From an optimization exercise on the open Yosys and OpenROAD flow, aimed at small area; shortcuts taken in it are not production practice.
Function was checked by simulation only, so behaviour that the tests miss may differ from the original.
Not every run is shown, and edits may drop behaviour that the tests do not exercise.
Power and IR drop assume default switching activity.

==> run_1/clock_nets.png <==
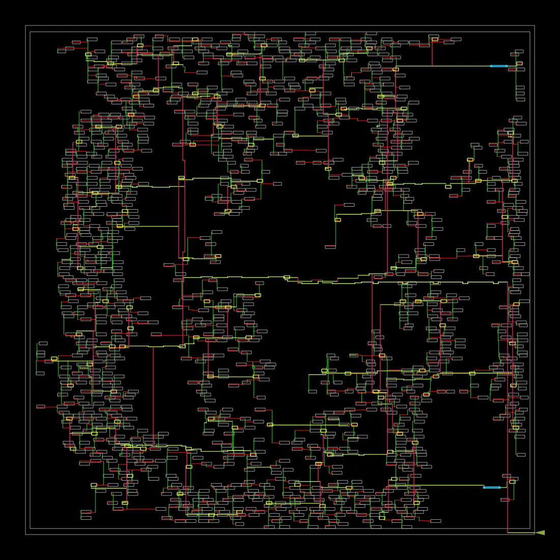
==> run_1/layers.png <==
Two of the layers only.
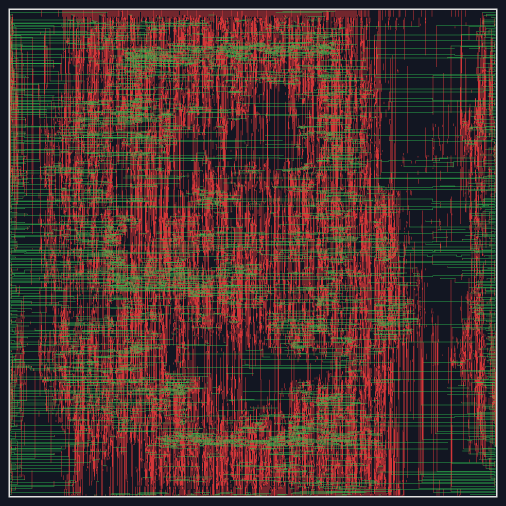
==> run_1/cts.png <==
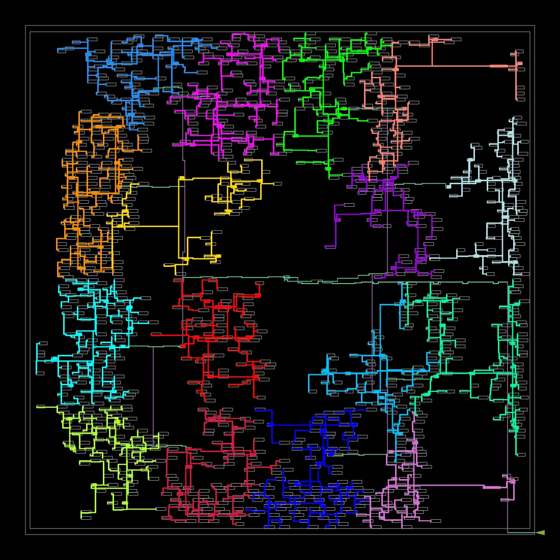
[design/flow/flow/run.sh]
#!/bin/bash
# Own layout flow: the standard flow (standard.sh) with
#  - synthesis: the standard flow's script plus hand-mapped register-file cells (see synth.tcl),
#  - the smallest buffer (buf_1) on every input and output port,
#  - clock tree without dummy loads and with small clock buffers.
# Each tool's full output stays in ORFS's logs under orfs/logs; this folder keeps
# map_gates.log and flow.log (make's output).
set -euo pipefail
W=$PWD
F=$W/flow
python3 "$F/map_gates.py" design.v design_mapped.v > map_gates.log 2>&1
export FLOW_DIR=$F FLOW_ABC_SCRIPT=$F/abc.script FLOW_SYNTH_TCL=$W/synth_recipe.tcl
bash standard.sh \
  VERILOG_FILES="$W/design_mapped.v" \
  SYNTH_SCRIPT="$F/synth.tcl" \
  "BUFFER_PORTS_ARGS=-buffer_cell sky130_fd_sc_hd__buf_1" \
  "CTS_ARGS=-sink_clustering_enable -repair_clock_nets -dont_use_dummy_load -sink_clustering_size 16 -sink_clustering_max_diameter 60 -buf_list {sky130_fd_sc_hd__clkbuf_4 sky130_fd_sc_hd__clkbuf_8}" \
  finish > flow.log 2>&1
[design/flow/flow/abc.script]
strash
dc2
dch -f
map -a
[design/flow/flow/abc.script.pre_abc.il.stat]

4. Printing statistics.

=== Pipeline_CPU ===

        +----------Local Count, excluding submodules.
        |        +-Local Area, excluding submodules.
        |        | 
     1401        - wires
     3924        - wire bits
       65        - public wires
     2527        - public wire bits
       45        - ports
     1316        - port bits
     1675 1.37E+04 cells
        1        -   Regs_0
        2   17.517   sky130_fd_sc_hd__a2111oi_0
       12   90.086   sky130_fd_sc_hd__a211oi_1
        2   17.517   sky130_fd_sc_hd__a21o_2
       98   490.47   sky130_fd_sc_hd__a21oi_1
       14  122.618   sky130_fd_sc_hd__a221oi_1
       19  142.637   sky130_fd_sc_hd__a22oi_1
       51  319.056   sky130_fd_sc_hd__a31oi_1
        1    10.01   sky130_fd_sc_hd__a32o_1
        3   26.275   sky130_fd_sc_hd__a41oi_1
        4   30.029   sky130_fd_sc_hd__and2_2
      239   897.11   sky130_fd_sc_hd__clkinv_1
      101 2.53E+03   sky130_fd_sc_hd__dfrtp_1
      177 3.54E+03   sky130_fd_sc_hd__dfxtp_1
       67  838.304   sky130_fd_sc_hd__ha_1
       32  360.346   sky130_fd_sc_hd__mux2_2
        2   20.019   sky130_fd_sc_hd__mux2i_1
      278 1.04E+03   sky130_fd_sc_hd__nand2_1
       34  170.163   sky130_fd_sc_hd__nand3_1
        9   56.304   sky130_fd_sc_hd__nand4_1
      135  506.736   sky130_fd_sc_hd__nor2_1
       18   90.086   sky130_fd_sc_hd__nor3_1
        1    7.507   sky130_fd_sc_hd__nor3b_1
        3   18.768   sky130_fd_sc_hd__nor4_1
        3   26.275   sky130_fd_sc_hd__o2111ai_1
       21  157.651   sky130_fd_sc_hd__o211ai_1
        1    7.507   sky130_fd_sc_hd__o21a_1
      213 1.07E+03   sky130_fd_sc_hd__o21ai_0
       10   87.584   sky130_fd_sc_hd__o221ai_1
       19  118.864   sky130_fd_sc_hd__o22ai_1
       12   90.086   sky130_fd_sc_hd__o31ai_1
        7   43.792   sky130_fd_sc_hd__or2_2
       12  105.101   sky130_fd_sc_hd__xnor2_1
       74  648.122   sky130_fd_sc_hd__xor2_1

   Area for cell type \Regs_0 is unknown!

   Chip area for module '\Pipeline_CPU': 13696.886400
     of which used for sequential elements: 6070.822400 (44.32%)

[design/flow/flow/map_gates.py]
#!/usr/bin/env python3
"""Replace the behavioural g_<cell> gate modules of the design with wrappers around the
sky130_fd_sc_hd__<cell>_1 library cells, so synthesis keeps the hand-built structure.
usage: map_gates.py design.v out.v"""
import re, sys

src = open(sys.argv[1]).read()
out = []
pos = 0
wrappers = []
for m in re.finditer(r'^\s*module\s+g_(\w+)\s*\((.*?)\);(.*?)^\s*endmodule\b', src, re.S | re.M):
    cell, ports = m.group(1), m.group(2)
    names = re.findall(r'\b(?:input|output)\s+(?:wire\s+)?(\w+)', ports)
    # ports given as "input A, input B, output Y"
    names = [n for n in re.findall(r'(\w+)\s*(?:,|$)', ports) if n not in ('input', 'output', 'wire')]
    out.append(src[pos:m.start()])
    conns = ', '.join(f'.{n}({n})' for n in names)
    wrappers.append(f'module g_{cell}({ports});\n  sky130_fd_sc_hd__{cell}_1 u ({conns});\nendmodule\n')
    pos = m.end()
out.append(src[pos:])
open(sys.argv[2], 'w').write(''.join(out) + '\n' + '\n'.join(wrappers))
print(f'mapped {len(wrappers)} gate modules', file=sys.stderr)
[design/flow/flow/rfmux_map.v]
// Register-file write multiplexer y = s ? b : a (a = the register's own output):
// y = o21ai(~s, ~b, nand2(~s, a)); the inverters are shared per register and per bit.
module \$_MUX_ (A, B, S, Y);
  input A, B, S;
  output Y;
  wire wen, wdn, n;
  \$_NOT_ i_s (.A(S), .Y(wen));
  \$_NOT_ i_b (.A(B), .Y(wdn));
  \sky130_fd_sc_hd__nand2_1 u_n (.A(wen), .B(A), .Y(n));
  \sky130_fd_sc_hd__o21ai_1 u_o (.A1(wen), .A2(wdn), .B1(n), .Y(Y));
endmodule
[design/flow/flow/synth.tcl]
# The standard flow's synthesis (synth_recipe.tcl), with two changes made just before ABC:
# the register file's write-enable multiplexers (left by dfflibmap in front of each
# register-file flip-flop) are mapped to nand2 + o21ai cells, and ABC runs this flow's script.
proc abc {args} {
  yosys select -set rfff {c:Regs_0.rf*}
  yosys select -set rfmux @rfff %ci1:+\[D\] %ci1:+\[Y\] t:\$_MUX_ %i
  yosys log "register-file write muxes: [llength [yosys tee -q -s result.string select -list @rfmux]]"
  yosys techmap -map $::env(FLOW_DIR)/rfmux_map.v @rfmux
  yosys opt_merge
  yosys select -clear
  set i [lsearch -exact $args -script]
  if {$i >= 0} { lset args [expr {$i + 1}] $::env(FLOW_ABC_SCRIPT) }
  yosys abc {*}$args
}
source $::env(FLOW_SYNTH_TCL)
[design/flow/standard.sh]
#!/bin/bash
# synth_recipe.tcl (not shown) runs the flow's synth.tcl, then flattens the netlist and writes it again
# the make line also repeats each setting of config.mk as NAME=value (left out here)
make -C /OpenROAD-flow-scripts/flow DESIGN_CONFIG=/design/flow/config.mk WORK_HOME=/design/flow/orfs CLKGATE_MAP_FILE= SYNTH_SCRIPT=/design/flow/synth_recipe.tcl "${@:-finish}"
[design/flow/config.mk]
export PLATFORM = sky130hd
export DESIGN_NAME = Pipeline_CPU
export DESIGN_NICKNAME = Pipeline_CPU
export VERILOG_FILES = /design/flow/design.v
export SDC_FILE = /design/flow/constraint.sdc
export NUM_CORES = 8
export LEC_CHECK = 0
export CAP_MARGIN = 20
export CORE_AREA = 4 4 456 456
export DIE_AREA = 0 0 460 460
export SLEW_MARGIN = 20
[design/flow/constraint.sdc]
create_clock -name core_clock -period 10.0 [get_ports {clk}]
set_input_delay 2.0000 -clock core_clock [delete_from_list [all_inputs] [get_ports {clk}]]
set_output_delay 2.0000 -clock core_clock [all_outputs]
set_load 0.01 [all_outputs]
[design/flow/design.v]
module ALU(
    input [31:0] A,
    input [31:0] B,
    input sub,
    input [2:0] f3,
    output [31:0] sum,
    output reg [31:0] res
    );
    wire [31:0] bx = B ^ {32{sub}};
    wire [32:0] s = {1'b0, A} + {1'b0, bx} + {32'b0, sub};
    assign sum = s[31:0];
    wire lt = ~s[32];
    always @(*) begin
        case (f3)
            3'b010: res = {31'b0, lt};
            3'b100: res = A ^ bx;
            3'b101: res = A >> B[4:0];
            3'b110: res = A | bx;
            3'b111: res = A & bx;
            default: res = sum;
        endcase
    end
endmodule
module Regs_0(
    input clk,
    input rst,
    input [4:0] Rs1_addr,
    input [4:0] Rs2_addr,
    input [4:0] Wt_addr,
    input [31:0] Wt_data,
    input RegWrite,
    output [31:0] Rs1_data,
    output [31:0] Rs2_data,
    output [1023:0] regs_flat
    );
    reg  [1023:32] rf;
    wire [31:1] sel1, sel2;
    genvar g, k;
    generate
        for (g = 1; g < 32; g = g + 1) begin : w
            assign sel1[g] = (Rs1_addr == g);
            assign sel2[g] = (Rs2_addr == g);
            always @(posedge clk or posedge rst) begin
                if (rst)
                    rf[32*g +: 32] <= 32'b0;
                else if (RegWrite && Wt_addr == g)
                    rf[32*g +: 32] <= Wt_data;
            end
        end
    endgenerate
    assign regs_flat = {rf, 32'b0};
    generate
        for (k = 0; k < 32; k = k + 1) begin : rd
            RegRead u1 (.sel(sel1), .q0(rf[32*1+k]),  .q1(rf[32*2+k]),  .q2(rf[32*3+k]),  .q3(rf[32*4+k]),
                        .q4(rf[32*5+k]),  .q5(rf[32*6+k]),  .q6(rf[32*7+k]),  .q7(rf[32*8+k]),
                        .q8(rf[32*9+k]),  .q9(rf[32*10+k]), .q10(rf[32*11+k]), .q11(rf[32*12+k]),
                        .q12(rf[32*13+k]), .q13(rf[32*14+k]), .q14(rf[32*15+k]), .q15(rf[32*16+k]),
                        .q16(rf[32*17+k]), .q17(rf[32*18+k]), .q18(rf[32*19+k]), .q19(rf[32*20+k]),
                        .q20(rf[32*21+k]), .q21(rf[32*22+k]), .q22(rf[32*23+k]), .q23(rf[32*24+k]),
                        .q24(rf[32*25+k]), .q25(rf[32*26+k]), .q26(rf[32*27+k]), .q27(rf[32*28+k]),
                        .q28(rf[32*29+k]), .q29(rf[32*30+k]), .q30(rf[32*31+k]), .y(Rs1_data[k]));
            RegRead u2 (.sel(sel2), .q0(rf[32*1+k]),  .q1(rf[32*2+k]),  .q2(rf[32*3+k]),  .q3(rf[32*4+k]),
                        .q4(rf[32*5+k]),  .q5(rf[32*6+k]),  .q6(rf[32*7+k]),  .q7(rf[32*8+k]),
                        .q8(rf[32*9+k]),  .q9(rf[32*10+k]), .q10(rf[32*11+k]), .q11(rf[32*12+k]),
                        .q12(rf[32*13+k]), .q13(rf[32*14+k]), .q14(rf[32*15+k]), .q15(rf[32*16+k]),
                        .q16(rf[32*17+k]), .q17(rf[32*18+k]), .q18(rf[32*19+k]), .q19(rf[32*20+k]),
                        .q20(rf[32*21+k]), .q21(rf[32*22+k]), .q22(rf[32*23+k]), .q23(rf[32*24+k]),
                        .q24(rf[32*25+k]), .q25(rf[32*26+k]), .q26(rf[32*27+k]), .q27(rf[32*28+k]),
                        .q28(rf[32*29+k]), .q29(rf[32*30+k]), .q30(rf[32*31+k]), .y(Rs2_data[k]));
        end
    endgenerate
endmodule
module RegRead(
    input [31:1] sel,
    input q0, q1, q2, q3, q4, q5, q6, q7, q8, q9, q10, q11, q12, q13, q14, q15,
    input q16, q17, q18, q19, q20, q21, q22, q23, q24, q25, q26, q27, q28, q29, q30,
    output y
    );
    wire [10:0] t;
    wire [2:0] u;
    g_a222oi a0 (.A1(sel[1]),  .A2(q0),  .B1(sel[2]),  .B2(q1),  .C1(sel[3]),  .C2(q2),  .Y(t[0]));
    g_a222oi a1 (.A1(sel[4]),  .A2(q3),  .B1(sel[5]),  .B2(q4),  .C1(sel[6]),  .C2(q5),  .Y(t[1]));
    g_a222oi a2 (.A1(sel[7]),  .A2(q6),  .B1(sel[8]),  .B2(q7),  .C1(sel[9]),  .C2(q8),  .Y(t[2]));
    g_a222oi a3 (.A1(sel[10]), .A2(q9),  .B1(sel[11]), .B2(q10), .C1(sel[12]), .C2(q11), .Y(t[3]));
    g_a222oi a4 (.A1(sel[13]), .A2(q12), .B1(sel[14]), .B2(q13), .C1(sel[15]), .C2(q14), .Y(t[4]));
    g_a222oi a5 (.A1(sel[16]), .A2(q15), .B1(sel[17]), .B2(q16), .C1(sel[18]), .C2(q17), .Y(t[5]));
    g_a222oi a6 (.A1(sel[19]), .A2(q18), .B1(sel[20]), .B2(q19), .C1(sel[21]), .C2(q20), .Y(t[6]));
    g_a222oi a7 (.A1(sel[22]), .A2(q21), .B1(sel[23]), .B2(q22), .C1(sel[24]), .C2(q23), .Y(t[7]));
    g_a222oi a8 (.A1(sel[25]), .A2(q24), .B1(sel[26]), .B2(q25), .C1(sel[27]), .C2(q26), .Y(t[8]));
    g_a222oi a9 (.A1(sel[28]), .A2(q27), .B1(sel[29]), .B2(q28), .C1(sel[30]), .C2(q29), .Y(t[9]));
    g_nand2  n10 (.A(sel[31]), .B(q30), .Y(t[10]));
    g_nand4  m0 (.A(t[0]), .B(t[1]), .C(t[2]),  .D(t[3]), .Y(u[0]));
    g_nand4  m1 (.A(t[4]), .B(t[5]), .C(t[6]),  .D(t[7]), .Y(u[1]));
    g_nand3  m2 (.A(t[8]), .B(t[9]), .C(t[10]), .Y(u[2]));
    g_or3    o  (.A(u[0]), .B(u[1]), .C(u[2]), .X(y));
endmodule
module g_nand2(input A, input B, output Y);
    assign Y = ~(A & B);
endmodule
module g_nand3(input A, input B, input C, output Y);
    assign Y = ~(A & B & C);
endmodule
module g_nand4(input A, input B, input C, input D, output Y);
    assign Y = ~(A & B & C & D);
endmodule
module g_or3(input A, input B, input C, output X);
    assign X = A | B | C;
endmodule
module g_a222oi(input A1, input A2, input B1, input B2, input C1, input C2, output Y);
    assign Y = ~((A1 & A2) | (B1 & B2) | (C1 & C2));
endmodule
module Pipeline_CPU(
    input clk,
    input rst,
    input [31: 0] inst_IF,
    input [31: 0] Data_in,
    output wire [31: 0] PC_out_EX,
    output wire [31: 0] PC_out_ID,
    output wire [31: 0] inst_ID,
    output wire [31: 0] PC_out_IF,
    output wire [31: 0] Addr_out,
    output wire [31: 0] Data_out,
    output wire [31: 0] Data_out_WB,
    output wire MemRW_Mem,
    output wire MemRW_EX,
    output wire [31:0] Reg00,
    output wire [31:0] Reg01,
    output wire [31:0] Reg02,
    output wire [31:0] Reg03,
    output wire [31:0] Reg04,
    output wire [31:0] Reg05,
    output wire [31:0] Reg06,
    output wire [31:0] Reg07,
    output wire [31:0] Reg08,
    output wire [31:0] Reg09,
    output wire [31:0] Reg10,
    output wire [31:0] Reg11,
    output wire [31:0] Reg12,
    output wire [31:0] Reg13,
    output wire [31:0] Reg14,
    output wire [31:0] Reg15,
    output wire [31:0] Reg16,
    output wire [31:0] Reg17,
    output wire [31:0] Reg18,
    output wire [31:0] Reg19,
    output wire [31:0] Reg20,
    output wire [31:0] Reg21,
    output wire [31:0] Reg22,
    output wire [31:0] Reg23,
    output wire [31:0] Reg24,
    output wire [31:0] Reg25,
    output wire [31:0] Reg26,
    output wire [31:0] Reg27,
    output wire [31:0] Reg28,
    output wire [31:0] Reg29,
    output wire [31:0] Reg30,
    output wire [31:0] Reg31
    );
    reg  [31:1] pc;             
    reg         take_M;
    reg  [31:0] x_M;
    always @(posedge clk or posedge rst) begin
        if (rst)
            pc <= 31'b0;
        else if (take_M)
            pc <= x_M[31:1];
        else
            pc <= {pc[31:2] + 30'd1, pc[1]};
    end
    reg [31:1] pc_D;
    reg [31:0] ir_D;
    always @(posedge clk or posedge rst) begin
        if (rst) begin
            pc_D <= 31'b0;
            ir_D <= 32'b0;
        end else begin
            pc_D <= pc;
            ir_D <= inst_IF;
        end
    end
    wire d_jal = ir_D[3];
    wire d_beq = ir_D[6] & ~ir_D[3];
    wire d_sw  = ir_D[5] & ~ir_D[4] & ~ir_D[6];
    wire d_R   = ir_D[5] & ir_D[4];
    wire d_I   = ~ir_D[5] & ir_D[4];
    wire d_lw  = ~ir_D[5] & ~ir_D[4];
    wire d_rw  = ~ir_D[5] | ir_D[4] | ir_D[3];
    wire [2:0] d_f3 = ir_D[14:12];
    wire d_sub = (d_R & ir_D[30] & (d_f3 == 3'b000)) | ((d_R | d_I) & (d_f3 == 3'b010));
    reg  [4:0]  wa_W;
    reg  [31:0] w_W;
    reg         rw_W;
    wire [31:0] rs1, rs2;
    wire [1023:0] regs;
    Regs_0 Regs_0 (
        .clk(clk),
        .rst(rst),
        .Rs1_addr(ir_D[19:15]),
        .Rs2_addr(ir_D[24:20]),
        .Wt_addr(wa_W),
        .Wt_data(w_W),
        .RegWrite(rw_W),
        .Rs1_data(rs1),
        .Rs2_data(rs2),
        .regs_flat(regs)
    );
    wire d_eq = (rs1 == rs2);
    reg [31:0] imm;
    always @(*) begin
        if (d_jal)
            imm = {{12{ir_D[31]}}, ir_D[19:12], ir_D[20], ir_D[30:21], 1'b0};
        else if (d_beq)
            imm = {{20{ir_D[31]}}, ir_D[7], ir_D[30:25], ir_D[11:8], 1'b0};
        else if (d_sw)
            imm = {{21{ir_D[31]}}, ir_D[30:25], ir_D[11:7]};
        else
            imm = {{21{ir_D[31]}}, ir_D[30:20]};
    end
    wire [31:0] opA = (d_beq | d_jal) ? {pc_D, 1'b0} : rs1;
    wire [31:0] opB = d_R ? rs2 : imm;
    wire [31:0] sum, alu_res;
    ALU ALU_0 (
        .A(opA),
        .B(opB),
        .sub(d_sub),
        .f3(d_f3),
        .sum(sum),
        .res(alu_res)
    );
    wire [31:0] link = {pc_D[31:2] + 30'd1, pc_D[1], 1'b0};
    wire [31:0] y_D = d_sw ? rs2 : (d_jal ? link : alu_res);
    reg [31:0] x_E, y_E;
    reg [4:0]  wa_E;
    reg        lw_E;
    reg        rw_E, sw_E, take_E;
    always @(posedge clk) begin
        x_E  <= sum;
        y_E  <= y_D;
        wa_E <= ir_D[11:7];
        lw_E <= d_lw;
    end
    always @(posedge clk or posedge rst) begin
        if (rst) begin
            rw_E   <= 1'b0;
            sw_E   <= 1'b0;
            take_E <= 1'b0;
        end else begin
            rw_E   <= d_rw;
            sw_E   <= d_sw;
            take_E <= d_jal | (d_beq & d_eq);
        end
    end
    reg [31:0] y_M;
    reg [4:0]  wa_M;
    reg        lw_M;
    reg        rw_M, sw_M;
    always @(posedge clk) begin
        x_M  <= x_E;
        y_M  <= y_E;
        wa_M <= wa_E;
        lw_M <= lw_E;
    end
    always @(posedge clk or posedge rst) begin
        if (rst) begin
            rw_M   <= 1'b0;
            sw_M   <= 1'b0;
            take_M <= 1'b0;
        end else begin
            rw_M   <= rw_E;
            sw_M   <= sw_E;
            take_M <= take_E;
        end
    end
    always @(posedge clk) begin
        w_W  <= lw_M ? Data_in : y_M;
        wa_W <= wa_M;
    end
    always @(posedge clk or posedge rst) begin
        if (rst)
            rw_W <= 1'b0;
        else
            rw_W <= rw_M;
    end
    assign PC_out_IF   = {pc, 1'b0};
    assign PC_out_ID   = {pc_D, 1'b0};
    assign inst_ID     = ir_D;
    assign PC_out_EX   = x_E;
    assign MemRW_EX    = sw_E;
    assign MemRW_Mem   = sw_M;
    assign Addr_out    = x_M;
    assign Data_out    = y_M;
    assign Data_out_WB = w_W;
    assign Reg00 = regs[32*0  +: 32];
    assign Reg01 = regs[32*1  +: 32];
    assign Reg02 = regs[32*2  +: 32];
    assign Reg03 = regs[32*3  +: 32];
    assign Reg04 = regs[32*4  +: 32];
    assign Reg05 = regs[32*5  +: 32];
    assign Reg06 = regs[32*6  +: 32];
    assign Reg07 = regs[32*7  +: 32];
    assign Reg08 = regs[32*8  +: 32];
    assign Reg09 = regs[32*9  +: 32];
    assign Reg10 = regs[32*10 +: 32];
    assign Reg11 = regs[32*11 +: 32];
    assign Reg12 = regs[32*12 +: 32];
    assign Reg13 = regs[32*13 +: 32];
    assign Reg14 = regs[32*14 +: 32];
    assign Reg15 = regs[32*15 +: 32];
    assign Reg16 = regs[32*16 +: 32];
    assign Reg17 = regs[32*17 +: 32];
    assign Reg18 = regs[32*18 +: 32];
    assign Reg19 = regs[32*19 +: 32];
    assign Reg20 = regs[32*20 +: 32];
    assign Reg21 = regs[32*21 +: 32];
    assign Reg22 = regs[32*22 +: 32];
    assign Reg23 = regs[32*23 +: 32];
    assign Reg24 = regs[32*24 +: 32];
    assign Reg25 = regs[32*25 +: 32];
    assign Reg26 = regs[32*26 +: 32];
    assign Reg27 = regs[32*27 +: 32];
    assign Reg28 = regs[32*28 +: 32];
    assign Reg29 = regs[32*29 +: 32];
    assign Reg30 = regs[32*30 +: 32];
    assign Reg31 = regs[32*31 +: 32];
endmodule
==> results.json, run 1 <==
{
  "synth.top_cells.by_area": "dfrtp_1 43%, buf_4 12%, a222oi_1 10%, nand2_1 7.9%, o21ai_1 7.8%",
  "worstPathRequired_ps": 10790,
  "final_cells": 10100,
  "cts.reportedPaths.clkPinSlew_ps": 80,
  "antenna_found_initial": 55,
  "synthCells": 6820,
  "p_seq_mw": 9.43,
  "clk_path_buf_depth": 3,
  "first_pass_iters": 17,
  "power_mw": 19.7,
  "worstMarginPinSlew_ps": 1270,
  "die_x_um": 460,
  "wire_per_inst_um": 41.3,
  "preCtsSetupSlack_ps": 1240,
  "fin_crit_sh": 0.923,
  "cp_max_fo": 9,
  "cts_resized": 0,
  "setup_viol_count_final": 0,
  "yosys.area.top_type": "dfrtp_1",
  "hold_viol": 0,
  "synthFlopType": "dfrtp_1",
  "ys_ff_latch": 1270,
  "grt_pass1_wl_um": 551000,
  "start_util": 0.315,
  "root_buffer": "clkbuf_8",
  "powerComb_mw": 7.15,
  "power_frac_comb": 0.363,
  "worst_setup_path_start_kind": "register",
  "timing.rr.start": "ir_D[22]",
  "ant_nets": 0,
  "cts_tree": "yes",
  "whs_ps": 298,
  "fin_tns_setup_ps": 0,
  "hpwl_um": 325000,
  "final_common_cell": "nand2_1",
  "min_to": "y_M[7]",
  "fp.coreArea_um2": 203000,
  "ys_warn_count": 3,
  "fin_area_um2": 68600,
  "arrival_ps": 10020,
  "clk-power_mw": 3.12,
  "grt_pass1_vias": 58300,
  "netSwitchingFraction": 0.510,
  "drc_errors": 0,
  "reg2reg_depth": 43,
  "max_stage_delay_ps": 940,
  "place_area_um2": 66700,
  "fillers": 21400,
  "slew_headroom": 0.130,
  "criticalPathCategory": "reg2reg",
  "power_frac_seq": 0.479,
  "area_delta_synth_final_pct": 7.49,
  "die_area_um2": 212000,
  "synth.distinct_cells": 40,
  "gr-total-overflow": 0,
  "hold-path-cell-count": 0,
  "hp-class": "reg2reg",
  "r2r_end": "y_E[0]",
  "synth_enable_flop_cells": 0,
  "placementRows": 165,
  "slew_violations": 0,
  "port_buffers": 1281,
  "drtIter0Drc": 15000,
  "pin_count": 1316,
  "synthArstFlopShare": 0.861,
  "via_per_inst": 6.28,
  "rsz0062_at_grt": "false",
  "postSynthAreaPerCell_um2": 9.36,
  "cp-end-kind": "register",
  "postCtsSetupBuffers": 0,
  "final_net_count": 7559,
  "utilization": 0.339,
  "ys_seq_area_frac": 0.484,
  "power_leader": "registers",
  "dp_cells": 9960,
  "cts.sinks": 1270,
  "max_freq_mhz": 108,
  "synth_top_area_frac": 0.428,
  "powerDensity_nw_per_um2": 287,
  "switchingPower_mw": 10.1,
  "die-height_um": 460,
  "leakagePower_nw": 27.9,
  "routabilityCongestion": 1.05,
  "synth_area_um2": 63900,
  "worstHoldStart": "y_E[7]",
  "fin_crit_ps": 9230,
  "final_cell_mix": "1344 x nand2_1, 1281 x buf_1, 1092 x dfrtp_1",
  "slowest_stage": "nor3_2",
  "drive_above_1_share": 0.0630,
  "worst_path_most_repeated_cell": "nor2_1",
  "ff2ff_setup_slack_ps": 770,
  "hold_buffers": 0,
  "fin_ws_ps": 772,
  "status": "no timing/DRC/antenna violations",
  "grt_start_max_net_pins": 192,
  "p_int_mw": 9.64,
  "ir_worst_vdd_uv": 161,
  "clockPowerShare": 0.158,
  "drv_cap": 0
}
-- clock_nets.png (at the start) --
Seq Cell Count: 1270
worst skew pair latency: 1000 ps
Setup Skew: 103 ps
# clk buffers: 136

-- layers.png (at the start) --
Key: M3 = green [wire length 60.4 mm]; M2 = red [wire length 167 mm]
routed via count: 63700
total track usage: 0.380
DRT Wirelength: 418000 µm

-- cts.png (at the start) --
TritonCTS buffer count: 136
H-Tree Depth: 4

-- run 1: cells by family (layout without fill, tap and decap cells) --
group,count (synthesis),count (layout),share of synthesized area
XOR/XNOR,82,82,0.0112
AO/OA/AOI/OAI,2119,2119,0.222
buffers and inverters,1315,1886,0.138
adder cells (fa/ha/maj),67,67,0.0132
multiplexers,39,39,0.00674
other,1,69,0.0000587
AND/OR/NAND/NOR,1927,1927,0.125
flip-flops,1270,1270,0.484
-- run 1: critical path, delay by kind of cell (launching register included) --
| kind | cells | cell delay (ps) |
|---|---|---|
| AOI/OAI and AO/OA | 15 | 3440 |
| buffers and inverters | 5 | 730 |
| xor gates and xnor gates | 1 | 210 |
| and+or+nand+nor | 21 | 3810 |
| adders and majority gates | 1 | 400 |
| DFF | 1 | 430 |
-- run 1: how the worst max path moves through the flow --
stage	start	end	depth (start not counted)
finish	ir_D[22]	y_E[0]	43
global route	ir_D[22]	y_E[0]	43
CTS	ir_D[22]	y_E[0]	43
detailed placement	ir_D[22]	y_E[0]	43
global placement	ir_D[22]	y_E[0]	43
floorplan	ir_D[24]	y_E[31]	40
-- run 1: layer usage --
| layer | vias up | wire [µm] | track usage |
|---|---|---|---|
| met4 | 16 | 36200 | 0.262 |
| met5 | - | 117 | 0 |
| li1 | 25500 | - | - |
| met3 | 1114 | 60400 | 0.159 |
| met1 | 31500 | 154000 | 0.475 |
| met2 | 5542 | 167000 | 0.530 |
-- run 1: synth_stat cells, types with 24 or more instances --
cell,n
mux2_2,32
nand2_1,1352
nand4_1,143
nand3_1,129
xor2_1,63
o21ai_0,224
a21oi_1,99
o21ai_1,992
dfxtp_1,177
clkinv_1,288
nor2_1,182
o211ai_1,24
nor3_1,46
dfrtp_1,1093
a31oi_1,47
or3_1,64
ha_1,66
buf_4,1027
a222oi_1,640
o22ai_1,27
-- run 1: final cells by class --
cell class	instances	area (µm²)	area share
Timing Repair Buffer	1462	6260	0.0912
Clock buffer	136	1870	0.0273
Inverter	288	1110	0.0161
Tap cell	2672	3340	0.0487
Sequential cell	1270	30900	0.450
Multi-Input combinational cell	4268	25100	0.365
Antenna cell	35	87.6	0.00128
-- run 1: registers in the layout, summed over array words and instances (netlist names), 31 cells and up --
name and flops:
Regs_0.rf 992, ir_D 32, pc 31, pc_D 31, w_W 32, x_E 32
x_M 32, y_E 32, y_M 32
==> run_1/gates.png <==
Scale bar: 100 µm.
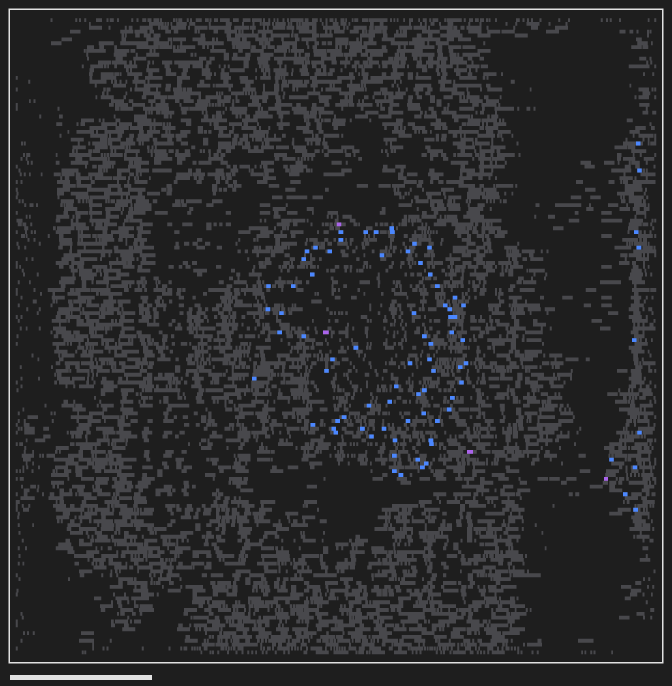

## Run 2: what changed since run 1
--- a/design/flow/design.v
+++ b/design/flow/design.v
@@ -3,23 +3,45 @@
     input [31:0] B,
     input sub,
     input [2:0] f3,
+    input sel_st,              
+    input sel_link,            
+    input [31:0] st,
+    input [31:0] link,
     output [31:0] sum,
-    output reg [31:0] res
+    output [31:0] y
     );
     wire [31:0] bx = B ^ {32{sub}};
-    wire [32:0] s = {1'b0, A} + {1'b0, bx} + {32'b0, sub};
-    assign sum = s[31:0];
-    wire lt = ~s[32];
+    wire [31:0] p = A ^ bx;
+    wire [31:0] g = A & bx;
+    reg [31:0] G, P;
+    integer i, l;
     always @(*) begin
-        case (f3)
-            3'b010: res = {31'b0, lt};
-            3'b100: res = A ^ bx;
-            3'b101: res = A >> B[4:0];
-            3'b110: res = A | bx;
-            3'b111: res = A & bx;
-            default: res = sum;
-        endcase
+        G = g;
+        P = p;
+        G[0] = g[0] | (p[0] & sub);
+        for (l = 1; l <= 5; l = l + 1)
+            for (i = (1 << l) - 1; i < 32; i = i + (1 << l)) begin
+                G[i] = G[i] | (P[i] & G[i - (1 << (l - 1))]);
+                P[i] = P[i] & P[i - (1 << (l - 1))];
+            end
+        for (l = 4; l >= 1; l = l - 1)
+            for (i = 3 * (1 << (l - 1)) - 1; i < 32; i = i + (1 << l)) begin
+                G[i] = G[i] | (P[i] & G[i - (1 << (l - 1))]);
+                P[i] = P[i] & P[i - (1 << (l - 1))];
+            end
     end
+    wire [31:0] c = {G[30:0], sub};
+    assign sum = p ^ c;
+    wire lt = ~G[31];
+    wire [31:0] sh = A >> B[4:0];
+    wire base   = ~sel_st & ~sel_link;
+    wire s_sum  = base & ~f3[2] & ~f3[1];
+    wire s_lt   = base & ~f3[2] & f3[1];
+    wire s_p    = base & f3[2] & ~f3[0];       
+    wire s_g    = base & f3[2] & f3[1];        
+    wire s_sh   = base & f3[2] & ~f3[1] & f3[0];
+    assign y = ({32{s_sum}} & sum) | ({32{s_p}} & p) | ({32{s_g}} & g) | ({32{s_sh}} & sh)
+             | ({32{sel_st}} & st) | ({32{sel_link}} & link) | {31'b0, s_lt & lt};
 endmodule
 module Regs_0(
     input clk,
@@ -218,17 +240,20 @@
     end
     wire [31:0] opA = (d_beq | d_jal) ? {pc_D, 1'b0} : rs1;
     wire [31:0] opB = d_R ? rs2 : imm;
-    wire [31:0] sum, alu_res;
+    wire [31:0] sum, y_D;
+    wire [31:0] link = {pc_D[31:2] + 30'd1, pc_D[1], 1'b0};
     ALU ALU_0 (
         .A(opA),
         .B(opB),
         .sub(d_sub),
         .f3(d_f3),
+        .sel_st(d_sw),
+        .sel_link(d_jal),
+        .st(rs2),
+        .link(link),
         .sum(sum),
-        .res(alu_res)
+        .y(y_D)
     );
-    wire [31:0] link = {pc_D[31:2] + 30'd1, pc_D[1], 1'b0};
-    wire [31:0] y_D = d_sw ? rs2 : (d_jal ? link : alu_res);
     reg [31:0] x_E, y_E;
     reg [4:0]  wa_E;
     reg        lw_E;
==> design/flow/flow/run.sh (replaced) <==
#!/bin/bash
# Own layout flow: the standard flow (standard.sh) with
#  - synthesis: the standard flow's script plus hand-mapped register-file cells (see synth.tcl),
#  - the smallest buffer (buf_1) on every input and output port,
#  - clock tree without dummy loads and with small clock buffers,
set -euo pipefail
W=$PWD
F=$W/flow
python3 "$F/map_gates.py" design.v design_mapped.v > map_gates.log 2>&1
export FLOW_DIR=$F FLOW_ABC_SCRIPT=$F/abc.script FLOW_SYNTH_TCL=$W/synth_recipe.tcl
bash standard.sh \
  VERILOG_FILES="$W/design_mapped.v" \
  SYNTH_SCRIPT="$F/synth.tcl" \
  "BUFFER_PORTS_ARGS=-buffer_cell sky130_fd_sc_hd__buf_1" \
  "PLACE_PINS_ARGS=-min_distance 1 -min_distance_in_tracks" \
  "CTS_ARGS=-sink_clustering_enable -repair_clock_nets -dont_use_dummy_load -sink_clustering_size 16 -sink_clustering_max_diameter 60 -buf_list {sky130_fd_sc_hd__clkbuf_4 sky130_fd_sc_hd__clkbuf_8}" \
  finish > flow.log 2>&1
==> design/flow/flow/abc.script.v4_pre.il.stat (new file) <==

4. Printing statistics.

=== Pipeline_CPU ===

        +----------Local Count, excluding submodules.
        |        +-Local Area, excluding submodules.
        |        | 
     5392        - wires
     6830        - wire bits
     2076        - public wires
     3453        - public wire bits
       45        - ports
     1316        - port bits
     5625 5.59E+04 cells
        4   35.034   sky130_fd_sc_hd__a2111oi_0
       11   82.579   sky130_fd_sc_hd__a211oi_1
       50   250.24   sky130_fd_sc_hd__a21oi_1
       15  131.376   sky130_fd_sc_hd__a221oi_1
      640 6.41E+03   sky130_fd_sc_hd__a222oi_1
       22  165.158   sky130_fd_sc_hd__a22oi_1
        1    8.758   sky130_fd_sc_hd__a311oi_1
        6   37.536   sky130_fd_sc_hd__a31oi_1
        1    7.507   sky130_fd_sc_hd__and2_2
       11   82.579   sky130_fd_sc_hd__and3_2
      242  908.371   sky130_fd_sc_hd__clkinv_1
     1093 2.74E+04   sky130_fd_sc_hd__dfrtp_1
      177 3.54E+03   sky130_fd_sc_hd__dfxtp_1
       16  320.307   sky130_fd_sc_hd__fa_1
       94 1.18E+03   sky130_fd_sc_hd__ha_1
       32  360.346   sky130_fd_sc_hd__mux2_2
       10  100.096   sky130_fd_sc_hd__mux2i_1
     1319 4.95E+03   sky130_fd_sc_hd__nand2_1
      123   615.59   sky130_fd_sc_hd__nand3_1
      131  819.536   sky130_fd_sc_hd__nand4_1
      149  559.286   sky130_fd_sc_hd__nor2_1
       35  175.168   sky130_fd_sc_hd__nor3_1
        8   50.048   sky130_fd_sc_hd__nor4_1
        6    52.55   sky130_fd_sc_hd__o2111ai_1
       35  262.752   sky130_fd_sc_hd__o211ai_1
        2   15.014   sky130_fd_sc_hd__o21a_1
      199  995.955   sky130_fd_sc_hd__o21ai_0
      992 4.96E+03   sky130_fd_sc_hd__o21ai_1
        1    7.507   sky130_fd_sc_hd__o21bai_1
        2   22.522   sky130_fd_sc_hd__o221a_2
       24  210.202   sky130_fd_sc_hd__o221ai_1
        1    10.01   sky130_fd_sc_hd__o22a_2
       23  143.888   sky130_fd_sc_hd__o22ai_1
        2   15.014   sky130_fd_sc_hd__o31ai_1
       21  131.376   sky130_fd_sc_hd__or2_2
       64  400.384   sky130_fd_sc_hd__or3_1
       40  350.336   sky130_fd_sc_hd__xnor2_1
       23  201.443   sky130_fd_sc_hd__xor2_1

   Chip area for module '\Pipeline_CPU': 55921.132800
     of which used for sequential elements: 30894.630400 (55.25%)

==> design/flow/flow/synth.tcl (replaced) <==
# The standard flow's synthesis script (synth_recipe.tcl), run with three changes:
#  - yosys synth is called without ORFS's -extra-map (Kogge-Stone adders), so adders use
#    Yosys's default Brent-Kung carry lookahead;
#  - just before ABC, the register file's write-enable multiplexers (left by dfflibmap in
#    front of each register-file flip-flop) are mapped to nand2 + o21ai cells;
#  - ABC runs this flow's script (abc.script).
# Everything else (including -nofsm -noshare, flattening and renaming) is the standard flow's.
proc abc {args} {
  yosys select -set rfff {c:Regs_0.rf*}
  yosys select -set rfmux @rfff %ci1:+\[D\] %ci1:+\[Y\] t:\$_MUX_ %i
  yosys techmap -map $::env(FLOW_DIR)/rfmux_map.v @rfmux
  yosys opt_merge
  yosys select -clear
  set i [lsearch -exact $args -script]
  if {$i >= 0} { lset args [expr {$i + 1}] $::env(FLOW_ABC_SCRIPT) }
  yosys abc {*}$args
}
set f [open $::env(FLOW_SYNTH_TCL)]
set lines [split [read $f] "\n"]
close $f
if {![string match "proc synth *yosys synth -nofsm -noshare*" [lindex $lines 0]]} {
  error "unexpected first line in synth_recipe.tcl: [lindex $lines 0]"
}
proc synth {args} {
  set i [lsearch -exact $args -extra-map]
  if {$i >= 0} { set args [lreplace $args $i [expr {$i + 1}]] }
  yosys synth -nofsm -noshare {*}$args
}
eval [join [lrange $lines 1 end] "\n"]
--- a/design/flow/config.mk
+++ b/design/flow/config.mk
@@ -6,6 +6,6 @@
 export NUM_CORES = 8
 export LEC_CHECK = 0
 export CAP_MARGIN = 20
-export CORE_AREA = 4 4 456 456
-export DIE_AREA = 0 0 460 460
+export CORE_AREA = 4 4 336 336
+export DIE_AREA = 0 0 340 340
 export SLEW_MARGIN = 20
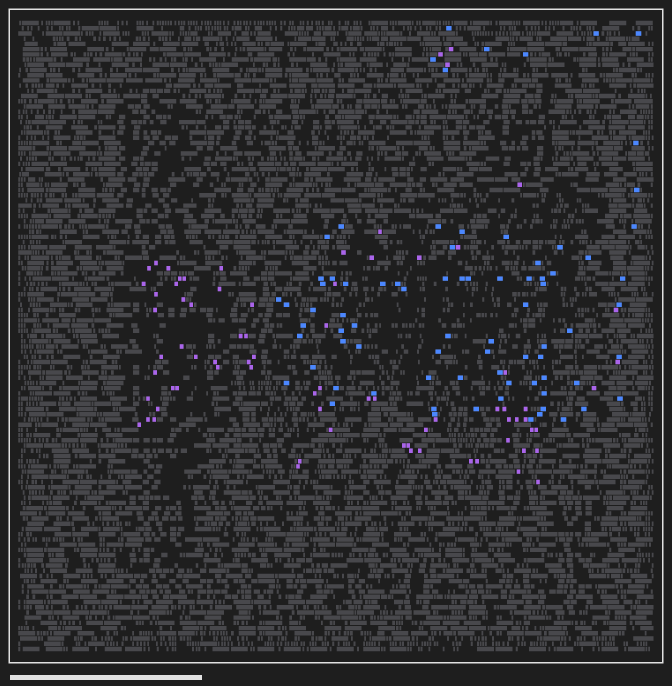
(run_2/gates.png)
Scale bar: 100 µm.
Key: and/or cells = purple [cells 76, most used or3_1]; xor and xnor cells = blue [cells 79, most used xor2_1]
fraction of area in multi-input gates: 0.368
commonest non-fill, non-tap cell in the layout: nand2_1

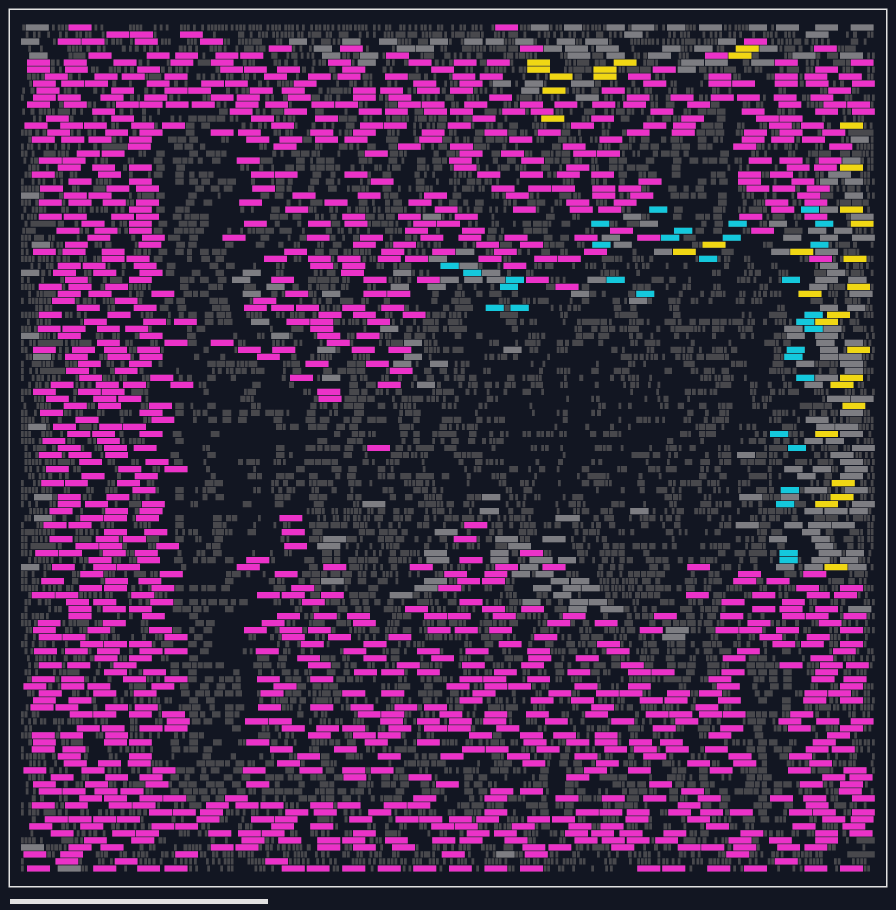
(run_2/ff_map.png)
Scale bar: 100 µm. Other sequential cells in the stronger gray, the rest of the logic in the fainter gray.
Key: pc_D = yellow [placed flops 31]; x_E = cyan [placed flops 32]; Regs_0.rf = magenta [placed flops 992, where widely spread]
FF/Latch Area: 30900 µm²
Final Util: 0.598

==> results.json, run 2 <==
{
  "via_per_inst": 7.22,
  "final_cells": 8582,
  "hp-class": "reg2reg",
  "grt_pass1_vias": 56400,
  "min_to": "y_M[2]",
  "htreeDepth": 3,
  "max_stage_delay_ps": 720,
  "ys_seq_area_frac": 0.493,
  "power_mw": 19.1,
  "setup_viol_count_final": 0,
  "pin_count": 1316,
  "antenna_found_initial": 44,
  "reg2reg_depth": 40,
  "ff2ff_setup_slack_ps": 1120,
  "track_usage": 0.541,
  "drc_errors": 0,
  "rsz0062_at_grt": "false",
  "drv_cap": 0,
  "grtUsageMet2": 0.724,
  "port_buffers": 1281,
  "synth.distinct_cells": 37,
  "start_util": 0.574,
  "first_pass_iters": 20,
  "status": "no timing/DRC/antenna violations",
  "area_delta_synth_final_pct": 4.22,
  "die_area_um2": 116000,
  "clock_latency_ps": 850,
  "wire_per_inst_um": 37.7,
  "timing.rr.start": "ir_D[19]",
  "ys_warn_count": 3,
  "numCtsBuffers": 106,
  "ir_worst_vdd_uv": 217,
  "place_area_um2": 63700,
  "clk_path_buf_depth": 3,
  "worstMarginPinSlew_ps": 1110,
  "slew_headroom": 0.262,
  "worstPathRequired_ps": 10690,
  "worst_path_most_repeated_cell": "nand2_1",
  "routabilityCongestion": 1.11,
  "whs_ps": 303,
  "largest_reg_flops": 992,
  "synth_top_area_frac": 0.436,
  "cts_tree": "yes",
  "yosys.area.top_type": "dfrtp_1",
  "arrival_ps": 9570,
  "postRouteWirelength_um": 324000,
  "final_net_count": 7231,
  "r2r_end": "y_E[30]",
  "fin_area_um2": 65300,
  "ys_ff_latch": 1270,
  "grt_pass1_wl_um": 447000,
  "cp_max_fo": 25,
  "fin_crit_ps": 8880,
  "ys_top_cells_by_count": "1362 x nand2_1, 1093 x dfrtp_1, 1027 x buf_4, 992 x o21ai_1, 640 x a222oi_1",
  "synthFlopType": "dfrtp_1",
  "gr-usage-met3": 0.244,
  "fp.coreArea_um2": 109000,
  "synth.top_cells.by_area": "dfrtp_1 44%, buf_4 12%, a222oi_1 10%, nand2_1 8.2%, o21ai_1 7.9%",
  "cts.reportedPaths.clkPinSlew_ps": 100,
  "placementRows": 121,
  "drive_above_1_share": 0.0604,
  "synthArstFlopShare": 0.861,
  "regMostFlops": "Regs_0.rf",
  "gr-total-overflow": 0,
  "fin_tns_setup_ps": 0,
  "grt_start_max_net_pins": 159,
  "slew_violations": 0,
  "synthCells": 6521,
  "criticalPathCategory": "reg2reg",
  "busiest_layer": "met2",
  "die-height_um": 340,
  "drtIter0Drc": 16300,
  "worst_setup_path_start_kind": "register",
  "cts_resized": 0,
  "clock_skew_ps": 100,
  "powerDensity_nw_per_um2": 292,
  "worstHoldStart": "y_E[2]",
  "root_buffer": "clkbuf_8",
  "die_x_um": 340,
  "leakagePower_nw": 27.2,
  "cts.sinks": 1270,
  "use_met1": 0.659,
  "final_cell_mix": "1340 x nand2_1, 1281 x buf_1, 1092 x dfrtp_1",
  "hold_buffers": 0,
  "synth_enable_flop_cells": 0,
  "ant_nets": 0,
  "fin_crit_sh": 0.888,
  "postSynthAreaPerCell_um2": 9.61,
  "hpwl_um": 229000,
  "max_freq_mhz": 113,
  "synth_area_um2": 62700,
  "postCtsSetupBuffers": 0,
  "hold_viol": 0,
  "hold-path-cell-count": 0,
  "yosysMostFrequentCell": "nand2_1",
  "cp-end-kind": "register",
  "dp_cells": 8451,
  "vias": 62000,
  "slowest_stage": "clkinv_1"
}
run 2: cell count changes in the layout (fill, tap and decap cells not counted), sizes merged, moves of 15 or more:
cell / delta
clkinv: -82
o21ai: -74
nor2: -54
a21oi: -33
a31oi: -33
clkbuf: -30
xor2: -21
a22oi: +20
nand3: -20
xnor2: +18
fa: +15
run 2: cell families after synthesis:
kind of cell,count (synthesis),share of synthesized area
adders and majority gates,78,0.0175
muxes,34,0.00607
and+or+nand+nor,1851,0.123
other,1,0.0000598
buffers and inverters,1227,0.135
xor gates and xnor gates,79,0.0110
DFF,1270,0.493
AOI/OAI and AO/OA,1981,0.215
run 2: cell type report:
class / count / area [µm²]
Fill cell: 9826 / 43800
Sequential cell: 1270 / 30900
Multi-Input combinational cell: 4057 / 24000
Timing Repair Buffer: 1452 / 6280
Tap cell: 1476 / 1850
Clock buffer: 106 / 1460
Inverter: 200 / 777
Antenna cell: 21 / 52.6
run 2: where the power goes:
| group | internal, mW | leakage, nW | switching, mW |
|---|---|---|---|
| registers | 6.79 | 15.7 | 2.80 |
| clock network | 0.941 | 0.762 | 1.69 |
| logic | 1.92 | 10.8 | 4.95 |
run 2: per-layer routing:
layer | vias up | routed length, µm
met1 | 29200 | 106000
met5 | - | 440
met4 | 30 | 38000
met3 | 1813 | 54100
li1 | 24400 | -
met2 | 6566 | 125000
run 2: critical path, delay by kind of cell, from the launching register on:
family          cells  cell delay, ps
simple gates       22            3520
flops               1             330
compound gates     13            2800
fa+ha+maj           2             780
buf+inv             3            1320
run 2: worst max-delay path by stage:
stage	from	end	slack, ps	cells past startpoint
final	ir_D[19]	y_E[30]	1120	40
after global routing	ir_D[19]	y_E[30]	760	40
after CTS	ir_D[19]	y_E[30]	1400	40
after detailed placement	ir_D[19]	y_E[30]	1400	40
after global placement	ir_D[19]	y_E[30]	1570	40
after floorplan	ir_D[24]	y_E[30]	60	39
run 2: metrics by stage:
step | worst slack [ps] | util
2_1_floorplan | 62.8 | -
3_3_place_gp | 1570 | 0.583
3_5_place_dp | 1400 | 0.584
4_1_cts | 1400 | 0.597
5_1_grt | 760 | 0.598
6_report | 1120 | 0.598
==> run_2/pinout.png <==
Scale bar: 100 µm. Pins as bars across the die edge, other pins in gray.
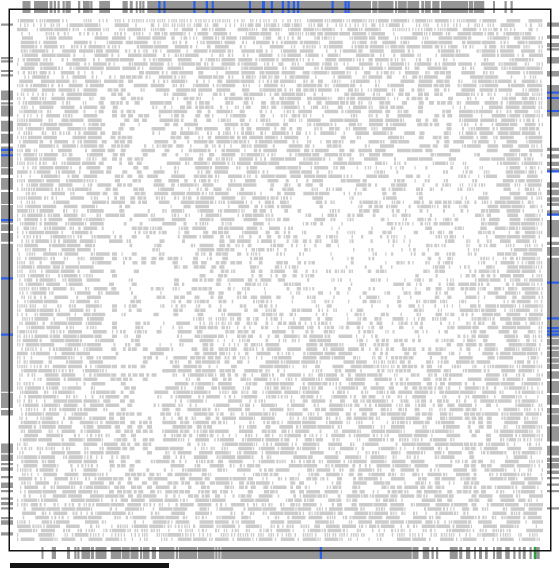

## Run 3: what changed since run 2
--- a/design/flow/design.v
+++ b/design/flow/design.v
@@ -5,14 +5,38 @@
     input [2:0] f3,
     input sel_st,              
     input sel_link,            
+    input sel_zero,            
     input [31:0] st,
     input [31:0] link,
     output [31:0] sum,
     output [31:0] y
     );
+    wire [31:0] p, g;
+    wire cout;
+    AddSub u_add (.A(A), .B(B), .sub(sub), .p(p), .g(g), .sum(sum), .cout(cout));
+    wire lt = ~cout;
+    wire [31:0] sh = A >> B[4:0];
+    wire base   = ~sel_st & ~sel_link & ~sel_zero;
+    wire s_sum  = base & ~f3[2] & ~f3[1];
+    wire s_lt   = base & ~f3[2] & f3[1];
+    wire s_p    = base & f3[2] & ~f3[0];       
+    wire s_g    = base & f3[2] & f3[1];        
+    wire s_sh   = base & f3[2] & ~f3[1] & f3[0];
+    assign y = ({32{s_sum}} & sum) | ({32{s_p}} & p) | ({32{s_g}} & g) | ({32{s_sh}} & sh)
+             | ({32{sel_st}} & st) | ({32{sel_link}} & link) | {31'b0, s_lt & lt};
+endmodule
+module AddSub(
+    input [31:0] A,
+    input [31:0] B,
+    input sub,
+    output [31:0] p,
+    output [31:0] g,
+    output [31:0] sum,
+    output cout
+    );
     wire [31:0] bx = B ^ {32{sub}};
-    wire [31:0] p = A ^ bx;
-    wire [31:0] g = A & bx;
+    assign p = A ^ bx;
+    assign g = A & bx;
     reg [31:0] G, P;
     integer i, l;
     always @(*) begin
@@ -30,18 +54,8 @@
                 P[i] = P[i] & P[i - (1 << (l - 1))];
             end
     end
-    wire [31:0] c = {G[30:0], sub};
-    assign sum = p ^ c;
-    wire lt = ~G[31];
-    wire [31:0] sh = A >> B[4:0];
-    wire base   = ~sel_st & ~sel_link;
-    wire s_sum  = base & ~f3[2] & ~f3[1];
-    wire s_lt   = base & ~f3[2] & f3[1];
-    wire s_p    = base & f3[2] & ~f3[0];       
-    wire s_g    = base & f3[2] & f3[1];        
-    wire s_sh   = base & f3[2] & ~f3[1] & f3[0];
-    assign y = ({32{s_sum}} & sum) | ({32{s_p}} & p) | ({32{s_g}} & g) | ({32{s_sh}} & sh)
-             | ({32{sel_st}} & st) | ({32{sel_link}} & link) | {31'b0, s_lt & lt};
+    assign sum = p ^ {G[30:0], sub};
+    assign cout = G[31];
 endmodule
 module Regs_0(
     input clk,
@@ -249,6 +263,7 @@
         .f3(d_f3),
         .sel_st(d_sw),
         .sel_link(d_jal),
+        .sel_zero(d_lw),
         .st(rs2),
         .link(link),
         .sum(sum),
@@ -297,7 +312,7 @@
         end
     end
     always @(posedge clk) begin
-        w_W  <= lw_M ? Data_in : y_M;
+        w_W  <= y_M | ({32{lw_M}} & Data_in);    
         wa_W <= wa_M;
     end
     always @(posedge clk or posedge rst) begin
--- a/design/flow/flow/run.sh
+++ b/design/flow/flow/run.sh
@@ -1,6 +1,7 @@
 #!/bin/bash
 # Own layout flow: the standard flow (standard.sh) with
 #  - synthesis: the standard flow's script plus hand-mapped register-file cells (see synth.tcl),
+#    with ABC mapping all adders (no full/half-adder cell extraction),
 #  - the smallest buffer (buf_1) on every input and output port,
 #  - clock tree without dummy loads and with small clock buffers,
 set -euo pipefail
@@ -11,6 +12,8 @@
 bash standard.sh \
   VERILOG_FILES="$W/design_mapped.v" \
   SYNTH_SCRIPT="$F/synth.tcl" \
+  ADDER_MAP_FILE= \
+  SYNTH_KEEP_MODULES=AddSub \
   "BUFFER_PORTS_ARGS=-buffer_cell sky130_fd_sc_hd__buf_1" \
   "PLACE_PINS_ARGS=-min_distance 1 -min_distance_in_tracks" \
   "CTS_ARGS=-sink_clustering_enable -repair_clock_nets -dont_use_dummy_load -sink_clustering_size 16 -sink_clustering_max_diameter 60 -buf_list {sky130_fd_sc_hd__clkbuf_4 sky130_fd_sc_hd__clkbuf_8}" \
==> design/flow/flow/abc.script (replaced) <==
strash
dc2
dc2
dch -f
amap
==> design/flow/flow/adder.script (new file) <==
strash
dch -f
map -D 3000
--- a/design/flow/flow/synth.tcl
+++ b/design/flow/flow/synth.tcl
@@ -1,9 +1,10 @@
-# The standard flow's synthesis script (synth_recipe.tcl), run with three changes:
+# The standard flow's synthesis script (synth_recipe.tcl), run with these changes:
 #  - yosys synth is called without ORFS's -extra-map (Kogge-Stone adders), so adders use
 #    Yosys's default Brent-Kung carry lookahead;
 #  - just before ABC, the register file's write-enable multiplexers (left by dfflibmap in
 #    front of each register-file flip-flop) are mapped to nand2 + o21ai cells;
-#  - ABC runs this flow's script (abc.script).
+#  - ABC runs this flow's script (abc.script), and adder.script on the adder module
+#    (AddSub, kept apart by SYNTH_KEEP_MODULES) so that it stays fast.
 # Everything else (including -nofsm -noshare, flattening and renaming) is the standard flow's.
 proc abc {args} {
   yosys select -set rfff {c:Regs_0.rf*}
@@ -12,8 +13,15 @@
   yosys opt_merge
   yosys select -clear
   set i [lsearch -exact $args -script]
-  if {$i >= 0} { lset args [expr {$i + 1}] $::env(FLOW_ABC_SCRIPT) }
-  yosys abc {*}$args
+  if {![catch {yosys tee -q -s result.string select -list AddSub} r] && $r ne ""} {
+    # the adder, kept as its own module (SYNTH_KEEP_MODULES), is mapped for speed
+    set a $args
+    lset a [expr {$i + 1}] $::env(FLOW_DIR)/adder.script
+    yosys abc {*}$a AddSub
+    yosys select -clear
+  }
+  lset args [expr {$i + 1}] $::env(FLOW_ABC_SCRIPT)
+  yosys abc {*}$args $::env(DESIGN_NAME)
 }
 set f [open $::env(FLOW_SYNTH_TCL)]
 set lines [split [read $f] "\n"]
removed: design/flow/flow/abc.script.pre_abc.il.stat
removed: design/flow/flow/abc.script.v4_pre.il.stat
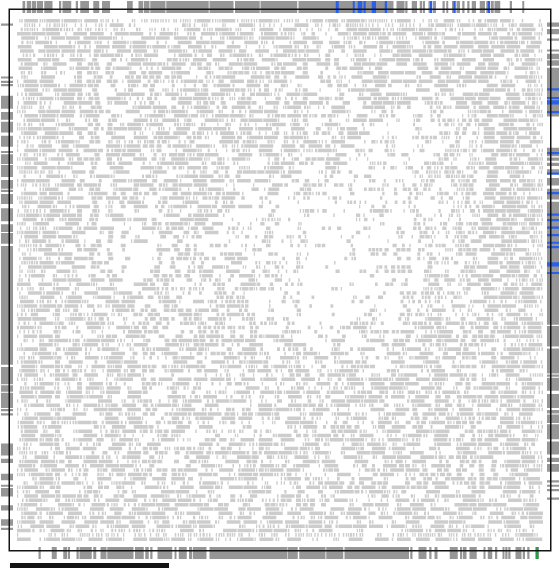
(run_3/pinout.png)
Scale bar: 100 µm. Pins as bars across the die edge, other pins in gray.
Key: Data_in = blue [pins 32, direction input, edge 18 right, 14 top]; rst = green [pins 1, direction input, edge bottom]
die height: 340 µm
Buffers on Ports: 1281
die width: 340 µm

==> results.json, run 3 <==
{
  "synthCells": 6479,
  "yosys.area.top_type": "dfrtp_1",
  "setup_viol_count_final": 0,
  "utilization": 0.593,
  "synth_xor_area_frac": 0.0100,
  "slew_violations": 0,
  "fin_crit_sh": 0.836,
  "synth_top_family_by_area": "compound AO/OA/AOI/OAI gates",
  "netSwitchingFraction": 0.495,
  "cts_tree": "yes",
  "switchingPower_mw": 9.48,
  "clock_latency_ps": 900,
  "fin_area_um2": 64700,
  "slowest_stage": "a2111oi_0",
  "area_delta_synth_final_pct": 4.03,
  "final_cell_mix": "1281 x buf_1, 1196 x nand2_1, 1092 x dfrtp_1",
  "fin_tns_setup_ps": 0,
  "clk_path_buf_depth": 3,
  "htreeDepth": 3,
  "powerDensity_nw_per_um2": 296,
  "rsz0062_at_grt": "false",
  "reg2reg_depth": 30,
  "cts_resized": 0,
  "hold_viol": 0,
  "status": "no timing/DRC/antenna violations",
  "hpwl_um": 230000,
  "fin_crit_ps": 8360,
  "pin_count": 1316,
  "cts.sinks": 1270,
  "synthFlopType": "dfrtp_1",
  "cp_max_fo": 32,
  "hold-path-cell-count": 0,
  "worst_setup_path_start_kind": "register",
  "muxShareOfSynthArea": 0,
  "final_net_count": 7106,
  "synth_enable_flop_cells": 0,
  "yosysMostFrequentCell": "nand2_1",
  "drtIter0Drc": 17400,
  "root_buffer": "clkbuf_8",
  "start_util": 0.570,
  "r2r_end": "y_E[0]",
  "synth_top_area_frac": 0.440,
  "hold_buffers": 0,
  "timing.rr.start": "ir_D[20]",
  "routabilityCongestion": 1.08,
  "grt_pass1_vias": 55800,
  "power_frac_seq": 0.478,
  "synth_simple_gate_area_frac": 0.125,
  "postCtsSetupBuffers": 0,
  "fp.coreArea_um2": 109000,
  "die_area_um2": 116000,
  "max_freq_mhz": 120,
  "synth_fa_ha_area_frac": 0,
  "final_cells": 8548,
  "ant_nets": 0,
  "clockPowerShare": 0.141,
  "worstPathRequired_ps": 10710,
  "ys_ff_latch": 1270,
  "worst_path_most_repeated_cell": "clkinv_1",
  "worstHoldStart": "wa_M[3]",
  "max_stage_delay_ps": 710,
  "leakagePower_nw": 26.7,
  "drc_errors": 0,
  "place_area_um2": 63100,
  "numCtsBuffers": 108,
  "p_int_mw": 9.66,
  "synth.distinct_cells": 50,
  "whs_ps": 299,
  "largest_reg_flops": 992
}
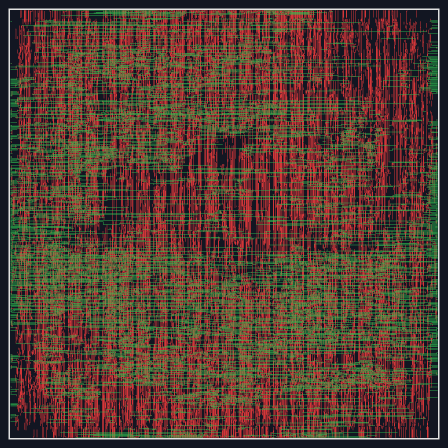
(run_3/layers.png)
Two of the layers only.
Key: M2 = red [wire length 128 mm]; M3 = green [wire length 59.0 mm]
routed via count: 62400
wire per inst: 38.8 µm
DRT Wirelength: 332000 µm
total track usage: 0.552

-- run 3: cell types whose count changed after synthesis, sizes merged, moves of 28 or more --
cell    before   now
a21o         0    32
o21ai     1142  1074
or2          1    31
nor2       128   240
mux2        32     0
o31ai        1    33
ha          62     0
a222oi     640   668
o22ai       14    76
nand3      109    72
nand2     1362  1196
o22a         0    36
-- run 3: worst max path at each step --
stage / cells after the start / startpoint / to / slack [ps]
floorplan: 1 / rst / Regs_0.rf[1000] / 1140
global placement: 34 / ir_D[24] / y_E[0] / 2030
detailed placement: 34 / ir_D[24] / y_E[0] / 2040
CTS: 31 / ir_D[20] / y_E[0] / 1940
global route: 31 / ir_D[20] / y_E[0] / 1220
finish: 30 / ir_D[20] / y_E[0] / 1640
-- run 3: Yosys stat by module (local to each module, per instance) --
module | cells inside | times used | flip-flops and latches | area (µm²)
AddSub | 305 | 1 | 0 | 1590
Pipeline_CPU | 6174 | 1 | 1270 | 60600
-- run 3: power by group through the flow --
stage	sequential [mW]	combinational (mW)	clock, mW
global placement	8.97	6.68	0
CTS	8.93	6.78	2.65
detailed placement	9.02	6.76	0
global route	9.22	7.51	2.84
floorplan	8.30	5.05	0
finish	9.14	7.31	2.69
-- run 3: area by class of cell --
type	count	area, µm²
clock buffer	108	1490
antenna	34	85.1
inverter	195	758
fill	9713	44400
sequential	1270	30900
timing repair buffer	1446	6130
tap	1476	1850
multi-input combinational	4019	23500
-- run 3: kinds of logic (layout without fill, tap and decap cells) --
logic type | count (synthesis) | in the layout
other | 1 | 68
buffers and inverters | 1223 | 1749
AOI/OAI and AO/OA | 2083 | 2083
and+or+nand+nor | 1831 | 1831
xor gates and xnor gates | 71 | 71
DFF | 1270 | 1270
-- run 3: metal layers --
layer,vias up,wire (µm),global-route usage
li1,24500,-,-
met1,29400,107000,0.659
met2,6630,128000,0.737
met3,1771,59000,0.282
met4,36,36800,0.448
met5,-,477,0.0229
-- run 3: critical path: cells and delay by family (launching register included) --
kind	cells	cell delay, ps
and+or+nand+nor	11	2890
buffers and inverters	8	1610
xor gates and xnor gates	1	300
DFF	1	600
AOI/OAI and AO/OA	10	2800
==> run_3/cts.png <==
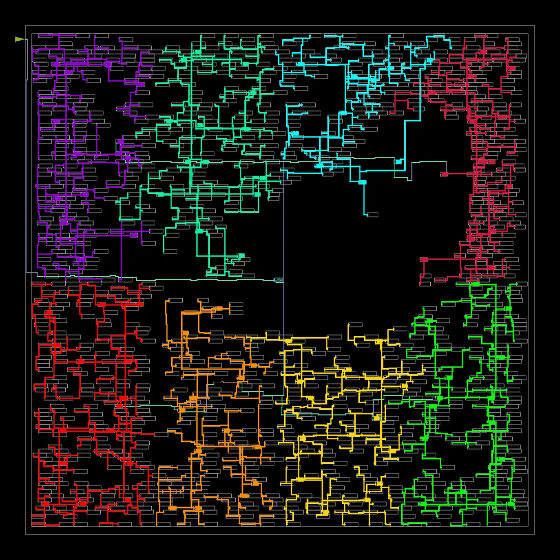

## Run 4: what changed since run 3
--- a/design/flow/design.v
+++ b/design/flow/design.v
@@ -85,6 +85,9 @@
         end
     endgenerate
     assign regs_flat = {rf, 32'b0};
+    wire [31:0] rd1n, rd2n;
+    assign Rs1_data = ~rd1n;
+    assign Rs2_data = ~rd2n;
     generate
         for (k = 0; k < 32; k = k + 1) begin : rd
             RegRead u1 (.sel(sel1), .q0(rf[32*1+k]),  .q1(rf[32*2+k]),  .q2(rf[32*3+k]),  .q3(rf[32*4+k]),
@@ -94,7 +97,7 @@
                         .q16(rf[32*17+k]), .q17(rf[32*18+k]), .q18(rf[32*19+k]), .q19(rf[32*20+k]),
                         .q20(rf[32*21+k]), .q21(rf[32*22+k]), .q22(rf[32*23+k]), .q23(rf[32*24+k]),
                         .q24(rf[32*25+k]), .q25(rf[32*26+k]), .q26(rf[32*27+k]), .q27(rf[32*28+k]),
-                        .q28(rf[32*29+k]), .q29(rf[32*30+k]), .q30(rf[32*31+k]), .y(Rs1_data[k]));
+                        .q28(rf[32*29+k]), .q29(rf[32*30+k]), .q30(rf[32*31+k]), .yn(rd1n[k]));
             RegRead u2 (.sel(sel2), .q0(rf[32*1+k]),  .q1(rf[32*2+k]),  .q2(rf[32*3+k]),  .q3(rf[32*4+k]),
                         .q4(rf[32*5+k]),  .q5(rf[32*6+k]),  .q6(rf[32*7+k]),  .q7(rf[32*8+k]),
                         .q8(rf[32*9+k]),  .q9(rf[32*10+k]), .q10(rf[32*11+k]), .q11(rf[32*12+k]),
@@ -102,7 +105,7 @@
                         .q16(rf[32*17+k]), .q17(rf[32*18+k]), .q18(rf[32*19+k]), .q19(rf[32*20+k]),
                         .q20(rf[32*21+k]), .q21(rf[32*22+k]), .q22(rf[32*23+k]), .q23(rf[32*24+k]),
                         .q24(rf[32*25+k]), .q25(rf[32*26+k]), .q26(rf[32*27+k]), .q27(rf[32*28+k]),
-                        .q28(rf[32*29+k]), .q29(rf[32*30+k]), .q30(rf[32*31+k]), .y(Rs2_data[k]));
+                        .q28(rf[32*29+k]), .q29(rf[32*30+k]), .q30(rf[32*31+k]), .yn(rd2n[k]));
         end
     endgenerate
 endmodule
@@ -110,7 +113,7 @@
     input [31:1] sel,
     input q0, q1, q2, q3, q4, q5, q6, q7, q8, q9, q10, q11, q12, q13, q14, q15,
     input q16, q17, q18, q19, q20, q21, q22, q23, q24, q25, q26, q27, q28, q29, q30,
-    output y
+    output yn
     );
     wire [10:0] t;
     wire [2:0] u;
@@ -128,7 +131,7 @@
     g_nand4  m0 (.A(t[0]), .B(t[1]), .C(t[2]),  .D(t[3]), .Y(u[0]));
     g_nand4  m1 (.A(t[4]), .B(t[5]), .C(t[6]),  .D(t[7]), .Y(u[1]));
     g_nand3  m2 (.A(t[8]), .B(t[9]), .C(t[10]), .Y(u[2]));
-    g_or3    o  (.A(u[0]), .B(u[1]), .C(u[2]), .X(y));
+    g_nor3   o  (.A(u[0]), .B(u[1]), .C(u[2]), .Y(yn));
 endmodule
 module g_nand2(input A, input B, output Y);
     assign Y = ~(A & B);
@@ -139,8 +142,8 @@
 module g_nand4(input A, input B, input C, input D, output Y);
     assign Y = ~(A & B & C & D);
 endmodule
-module g_or3(input A, input B, input C, output X);
-    assign X = A | B | C;
+module g_nor3(input A, input B, input C, output Y);
+    assign Y = ~(A | B | C);
 endmodule
 module g_a222oi(input A1, input A2, input B1, input B2, input C1, input C2, output Y);
     assign Y = ~((A1 & A2) | (B1 & B2) | (C1 & C2));
--- a/design/flow/config.mk
+++ b/design/flow/config.mk
@@ -6,6 +6,6 @@
 export NUM_CORES = 8
 export LEC_CHECK = 0
 export CAP_MARGIN = 20
-export CORE_AREA = 4 4 336 336
-export DIE_AREA = 0 0 340 340
+export CORE_AREA = 4 4 376 376
+export DIE_AREA = 0 0 380 380
 export SLEW_MARGIN = 20
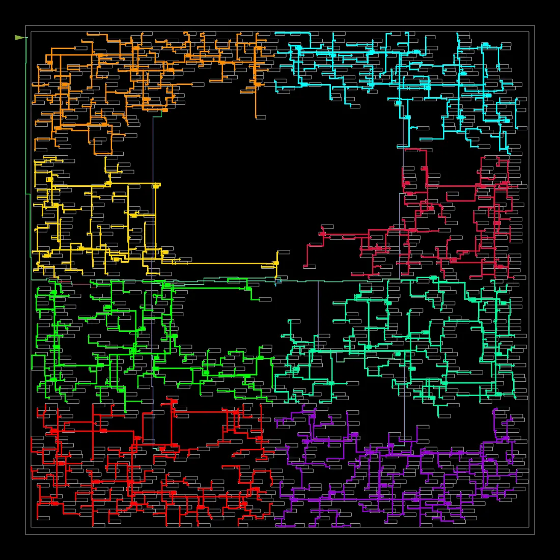
(run_4/cts.png)
H-Tree Depth: 3
Clock Sinks: 1270

==> results.json, run 4 <==
{
  "fin_crit_ps": 9220,
  "status": "no timing/DRC/antenna violations",
  "pin_count": 1316,
  "fillers": 13400,
  "rsz0062_at_grt": "false",
  "area_delta_synth_final_pct": 5.37,
  "hold-path-cell-count": 0,
  "hpwl_um": 258000,
  "worst_setup_path_start_kind": "register",
  "synth.top_cells.by_area": "dfrtp_1 44%, buf_4 12%, a222oi_1 11%, o21ai_1 8.0%, nand2_1 7.4%",
  "synthCells": 6487,
  "drc_errors": 0,
  "powerDensity_nw_per_um2": 297,
  "hold_viol": 0,
  "cp_max_fo": 17,
  "reg2reg_depth": 31,
  "die-height_um": 380,
  "synthArstFlopShare": 0.861,
  "fin_crit_sh": 0.922,
  "synth_top_family_by_area": "compound AO/OA/AOI/OAI gates",
  "fp.coreArea_um2": 137000,
  "root_buffer": "clkbuf_8",
  "final_cells": 8900,
  "yosys.area.top_type": "dfrtp_1",
  "whs_ps": 306,
  "timing.rr.start": "ir_D[20]",
  "worstPathRequired_ps": 10760,
  "clk_path_buf_depth": 3,
  "track_usage": 0.466,
  "setup_viol_count_final": 0,
  "yosysMostFrequentCell": "nand2_1",
  "leakagePower_nw": 26.8,
  "cts_resized": 0,
  "final_net_count": 7163,
  "grt_pass1_vias": 55900,
  "wire_per_inst_um": 39.5,
  "postRouteWirelength_um": 352000,
  "vias": 61400,
  "max_stage_delay_ps": 1130,
  "final_cell_mix": "1281 x buf_1, 1216 x nand2_1, 1092 x dfrtp_1",
  "worstMarginPinSlew_ps": 1290,
  "cts_tree": "yes",
  "synth_enable_flop_cells": 0,
  "slew_violations": 0,
  "port_buffers": 1281,
  "hold_buffers": 0,
  "synth_simple_gate_area_frac": 0.125,
  "fin_tns_setup_ps": 0,
  "slowest_stage": "nor3_1",
  "muxShareOfSynthArea": 0,
  "r2r_end": "y_E[0]",
  "postCtsSetupBuffers": 0,
  "criticalPathCategory": "reg2reg",
  "largest_reg_flops": 992,
  "synth_fa_ha_area_frac": 0,
  "synthFlopType": "dfrtp_1",
  "drtIter0Drc": 15200,
  "worstHoldStart": "y_E[31]",
  "drive_above_1_share": 0.0607,
  "max_freq_mhz": 109,
  "die_area_um2": 144000,
  "start_util": 0.452,
  "routabilityCongestion": 1.09,
  "numCtsBuffers": 115,
  "ys_ff_latch": 1270,
  "drv_cap": 0,
  "first_pass_iters": 17,
  "synth_xor_area_frac": 0.0100,
  "ant_nets": 0,
  "grt_pass1_wl_um": 477000,
  "synth.distinct_cells": 50,
  "die_x_um": 380,
  "placementRows": 136,
  "utilization": 0.476
}
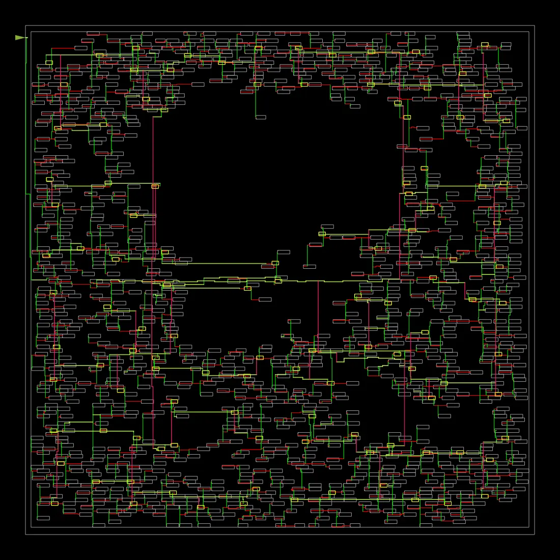
(run_4/clock_nets.png)
Setup Skew: 139 ps
# clk buffers: 115
worst skew pair latency: 950 ps

[run 4: final cells by class]
| class | count | area [µm²] | share of cell area |
|---|---|---|---|
| clock buffer | 115 | 1580 | 0.0242 |
| tap | 1794 | 2240 | 0.0343 |
| multi-input combinational | 4037 | 23500 | 0.359 |
| antenna | 11 | 27.5 | 0.000420 |
| inverter | 185 | 721 | 0.0110 |
| sequential | 1270 | 30900 | 0.472 |
| timing repair buffer | 1488 | 6500 | 0.0993 |
[run 4: worst max-delay path by stage]
stage | to | cells after the start | slack [ps] | start
3_3_place_gp | y_E[0] | 33 | 1450 | ir_D[20]
3_5_place_dp | y_E[0] | 33 | 1360 | ir_D[20]
6_report | y_E[0] | 31 | 780 | ir_D[20]
4_1_cts | y_E[0] | 36 | 1380 | ir_D[23]
5_1_grt | y_E[0] | 36 | 480 | ir_D[22]
2_1_floorplan | Regs_0.rf[1000] | 1 | 1140 | rst
[run 4: critical path: cells and delay by family (launching register included)]
| family | cells | cell delay, ps |
|---|---|---|
| AOI/OAI and AO/OA | 12 | 3760 |
| and+or+nand+nor | 13 | 3410 |
| buffers and inverters | 6 | 1350 |
| DFF | 1 | 580 |
[run 4: cells by family after synthesis]
| logic type | Yosys count |
|---|---|
| flops | 1270 |
| xor+xnor | 71 |
| compound gates | 2083 |
| buf+inv | 1213 |
| simple gates | 1849 |
| other cells | 1 |
[run 4: stage by stage]
stage / power (mW) / setup WS (ps) / area, µm²
after floorplan: 13.3 / 1140 / 62300
final: 19.4 / 784 / 65500
after detailed placement: 16.2 / 1360 / 63800
after global routing: 20.0 / 476 / 65400
after CTS: 18.9 / 1380 / 65400
after global placement: 16.1 / 1450 / 63800
[run 4: power breakdown]
| group | internal [mW] | leakage [nW] | switching [mW] |
|---|---|---|---|
| clock network | 1.01 | 0.827 | 1.77 |
| registers | 6.80 | 15.6 | 2.72 |
| logic | 1.91 | 10.4 | 5.24 |
| total | 9.72 | 26.8 | 9.72 |
[run 4: metal layers]
| metal | GRT usage | vias to the layer above | wire length (µm) | share of wire |
|---|---|---|---|---|
| met2 | 0.649 | 5727 | 140000 | 0.40 |
| met4 | 0.276 | 30 | 28000 | 0.080 |
| li1 | - | 24600 | - | - |
| met5 | 0.0413 | - | 930 | 0.0026 |
| met3 | 0.215 | 1275 | 57200 | 0.16 |
| met1 | 0.587 | 29700 | 125000 | 0.36 |
==> run_4/ff_map.png <==
Scale bar: 100 µm. Other sequential cells in the stronger gray, the rest of the logic in the fainter gray.
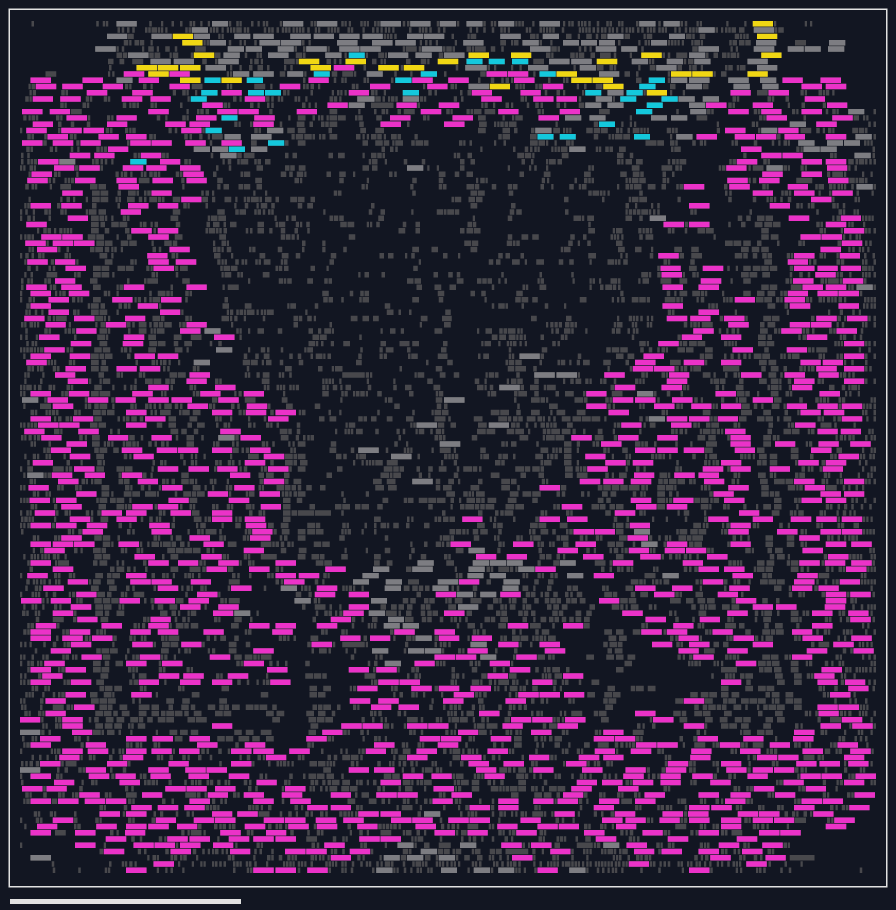

## Run 5: what changed since run 4
==> design/flow/flow/adder.script (replaced) <==
strash
dch -f
map -D 3000
amap
--- a/design/flow/config.mk
+++ b/design/flow/config.mk
@@ -6,6 +6,6 @@
 export NUM_CORES = 8
 export LEC_CHECK = 0
 export CAP_MARGIN = 20
-export CORE_AREA = 4 4 376 376
-export DIE_AREA = 0 0 380 380
+export CORE_AREA = 4 4 336 336
+export DIE_AREA = 0 0 340 340
 export SLEW_MARGIN = 20
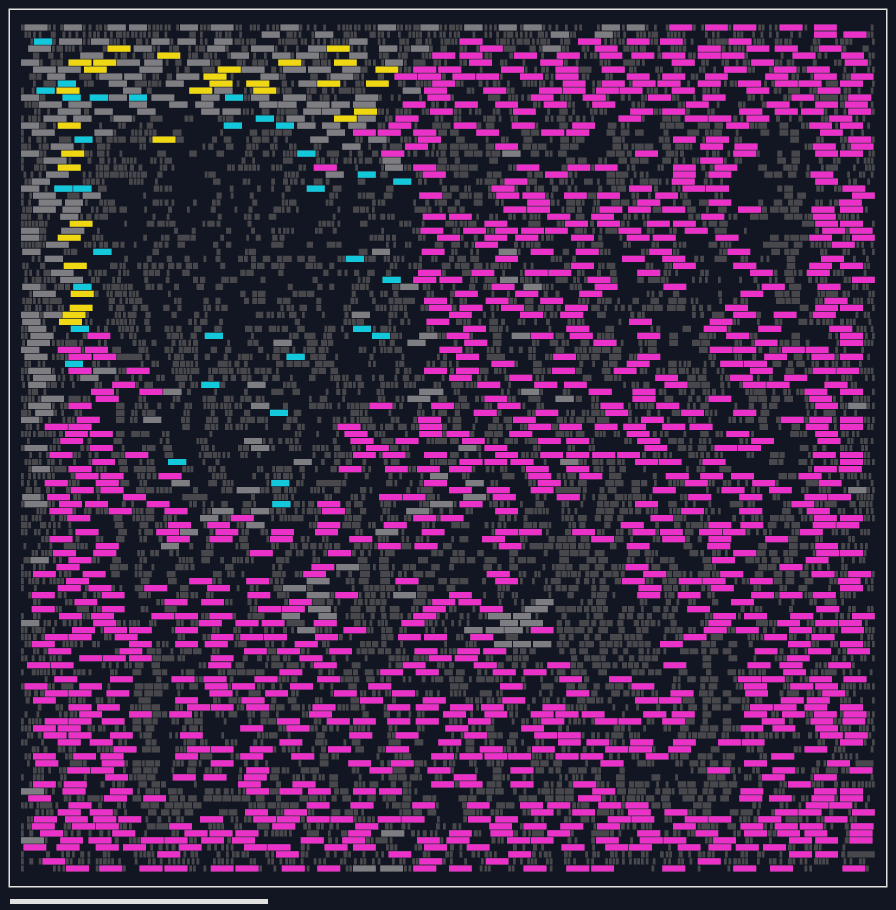
(run_5/ff_map.png)
Scale bar: 100 µm. Other sequential cells in the stronger gray, the rest of the logic in the fainter gray.
Key: Regs_0.rf = magenta [placed flops 992, where widely spread]; pc_D = yellow [placed flops 31, where top left]; x_E = cyan [placed flops 32]
Final Util: 0.592
sequential cell area share: 0.478
FF/Latch Area: 30900 µm²
Sequential Power: 9.19 mW

==> results.json, run 5 <==
{
  "dr_wl_met3_um": 58700,
  "crit_buf_inv": 5,
  "final_common_cell": "buf_1",
  "synth.top_cells.by_area": "dfrtp_1 44%, buf_4 12%, a222oi_1 11%, o21ai_1 8.0%, nand2_1 7.5%",
  "drc_errors": 0,
  "cp.depth": 26,
  "synthArstFlopShare": 0.861,
  "max_stage_delay_ps": 1070,
  "wire_per_inst_um": 38.4,
  "numCtsBuffers": 110,
  "synth_top_area_frac": 0.441,
  "grt_pass1_vias": 56400,
  "crit_start": "ir_D[19]",
  "clock_skew_ps": 144,
  "die_area_um2": 116000,
  "fin_tns_setup_ps": 0,
  "hold_viol": 0,
  "yosysMostFrequentCell": "nand2_1",
  "arrival_ps": 9830,
  "port_buffers": 1281,
  "gr-total-overflow": 0,
  "powerDensity_nw_per_um2": 289,
  "track_usage": 0.547,
  "met1Wirelength_um": 105000,
  "max_freq_mhz": 110,
  "clk_path_buf_depth": 3,
  "hold-path-cell-count": 0,
  "htreeDepth": 3,
  "drtIter0Drc": 17200,
  "use_met1": 0.642,
  "ys_seq_area_frac": 0.498,
  "final_net_count": 7148,
  "cp_max_fo": 32,
  "via_per_inst": 7.25,
  "final_cell_mix": "1281 x buf_1, 1236 x nand2_1, 1092 x dfrtp_1",
  "cts.reportedPaths.clkPinSlew_ps": 110,
  "worstPathRequired_ps": 10700,
  "slowest_stage": "nor3_1",
  "fp.coreArea_um2": 109000,
  "grt_pass1_wl_um": 451000,
  "final_cells": 8565,
  "drive_above_1_share": 0.0578,
  "reg2reg_depth": 26,
  "die-height_um": 340,
  "start_util": 0.568,
  "gr-usage-met3": 0.286,
  "criticalPathCategory": "reg2reg",
  "slew_violations": 0,
  "leakagePower_nw": 26.6,
  "worst_setup_path_start_kind": "register",
  "synthFlopType": "dfrtp_1",
  "postSynthAreaPerCell_um2": 9.54,
  "met2WireLength_um": 127000,
  "die_x_um": 340,
  "whs_ps": 282,
  "fin_crit_ps": 9130,
  "worstHoldStart": "y_E[25]",
  "busiest_layer": "met2",
  "postRouteWirelength_um": 329000,
  "regMostFlops": "Regs_0.rf",
  "cts_resized": 0,
  "synth.distinct_cells": 50,
  "rsz0062_at_grt": "false",
  "path_delay_family": "compound AO/OA/AOI/OAI gates",
  "fillers": 9839,
  "grtUsageMet2": 0.740,
  "synthCells": 6498,
  "synth_enable_flop_cells": 0,
  "yosys.area.top_type": "dfrtp_1",
  "maxUsedRoutingLayer": "met5",
  "fin_crit_sh": 0.913,
  "vias": 62100,
  "first_pass_iters": 28,
  "cts_tree": "yes",
  "postCtsSetupBuffers": 0,
  "ir_worst_vdd_uv": 234,
  "min_to": "y_M[25]",
  "multi_input_area_um2": 23400,
  "pin_count": 1316,
  "dp_cells": 8445,
  "setup_viol_count_final": 0,
  "cts.sinks": 1270,
  "routabilityCongestion": 1.09,
  "placementRows": 121,
  "r2r_end": "y_E[30]",
  "ys_top_cells_by_count": "1236 x nand2_1, 1093 x dfrtp_1, 1028 x buf_4, 992 x o21ai_1, 659 x a222oi_1",
  "root_buffer": "clkbuf_8",
  "timing.rr.start": "ir_D[19]",
  "ys_ff_latch": 1270,
  "antenna_found_initial": 16,
  "synth_area_um2": 62000,
  "status": "no timing/DRC/antenna violations",
  "ys_warn_count": 3,
  "clock_latency_ps": 890,
  "cp-end-kind": "register",
  "largest_reg_flops": 992,
  "ant_nets": 0,
  "area_delta_synth_final_pct": 4.28,
  "hp-class": "reg2reg",
  "hpwl_um": 228000,
  "grt_start_max_net_pins": 167,
  "drv_cap": 0,
  "hold_buffers": 0,
  "slew_headroom": 0.151,
  "ff2ff_setup_slack_ps": 870,
  "worstMarginPinSlew_ps": 1260
}
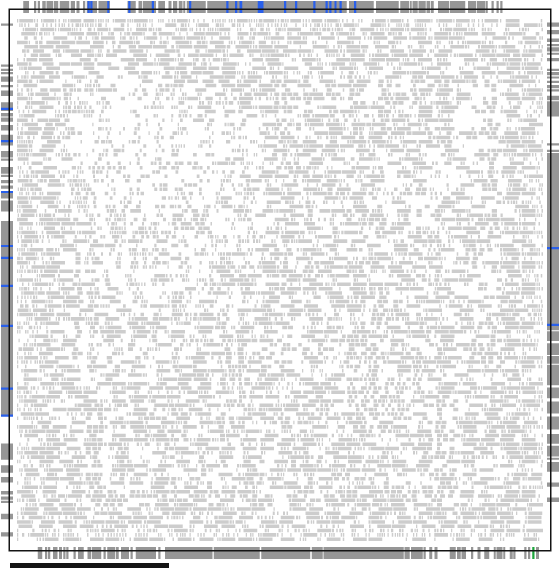
(run_5/pinout.png)
Scale bar: 100 µm. Pins as bars across the die edge, other pins in gray.
Key: rst = green [pins 1, direction input, edge bottom]; Data_in = blue [pins 32, direction input, edge 21 top, 9 left, 2 right]

==> run 5: changes by cell type in the layout (fill, tap and decap cells not counted), sizes merged, moves of 9 or more <==
cell / change
a21oi: +16
buf: -21
clkinv: -27
nand2: +19
nor2b: +9
o21ai: +50
xnor2: -41
xor2: -25
==> run 5: cell type report <==
| class | instances | area share |
|---|---|---|
| multi-input combinational | 4075 | 0.362 |
| inverter | 158 | 0.00962 |
| antenna | 9 | 0.000348 |
| clock buffer | 110 | 0.0234 |
| tap | 1476 | 0.0286 |
| sequential | 1270 | 0.478 |
| timing repair buffer | 1467 | 0.0981 |
==> run 5: stage by stage <==
stage	util	worst slack, ps	cell area (µm²)	power [mW]
after floorplan	-	1140	62100	13.0
after global placement	0.577	1540	63000	15.2
after detailed placement	0.578	1370	63100	15.3
after CTS	0.592	1330	64600	18.0
after global routing	0.592	537	64700	19.2
final	0.592	871	64700	18.7
==> run 5: power by group <==
| group | internal [mW] | switching [mW] | leakage, nW |
|---|---|---|---|
| Sequential | 6.75 | 2.45 | 15.6 |
| Clock | 0.974 | 1.74 | 0.791 |
| Combinational | 1.81 | 4.99 | 10.2 |
| Total | 9.53 | 9.18 | 26.6 |
==> run 5: worst max-delay path by stage <==
stage | slack [ps] | to
6_report | 870 | y_E[30]
5_1_grt | 540 | y_E[30]
4_1_cts | 1330 | y_E[30]
3_5_place_dp | 1370 | y_E[30]
3_3_place_gp | 1540 | y_E[31]
2_1_floorplan | 1140 | Regs_0.rf[1000]
==> run 5: cells by family after synthesis <==
family,count (synthesis),share of synthesized area
other,1,0.0000605
buffers and inverters,1186,0.134
XOR/XNOR,5,0.000706
AND/OR/NAND/NOR,1873,0.127
AO/OA/AOI/OAI,2163,0.240
flip-flops,1270,0.498
==> run 5: worst reg2reg max path, cell delays in order (launching register included) <==
cell	delay, ps
dfrtp_1	830
clkinv_1	870
nand3_1	530
nor2_2	50
buf_4	300
a222oi_1	450
nand4_1	350
nor3_1	1070
o22ai_1	420
o21ai_0	410
clkinv_1	180
a31oi_1	340
clkinv_1	170
a31oi_1	530
o221ai_1	250
buf_4	230
nand3_1	100
o311ai_0	270
nand4_1	200
o311ai_0	300
nand3_1	180
o21ai_0	130
nor2_1	110
nor2_1	60
nor2b_1	120
a2111oi_0	340
o311ai_0	210
==> run_5/gates.png <==
Scale bar: 100 µm.
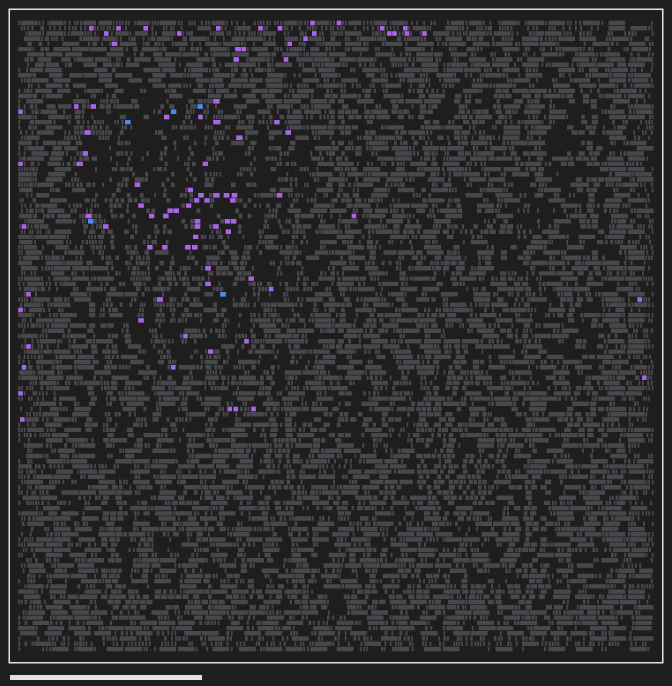

## Run 6: what changed since run 5
--- a/design/flow/design.v
+++ b/design/flow/design.v
@@ -71,11 +71,15 @@
     );
     reg  [1023:32] rf;
     wire [31:1] sel1, sel2;
+    wire [3:0] h1 = 4'b1 << Rs1_addr[4:3];
+    wire [3:0] h2 = 4'b1 << Rs2_addr[4:3];
+    wire [7:0] l1 = 8'b1 << Rs1_addr[2:0];
+    wire [7:0] l2 = 8'b1 << Rs2_addr[2:0];
     genvar g, k;
     generate
         for (g = 1; g < 32; g = g + 1) begin : w
-            assign sel1[g] = (Rs1_addr == g);
-            assign sel2[g] = (Rs2_addr == g);
+            g_and2_2 u_s1 (.A(h1[g >> 3]), .B(l1[g & 7]), .X(sel1[g]));
+            g_and2_2 u_s2 (.A(h2[g >> 3]), .B(l2[g & 7]), .X(sel2[g]));
             always @(posedge clk or posedge rst) begin
                 if (rst)
                     rf[32*g +: 32] <= 32'b0;
@@ -133,6 +137,9 @@
     g_nand3  m2 (.A(t[8]), .B(t[9]), .C(t[10]), .Y(u[2]));
     g_nor3   o  (.A(u[0]), .B(u[1]), .C(u[2]), .Y(yn));
 endmodule
+module g_and2_2(input A, input B, output X);
+    assign X = A & B;
+endmodule
 module g_nand2(input A, input B, output Y);
     assign Y = ~(A & B);
 endmodule
--- a/design/flow/flow/map_gates.py
+++ b/design/flow/flow/map_gates.py
@@ -1,6 +1,6 @@
 #!/usr/bin/env python3
 """Replace the behavioural g_<cell> gate modules of the design with wrappers around the
-sky130_fd_sc_hd__<cell>_1 library cells, so synthesis keeps the hand-built structure.
+sky130_fd_sc_hd__<cell>_1 library cells (or sky130_fd_sc_hd__<cell> when the name ends in a drive strength), so synthesis keeps the hand-built structure.
 usage: map_gates.py design.v out.v"""
 import re, sys
 
@@ -15,7 +15,8 @@
     names = [n for n in re.findall(r'(\w+)\s*(?:,|$)', ports) if n not in ('input', 'output', 'wire')]
     out.append(src[pos:m.start()])
     conns = ', '.join(f'.{n}({n})' for n in names)
-    wrappers.append(f'module g_{cell}({ports});\n  sky130_fd_sc_hd__{cell}_1 u ({conns});\nendmodule\n')
+    lib = cell if re.search(r'_\d+$', cell) else cell + '_1'   # g_and2_2 -> and2_2, g_nand2 -> nand2_1
+    wrappers.append(f'module g_{cell}({ports});\n  sky130_fd_sc_hd__{lib} u ({conns});\nendmodule\n')
     pos = m.end()
 out.append(src[pos:])
 open(sys.argv[2], 'w').write(''.join(out) + '\n' + '\n'.join(wrappers))
==> design/flow/flow/rfmux_map.v (replaced) <==
// Register-file write multiplexer y = s ? b : a (a = the register's own output):
// y = o21ai(~s, ~b, nand2(~s, a)). The inverters are shared (opt_merge -share_all) per
// register (~s, inv_4 for its 64 loads) and per bit (~b, inv_2 for its 31 loads).
module \$_MUX_ (A, B, S, Y);
  input A, B, S;
  output Y;
  wire wen, wdn, n;
  \sky130_fd_sc_hd__inv_4 i_s (.A(S), .Y(wen));
  \sky130_fd_sc_hd__inv_2 i_b (.A(B), .Y(wdn));
  \sky130_fd_sc_hd__nand2_1 u_n (.A(wen), .B(A), .Y(n));
  \sky130_fd_sc_hd__o21ai_1 u_o (.A1(wen), .A2(wdn), .B1(n), .Y(Y));
endmodule
--- a/design/flow/flow/synth.tcl
+++ b/design/flow/flow/synth.tcl
@@ -2,7 +2,8 @@
 #  - yosys synth is called without ORFS's -extra-map (Kogge-Stone adders), so adders use
 #    Yosys's default Brent-Kung carry lookahead;
 #  - just before ABC, the register file's write-enable multiplexers (left by dfflibmap in
-#    front of each register-file flip-flop) are mapped to nand2 + o21ai cells;
+#    front of each register-file flip-flop) are mapped to nand2 + o21ai cells, with shared
+#    inverters strong enough for their fanout (rfmux_map.v);
 #  - ABC runs this flow's script (abc.script), and adder.script on the adder module
 #    (AddSub, kept apart by SYNTH_KEEP_MODULES) so that it stays fast.
 # Everything else (including -nofsm -noshare, flattening and renaming) is the standard flow's.
@@ -10,7 +11,7 @@
   yosys select -set rfff {c:Regs_0.rf*}
   yosys select -set rfmux @rfff %ci1:+\[D\] %ci1:+\[Y\] t:\$_MUX_ %i
   yosys techmap -map $::env(FLOW_DIR)/rfmux_map.v @rfmux
-  yosys opt_merge
+  yosys opt_merge -share_all
   yosys select -clear
   set i [lsearch -exact $args -script]
   if {![catch {yosys tee -q -s result.string select -list AddSub} r] && $r ne ""} {
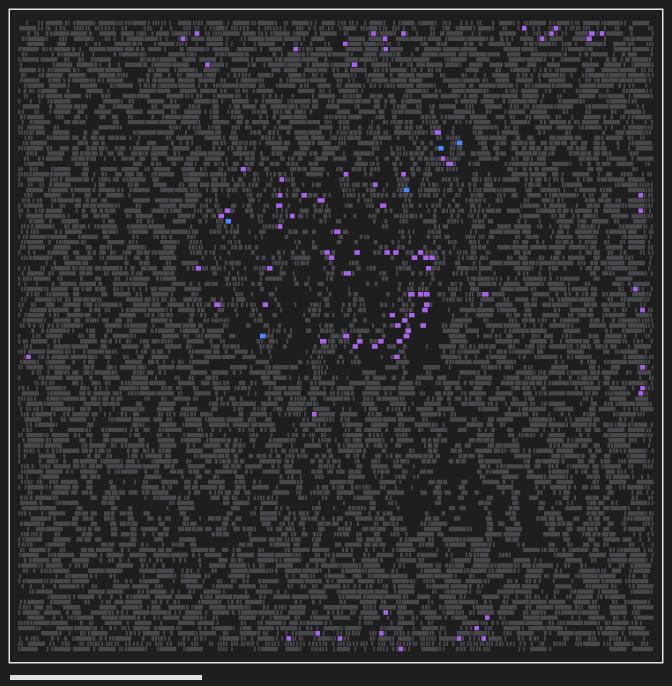
(run_6/gates.png)
Scale bar: 100 µm.
Key: non-inverting ao/oa cells = purple [cells 90, most used a21o_1]; xor and xnor cells = blue [cells 5, most used xor2_1]
fraction of area in multi-input gates: 0.361
Layout Cells excl Fill: 8521
commonest non-fill, non-tap cell in the layout: buf_1

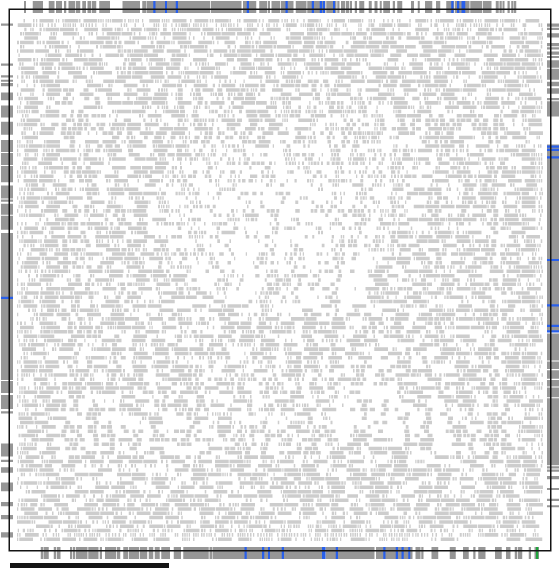
(run_6/pinout.png)
Scale bar: 100 µm. Pins as bars across the die edge, other pins in gray.
Key: Data_in = blue [pins 32, direction input, edge 13 top, 11 bottom, 7 right, 1 left]; rst = green [pins 1, direction input, edge bottom]
All pins by edge: 386 bottom, 341 top, 310 right, 279 left.

==> results.json, run 6 <==
{
  "synth.distinct_cells": 53,
  "start_util": 0.571,
  "final_net_count": 7103,
  "fp.coreArea_um2": 109000,
  "max_stage_delay_ps": 800,
  "via_per_inst": 7.14,
  "regArea_um2": 30900,
  "cts.sinks": 1270,
  "hp-class": "reg2reg",
  "die_area_um2": 116000,
  "synthArstFlopShare": 0.861,
  "clk_path_buf_depth": 3,
  "dp_cells": 8398,
  "powerDensity_nw_per_um2": 288,
  "htreeDepth": 3,
  "hold_buffers": 0,
  "fillers": 9909,
  "fin_crit_ps": 8370,
  "grt_pass1_vias": 54800,
  "cts.reportedPaths.clkPinSlew_ps": 110,
  "clock_skew_ps": 118,
  "postRouteWirelength_um": 313000,
  "placementRows": 121,
  "worstMarginPinSlew_ps": 1180,
  "cp_max_fo": 36,
  "synth.top_cells.by_area": "dfrtp_1 44%, buf_4 12%, a222oi_1 11%, o21ai_1 8.0%, nand2_1 7.4%",
  "drtIter0Drc": 16200,
  "numCtsBuffers": 113,
  "worst_setup_path_start_kind": "register",
  "yosys.area.top_type": "dfrtp_1",
  "vias": 60900,
  "setup_viol_count_final": 0,
  "place_area_um2": 62300,
  "postSynthAreaPerCell_um2": 9.54,
  "track_usage": 0.518,
  "leakagePower_nw": 26.4,
  "synth_enable_flop_cells": 0,
  "clock_latency_ps": 880,
  "max_freq_mhz": 119,
  "rsz0062_at_grt": "false",
  "hold_viol": 0,
  "grt_pass1_wl_um": 430000,
  "status": "no timing/DRC/antenna violations",
  "fin_crit_sh": 0.837,
  "ys_top_cells_by_count": "1229 x nand2_1, 1093 x dfrtp_1, 1028 x buf_4, 992 x o21ai_1, 656 x a222oi_1",
  "synth_area_um2": 62300,
  "root_buffer": "clkbuf_8",
  "synth_top_area_frac": 0.439,
  "slowest_stage": "nor3_1",
  "largest_reg_flops": 992,
  "regMostFlops": "Regs_0.rf",
  "cp-end-kind": "register",
  "ys_ff_latch": 1270,
  "fin_tns_setup_ps": 0,
  "worstPathRequired_ps": 10700,
  "ir_worst_vdd_uv": 165,
  "port_buffers": 1281,
  "final_cell_mix": "1281 x buf_1, 1229 x nand2_1, 1092 x dfrtp_1",
  "wire_per_inst_um": 36.7,
  "grt_start_max_net_pins": 141,
  "die-height_um": 340,
  "cts_resized": 0,
  "ant_nets": 0,
  "multi_input_area_um2": 23100,
  "drive_above_1_share": 0.0509,
  "criticalPathCategory": "reg2reg",
  "ys_warn_count": 3,
  "synthCells": 6530,
  "drc_errors": 0,
  "area_delta_synth_final_pct": 2.59,
  "yosysMostFrequentCell": "nand2_1",
  "postCtsSetupBuffers": 0,
  "antenna_found_initial": 23,
  "fin_area_um2": 63900,
  "first_pass_iters": 21,
  "gr-total-overflow": 0,
  "hpwl_um": 222000,
  "drv_cap": 0,
  "slew_headroom": 0.207,
  "routabilityCongestion": 1.12,
  "arrival_ps": 9070,
  "pin_count": 1316,
  "ff2ff_setup_slack_ps": 1630,
  "die_x_um": 340,
  "ys_seq_area_frac": 0.496,
  "cts_tree": "yes",
  "synthFlopType": "dfrtp_1",
  "slew_violations": 0
}
-- run 6: stage by stage --
step | utilization | hold slack, ps | setup slack, ps | power, mW
final | 0.586 | 275 | 1630 | 18.4
after global routing | 0.585 | 273 | 1180 | 18.9
after CTS | 0.585 | 276 | 2100 | 17.8
after detailed placement | 0.571 | 312 | 2100 | 15.2
after global placement | 0.571 | 310 | 2120 | 15.1
after floorplan | - | 310 | 1140 | 13.0
-- run 6: critical path, delay by kind of cell, from the launching register on --
| kind | cells | cell delay, ps |
|---|---|---|
| simple gates | 10 | 2550 |
| buf+inv | 6 | 1460 |
| flops | 1 | 530 |
| compound gates | 13 | 3640 |
-- run 6: Yosys stat by module (local to each module, per instance) --
module,cells,area [µm²]
AddSub,316,1470
Pipeline_CPU,6214,60800
-- run 6: final timing paths --
check	cells after the start	to	startpoint
setup / recovery	29	y_E[31]	ir_D[20]
hold / removal	0	y_M[27]	y_E[27]
setup reg to reg	29	y_E[31]	ir_D[20]
hold reg to reg	0	y_M[27]	y_E[27]
max in group asynchronous	4	Regs_0.rf[488]	rst
min in group asynchronous	2	Regs_0.rf[211]	rst
-- run 6: cell type report --
| type | count | area share |
|---|---|---|
| Antenna cell | 10 | 0.000391 |
| Clock buffer | 113 | 0.0243 |
| Inverter | 199 | 0.0133 |
| Multi-Input combinational cell | 4066 | 0.361 |
| Sequential cell | 1270 | 0.483 |
| Tap cell | 1476 | 0.0289 |
| Timing Repair Buffer | 1387 | 0.0886 |
-- run 6: layer usage --
metal / up-vias / wire [µm] / part of all wire / global-route usage
met5: - / 558 / 0.0018 / 0.0238
met4: 30 / 31500 / 0.10 / 0.367
met3: 1573 / 54200 / 0.17 / 0.250
met2: 5971 / 124000 / 0.40 / 0.720
met1: 28800 / 103000 / 0.33 / 0.628
li1: 24500 / - / - / -
-- run 6: cell families after synthesis --
family / count (synthesis) / share of synthesized area
buffers and inverters: 1227 / 0.137
AO/OA/AOI/OAI: 2163 / 0.239
XOR/XNOR: 5 / 0.000703
other: 1 / 0.0000602
AND/OR/NAND/NOR: 1864 / 0.128
flip-flops: 1270 / 0.496
-- run 6: power breakdown --
group          total [mW]  switching, mW  leakage [nW]  internal, mW
Sequential           9.31           2.57          15.6          6.74
Clock                2.74           1.74         0.813          1.00
Combinational        6.38           4.64          10.0          1.73
==> run_6/ff_map.png <==
Scale bar: 100 µm. Other sequential cells in the stronger gray, the rest of the logic in the fainter gray.
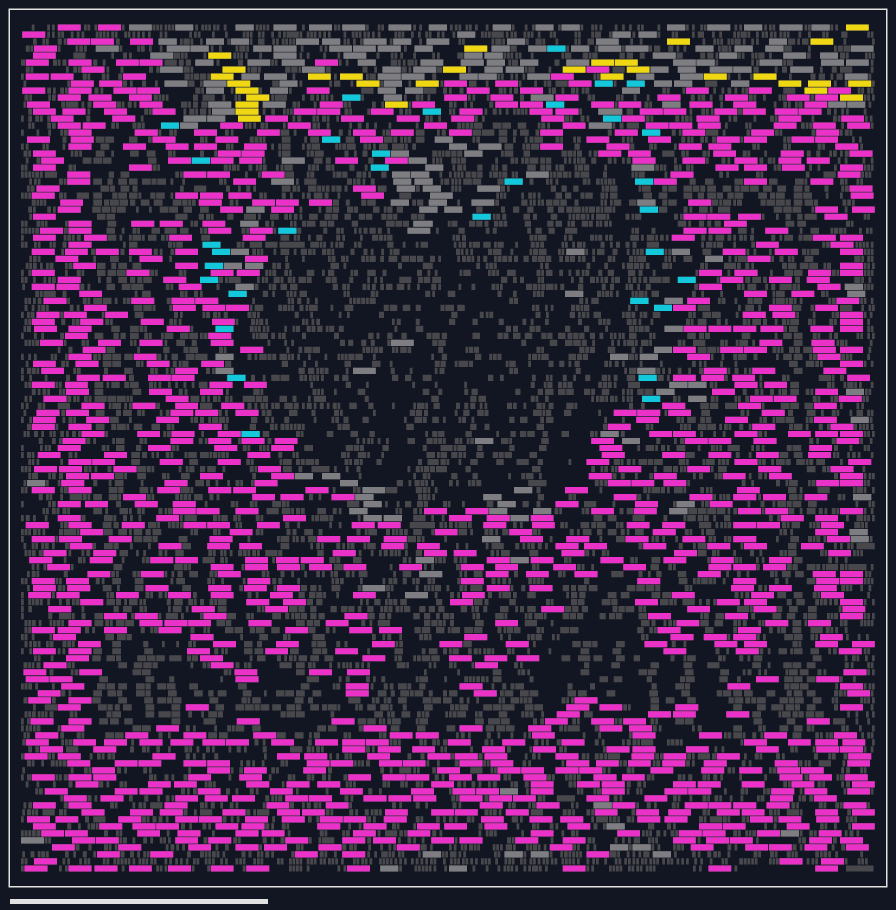

## Run 7: what changed since run 6
--- a/design/flow/design.v
+++ b/design/flow/design.v
@@ -78,8 +78,8 @@
     genvar g, k;
     generate
         for (g = 1; g < 32; g = g + 1) begin : w
-            g_and2_2 u_s1 (.A(h1[g >> 3]), .B(l1[g & 7]), .X(sel1[g]));
-            g_and2_2 u_s2 (.A(h2[g >> 3]), .B(l2[g & 7]), .X(sel2[g]));
+            g_and2_4 u_s1 (.A(h1[g >> 3]), .B(l1[g & 7]), .X(sel1[g]));
+            g_and2_4 u_s2 (.A(h2[g >> 3]), .B(l2[g & 7]), .X(sel2[g]));
             always @(posedge clk or posedge rst) begin
                 if (rst)
                     rf[32*g +: 32] <= 32'b0;
@@ -137,7 +137,7 @@
     g_nand3  m2 (.A(t[8]), .B(t[9]), .C(t[10]), .Y(u[2]));
     g_nor3   o  (.A(u[0]), .B(u[1]), .C(u[2]), .Y(yn));
 endmodule
-module g_and2_2(input A, input B, output X);
+module g_and2_4(input A, input B, output X);
     assign X = A & B;
 endmodule
 module g_nand2(input A, input B, output Y);
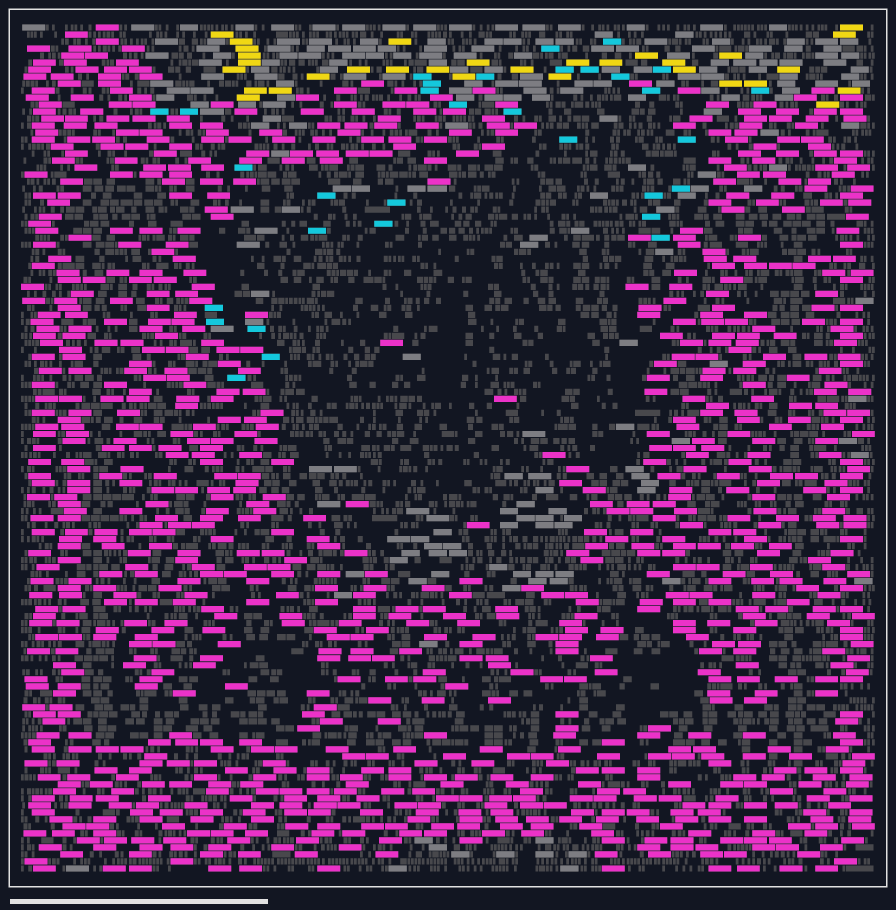
(run_7/ff_map.png)
Scale bar: 100 µm. Other sequential cells in the stronger gray, the rest of the logic in the fainter gray.
Key: Regs_0.rf = magenta [placed flops 992, where widely spread]; x_E = cyan [placed flops 32]; pc_D = yellow [placed flops 31, where a horizontal strip, top]
sequential cell area share: 0.485
Final Util: 0.583
FF/Latch Area: 30900 µm²

==> results.json, run 7 <==
{
  "final_cells": 8479,
  "antenna_found_initial": 15,
  "final_common_cell": "buf_1",
  "numCtsBuffers": 111,
  "crit_buf_inv": 8,
  "synth_enable_flop_cells": 0,
  "place_area_um2": 62100,
  "final_net_count": 7054,
  "regMostFlops": "Regs_0.rf",
  "track_usage": 0.511,
  "path_delay_family": "compound AO/OA/AOI/OAI gates",
  "pin_count": 1316,
  "synth.top_cells.by_area": "dfrtp_1 44%, buf_4 12%, a222oi_1 11%, o21ai_1 8.0%, nand2_1 7.4%",
  "gr-total-overflow": 0,
  "switchingPower_mw": 8.88,
  "netSwitchingFraction": 0.484,
  "slew_violations": 0,
  "cts.reportedPaths.clkPinSlew_ps": 100,
  "die-height_um": 340,
  "via_per_inst": 7.26,
  "synth_area_um2": 62400,
  "grt_pass1_vias": 54600,
  "vias": 61600,
  "largest_reg_flops": 992,
  "max_freq_mhz": 112,
  "cp_max_fo": 35,
  "final_cell_mix": "1281 x buf_1, 1229 x nand2_1, 1092 x dfrtp_1",
  "preCtsSetupSlack_ps": 1900,
  "worst_setup_path_start_kind": "register",
  "postRouteWirelength_um": 311000,
  "hp-class": "reg2reg",
  "start_util": 0.572,
  "cts_tree": "yes",
  "drc_errors": 0,
  "synthFlopType": "dfrtp_1",
  "power_frac_seq": 0.501,
  "hpwl_um": 218000,
  "status": "no timing/DRC/antenna violations",
  "power_frac_comb": 0.351,
  "clock_skew_ps": 122,
  "powerDensity_nw_per_um2": 288,
  "clock_latency_ps": 880,
  "port_buffers": 1281,
  "worstPathRequired_ps": 10730,
  "first_pass_iters": 21,
  "worst_path_most_repeated_cell": "clkinv_1",
  "die_area_um2": 116000,
  "fillers": 9810,
  "ir_worst_vdd_uv": 177,
  "cp-end-kind": "register",
  "ys_warn_count": 3,
  "fin_tns_setup_ps": 0,
  "htreeDepth": 3,
  "yosysMostFrequentCell": "nand2_1",
  "postSynthAreaPerCell_um2": 9.55,
  "root_buffer": "clkbuf_8",
  "synth.distinct_cells": 53,
  "fin_crit_ps": 8890,
  "slowest_stage": "nor3_1",
  "drive_above_1_share": 0.0438,
  "p_int_mw": 9.47,
  "fin_area_um2": 63600,
  "ys_top_cells_by_count": "1229 x nand2_1, 1093 x dfrtp_1, 1028 x buf_4, 992 x o21ai_1, 656 x a222oi_1",
  "yosys.area.top_type": "dfrtp_1",
  "fin_ws_ps": 1110,
  "area_delta_synth_final_pct": 2.02,
  "drtIter0Drc": 16400,
  "hold_viol": 0,
  "worstMarginPinSlew_ps": 1210,
  "synthArstFlopShare": 0.861,
  "rsz0062_at_grt": "false",
  "fp.coreArea_um2": 109000,
  "max_stage_delay_ps": 950,
  "ys_ff_latch": 1270,
  "power_mw": 18.3,
  "grt_start_max_net_pins": 175,
  "cts_resized": 0,
  "setup_viol_count_final": 0,
  "leakagePower_nw": 26.2,
  "ant_nets": 0,
  "ys_seq_area_frac": 0.495,
  "routabilityCongestion": 1.15,
  "synthCells": 6530,
  "criticalPathCategory": "reg2reg",
  "grt_pass1_wl_um": 426000,
  "dp_cells": 8350,
  "fin_crit_sh": 0.889,
  "hold_buffers": 0,
  "synth_top_area_frac": 0.438,
  "clk_path_buf_depth": 3,
  "wire_per_inst_um": 36.7,
  "die_x_um": 340,
  "whs_ps": 276,
  "cts.sinks": 1270,
  "postCtsSetupBuffers": 0,
  "clockPowerShare": 0.148,
  "placementRows": 121,
  "slew_headroom": 0.188,
  "drv_cap": 0,
  "arrival_ps": 9630
}
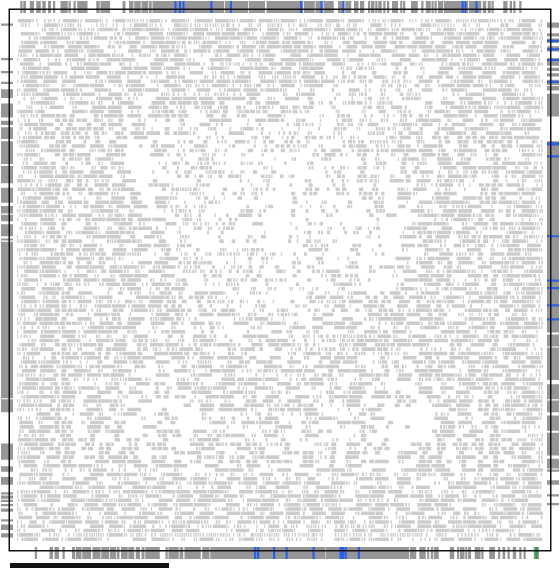
(run_7/pinout.png)
Scale bar: 100 µm. Pins as bars across the die edge, other pins in gray.
Key: Data_in = blue [pins 32, direction input, edge 12 right, 11 top, 9 bottom]; rst = green [pins 1, direction input, edge bottom]
All pins by edge: 384 bottom, 345 top, 315 right, 272 left.

-- run 7: cell types whose count changed in the layout (fill, tap and decap cells not counted), sizes merged --
cell and delta:
buf -48, diode +7, clkbuf -1
-- run 7: cell type report --
cell class / instances / area, µm² / share of cell area
Clock buffer: 111 / 1530 / 0.0240
Multi-Input combinational cell: 4066 / 23100 / 0.364
Antenna cell: 17 / 42.5 / 0.000668
Timing Repair Buffer: 1340 / 5330 / 0.0838
Sequential cell: 1270 / 30900 / 0.485
Tap cell: 1476 / 1850 / 0.0290
Inverter: 199 / 851 / 0.0134
-- run 7: power groups by stage --
stage / clock network, mW / logic [mW] / registers, mW
after CTS: 2.69 / 6.12 / 8.98
after global routing: 2.87 / 6.69 / 9.21
after global placement: 0 / 6.04 / 9.02
final: 2.72 / 6.43 / 9.19
after detailed placement: 0 / 6.10 / 9.07
after floorplan: 0 / 4.82 / 8.19
-- run 7: Yosys stat by module, one instance, submodules excluded --
module	flip-flops and latches	area, µm²
AddSub	0	1470
Pipeline_CPU	1270	60900
-- run 7: worst reg2reg max path: cells and delay by family, from the launching register on --
family | cells | cell delay [ps]
AOI/OAI and AO/OA | 15 | 3980
buffers and inverters | 8 | 1470
DFF | 1 | 480
and+or+nand+nor | 9 | 2860
-- run 7: final timing paths --
path,slack [ps],depth (start not counted),endpoint,start
worst max-delay path,1110,32,y_E[0],ir_D[20]
worst min-delay path,280,0,y_M[27],y_E[27]
worst max register to register,1110,32,y_E[0],ir_D[20]
worst min register to register,280,0,y_M[27],y_E[27]
max in group asynchronous,6490,4,take_M,rst
min in group asynchronous,1280,2,Regs_0.rf[243],rst
-- run 7: cells by family after synthesis --
family,share of synthesized area
flops,0.495
buf+inv,0.137
other cells,0.0000601
simple gates,0.129
xor+xnor,0.000702
compound gates,0.238
-- run 7: routing by layer --
metal	track usage	vias to the layer above	wire length, µm	part of all wire
met5	0.00208	-	142	0.00046
met2	0.723	6413	124000	0.40
li1	-	24500	-	-
met3	0.222	1563	51800	0.17
met4	0.346	12	30700	0.099
met1	0.631	29100	104000	0.33

-- static timing again, ports no longer ideal --
No port has a modelled driver above. Below, the same layouts with a new extraction and two added sets of constraints.
Step 1 assumes that a clkbuf_16 drives the clock port and a buf_2 every other input.
Step 2, shift: input delay + t, output delay - t, t = (earliest + latest rising clock arrival at the registers) / 2. This alone moves slack from input paths to output paths.
Three values: ideal, step 1, step 2; two values: the first two.
run	t (ns)	slack for setup (ns)	worst hold slack (ns)	worst register clock-pin slew, ns	worst slew at a driven data input, ns
run 1	1.045	0.772 / 0.772 / 0.772	0.298 / 0.298 / 0.298	0.11 / 0.11	0.38
run 2	0.883	1.125 / 1.125 / 1.125	0.303 / 0.303 / 0.303	0.11 / 0.11	0.16
run 3	0.918	1.644 / 1.644 / 1.644	0.299 / 0.299 / 0.299	0.12 / 0.12	0.22
run 4	0.954	0.784 / 0.784 / 0.784	0.306 / 0.306 / 0.306	0.11 / 0.11	0.12
run 5	0.897	0.871 / 0.871 / 0.871	0.282 / 0.282 / 0.282	0.11 / 0.11	0.21
run 6	0.901	1.628 / 1.628 / 1.628	0.275 / 0.275 / 0.275	0.11 / 0.11	0.08
run 7	0.896	1.105 / 1.105 / 1.105	0.276 / 0.276 / 0.276	0.11 / 0.11	0.22
After both steps setup and hold are still met in every run listed.
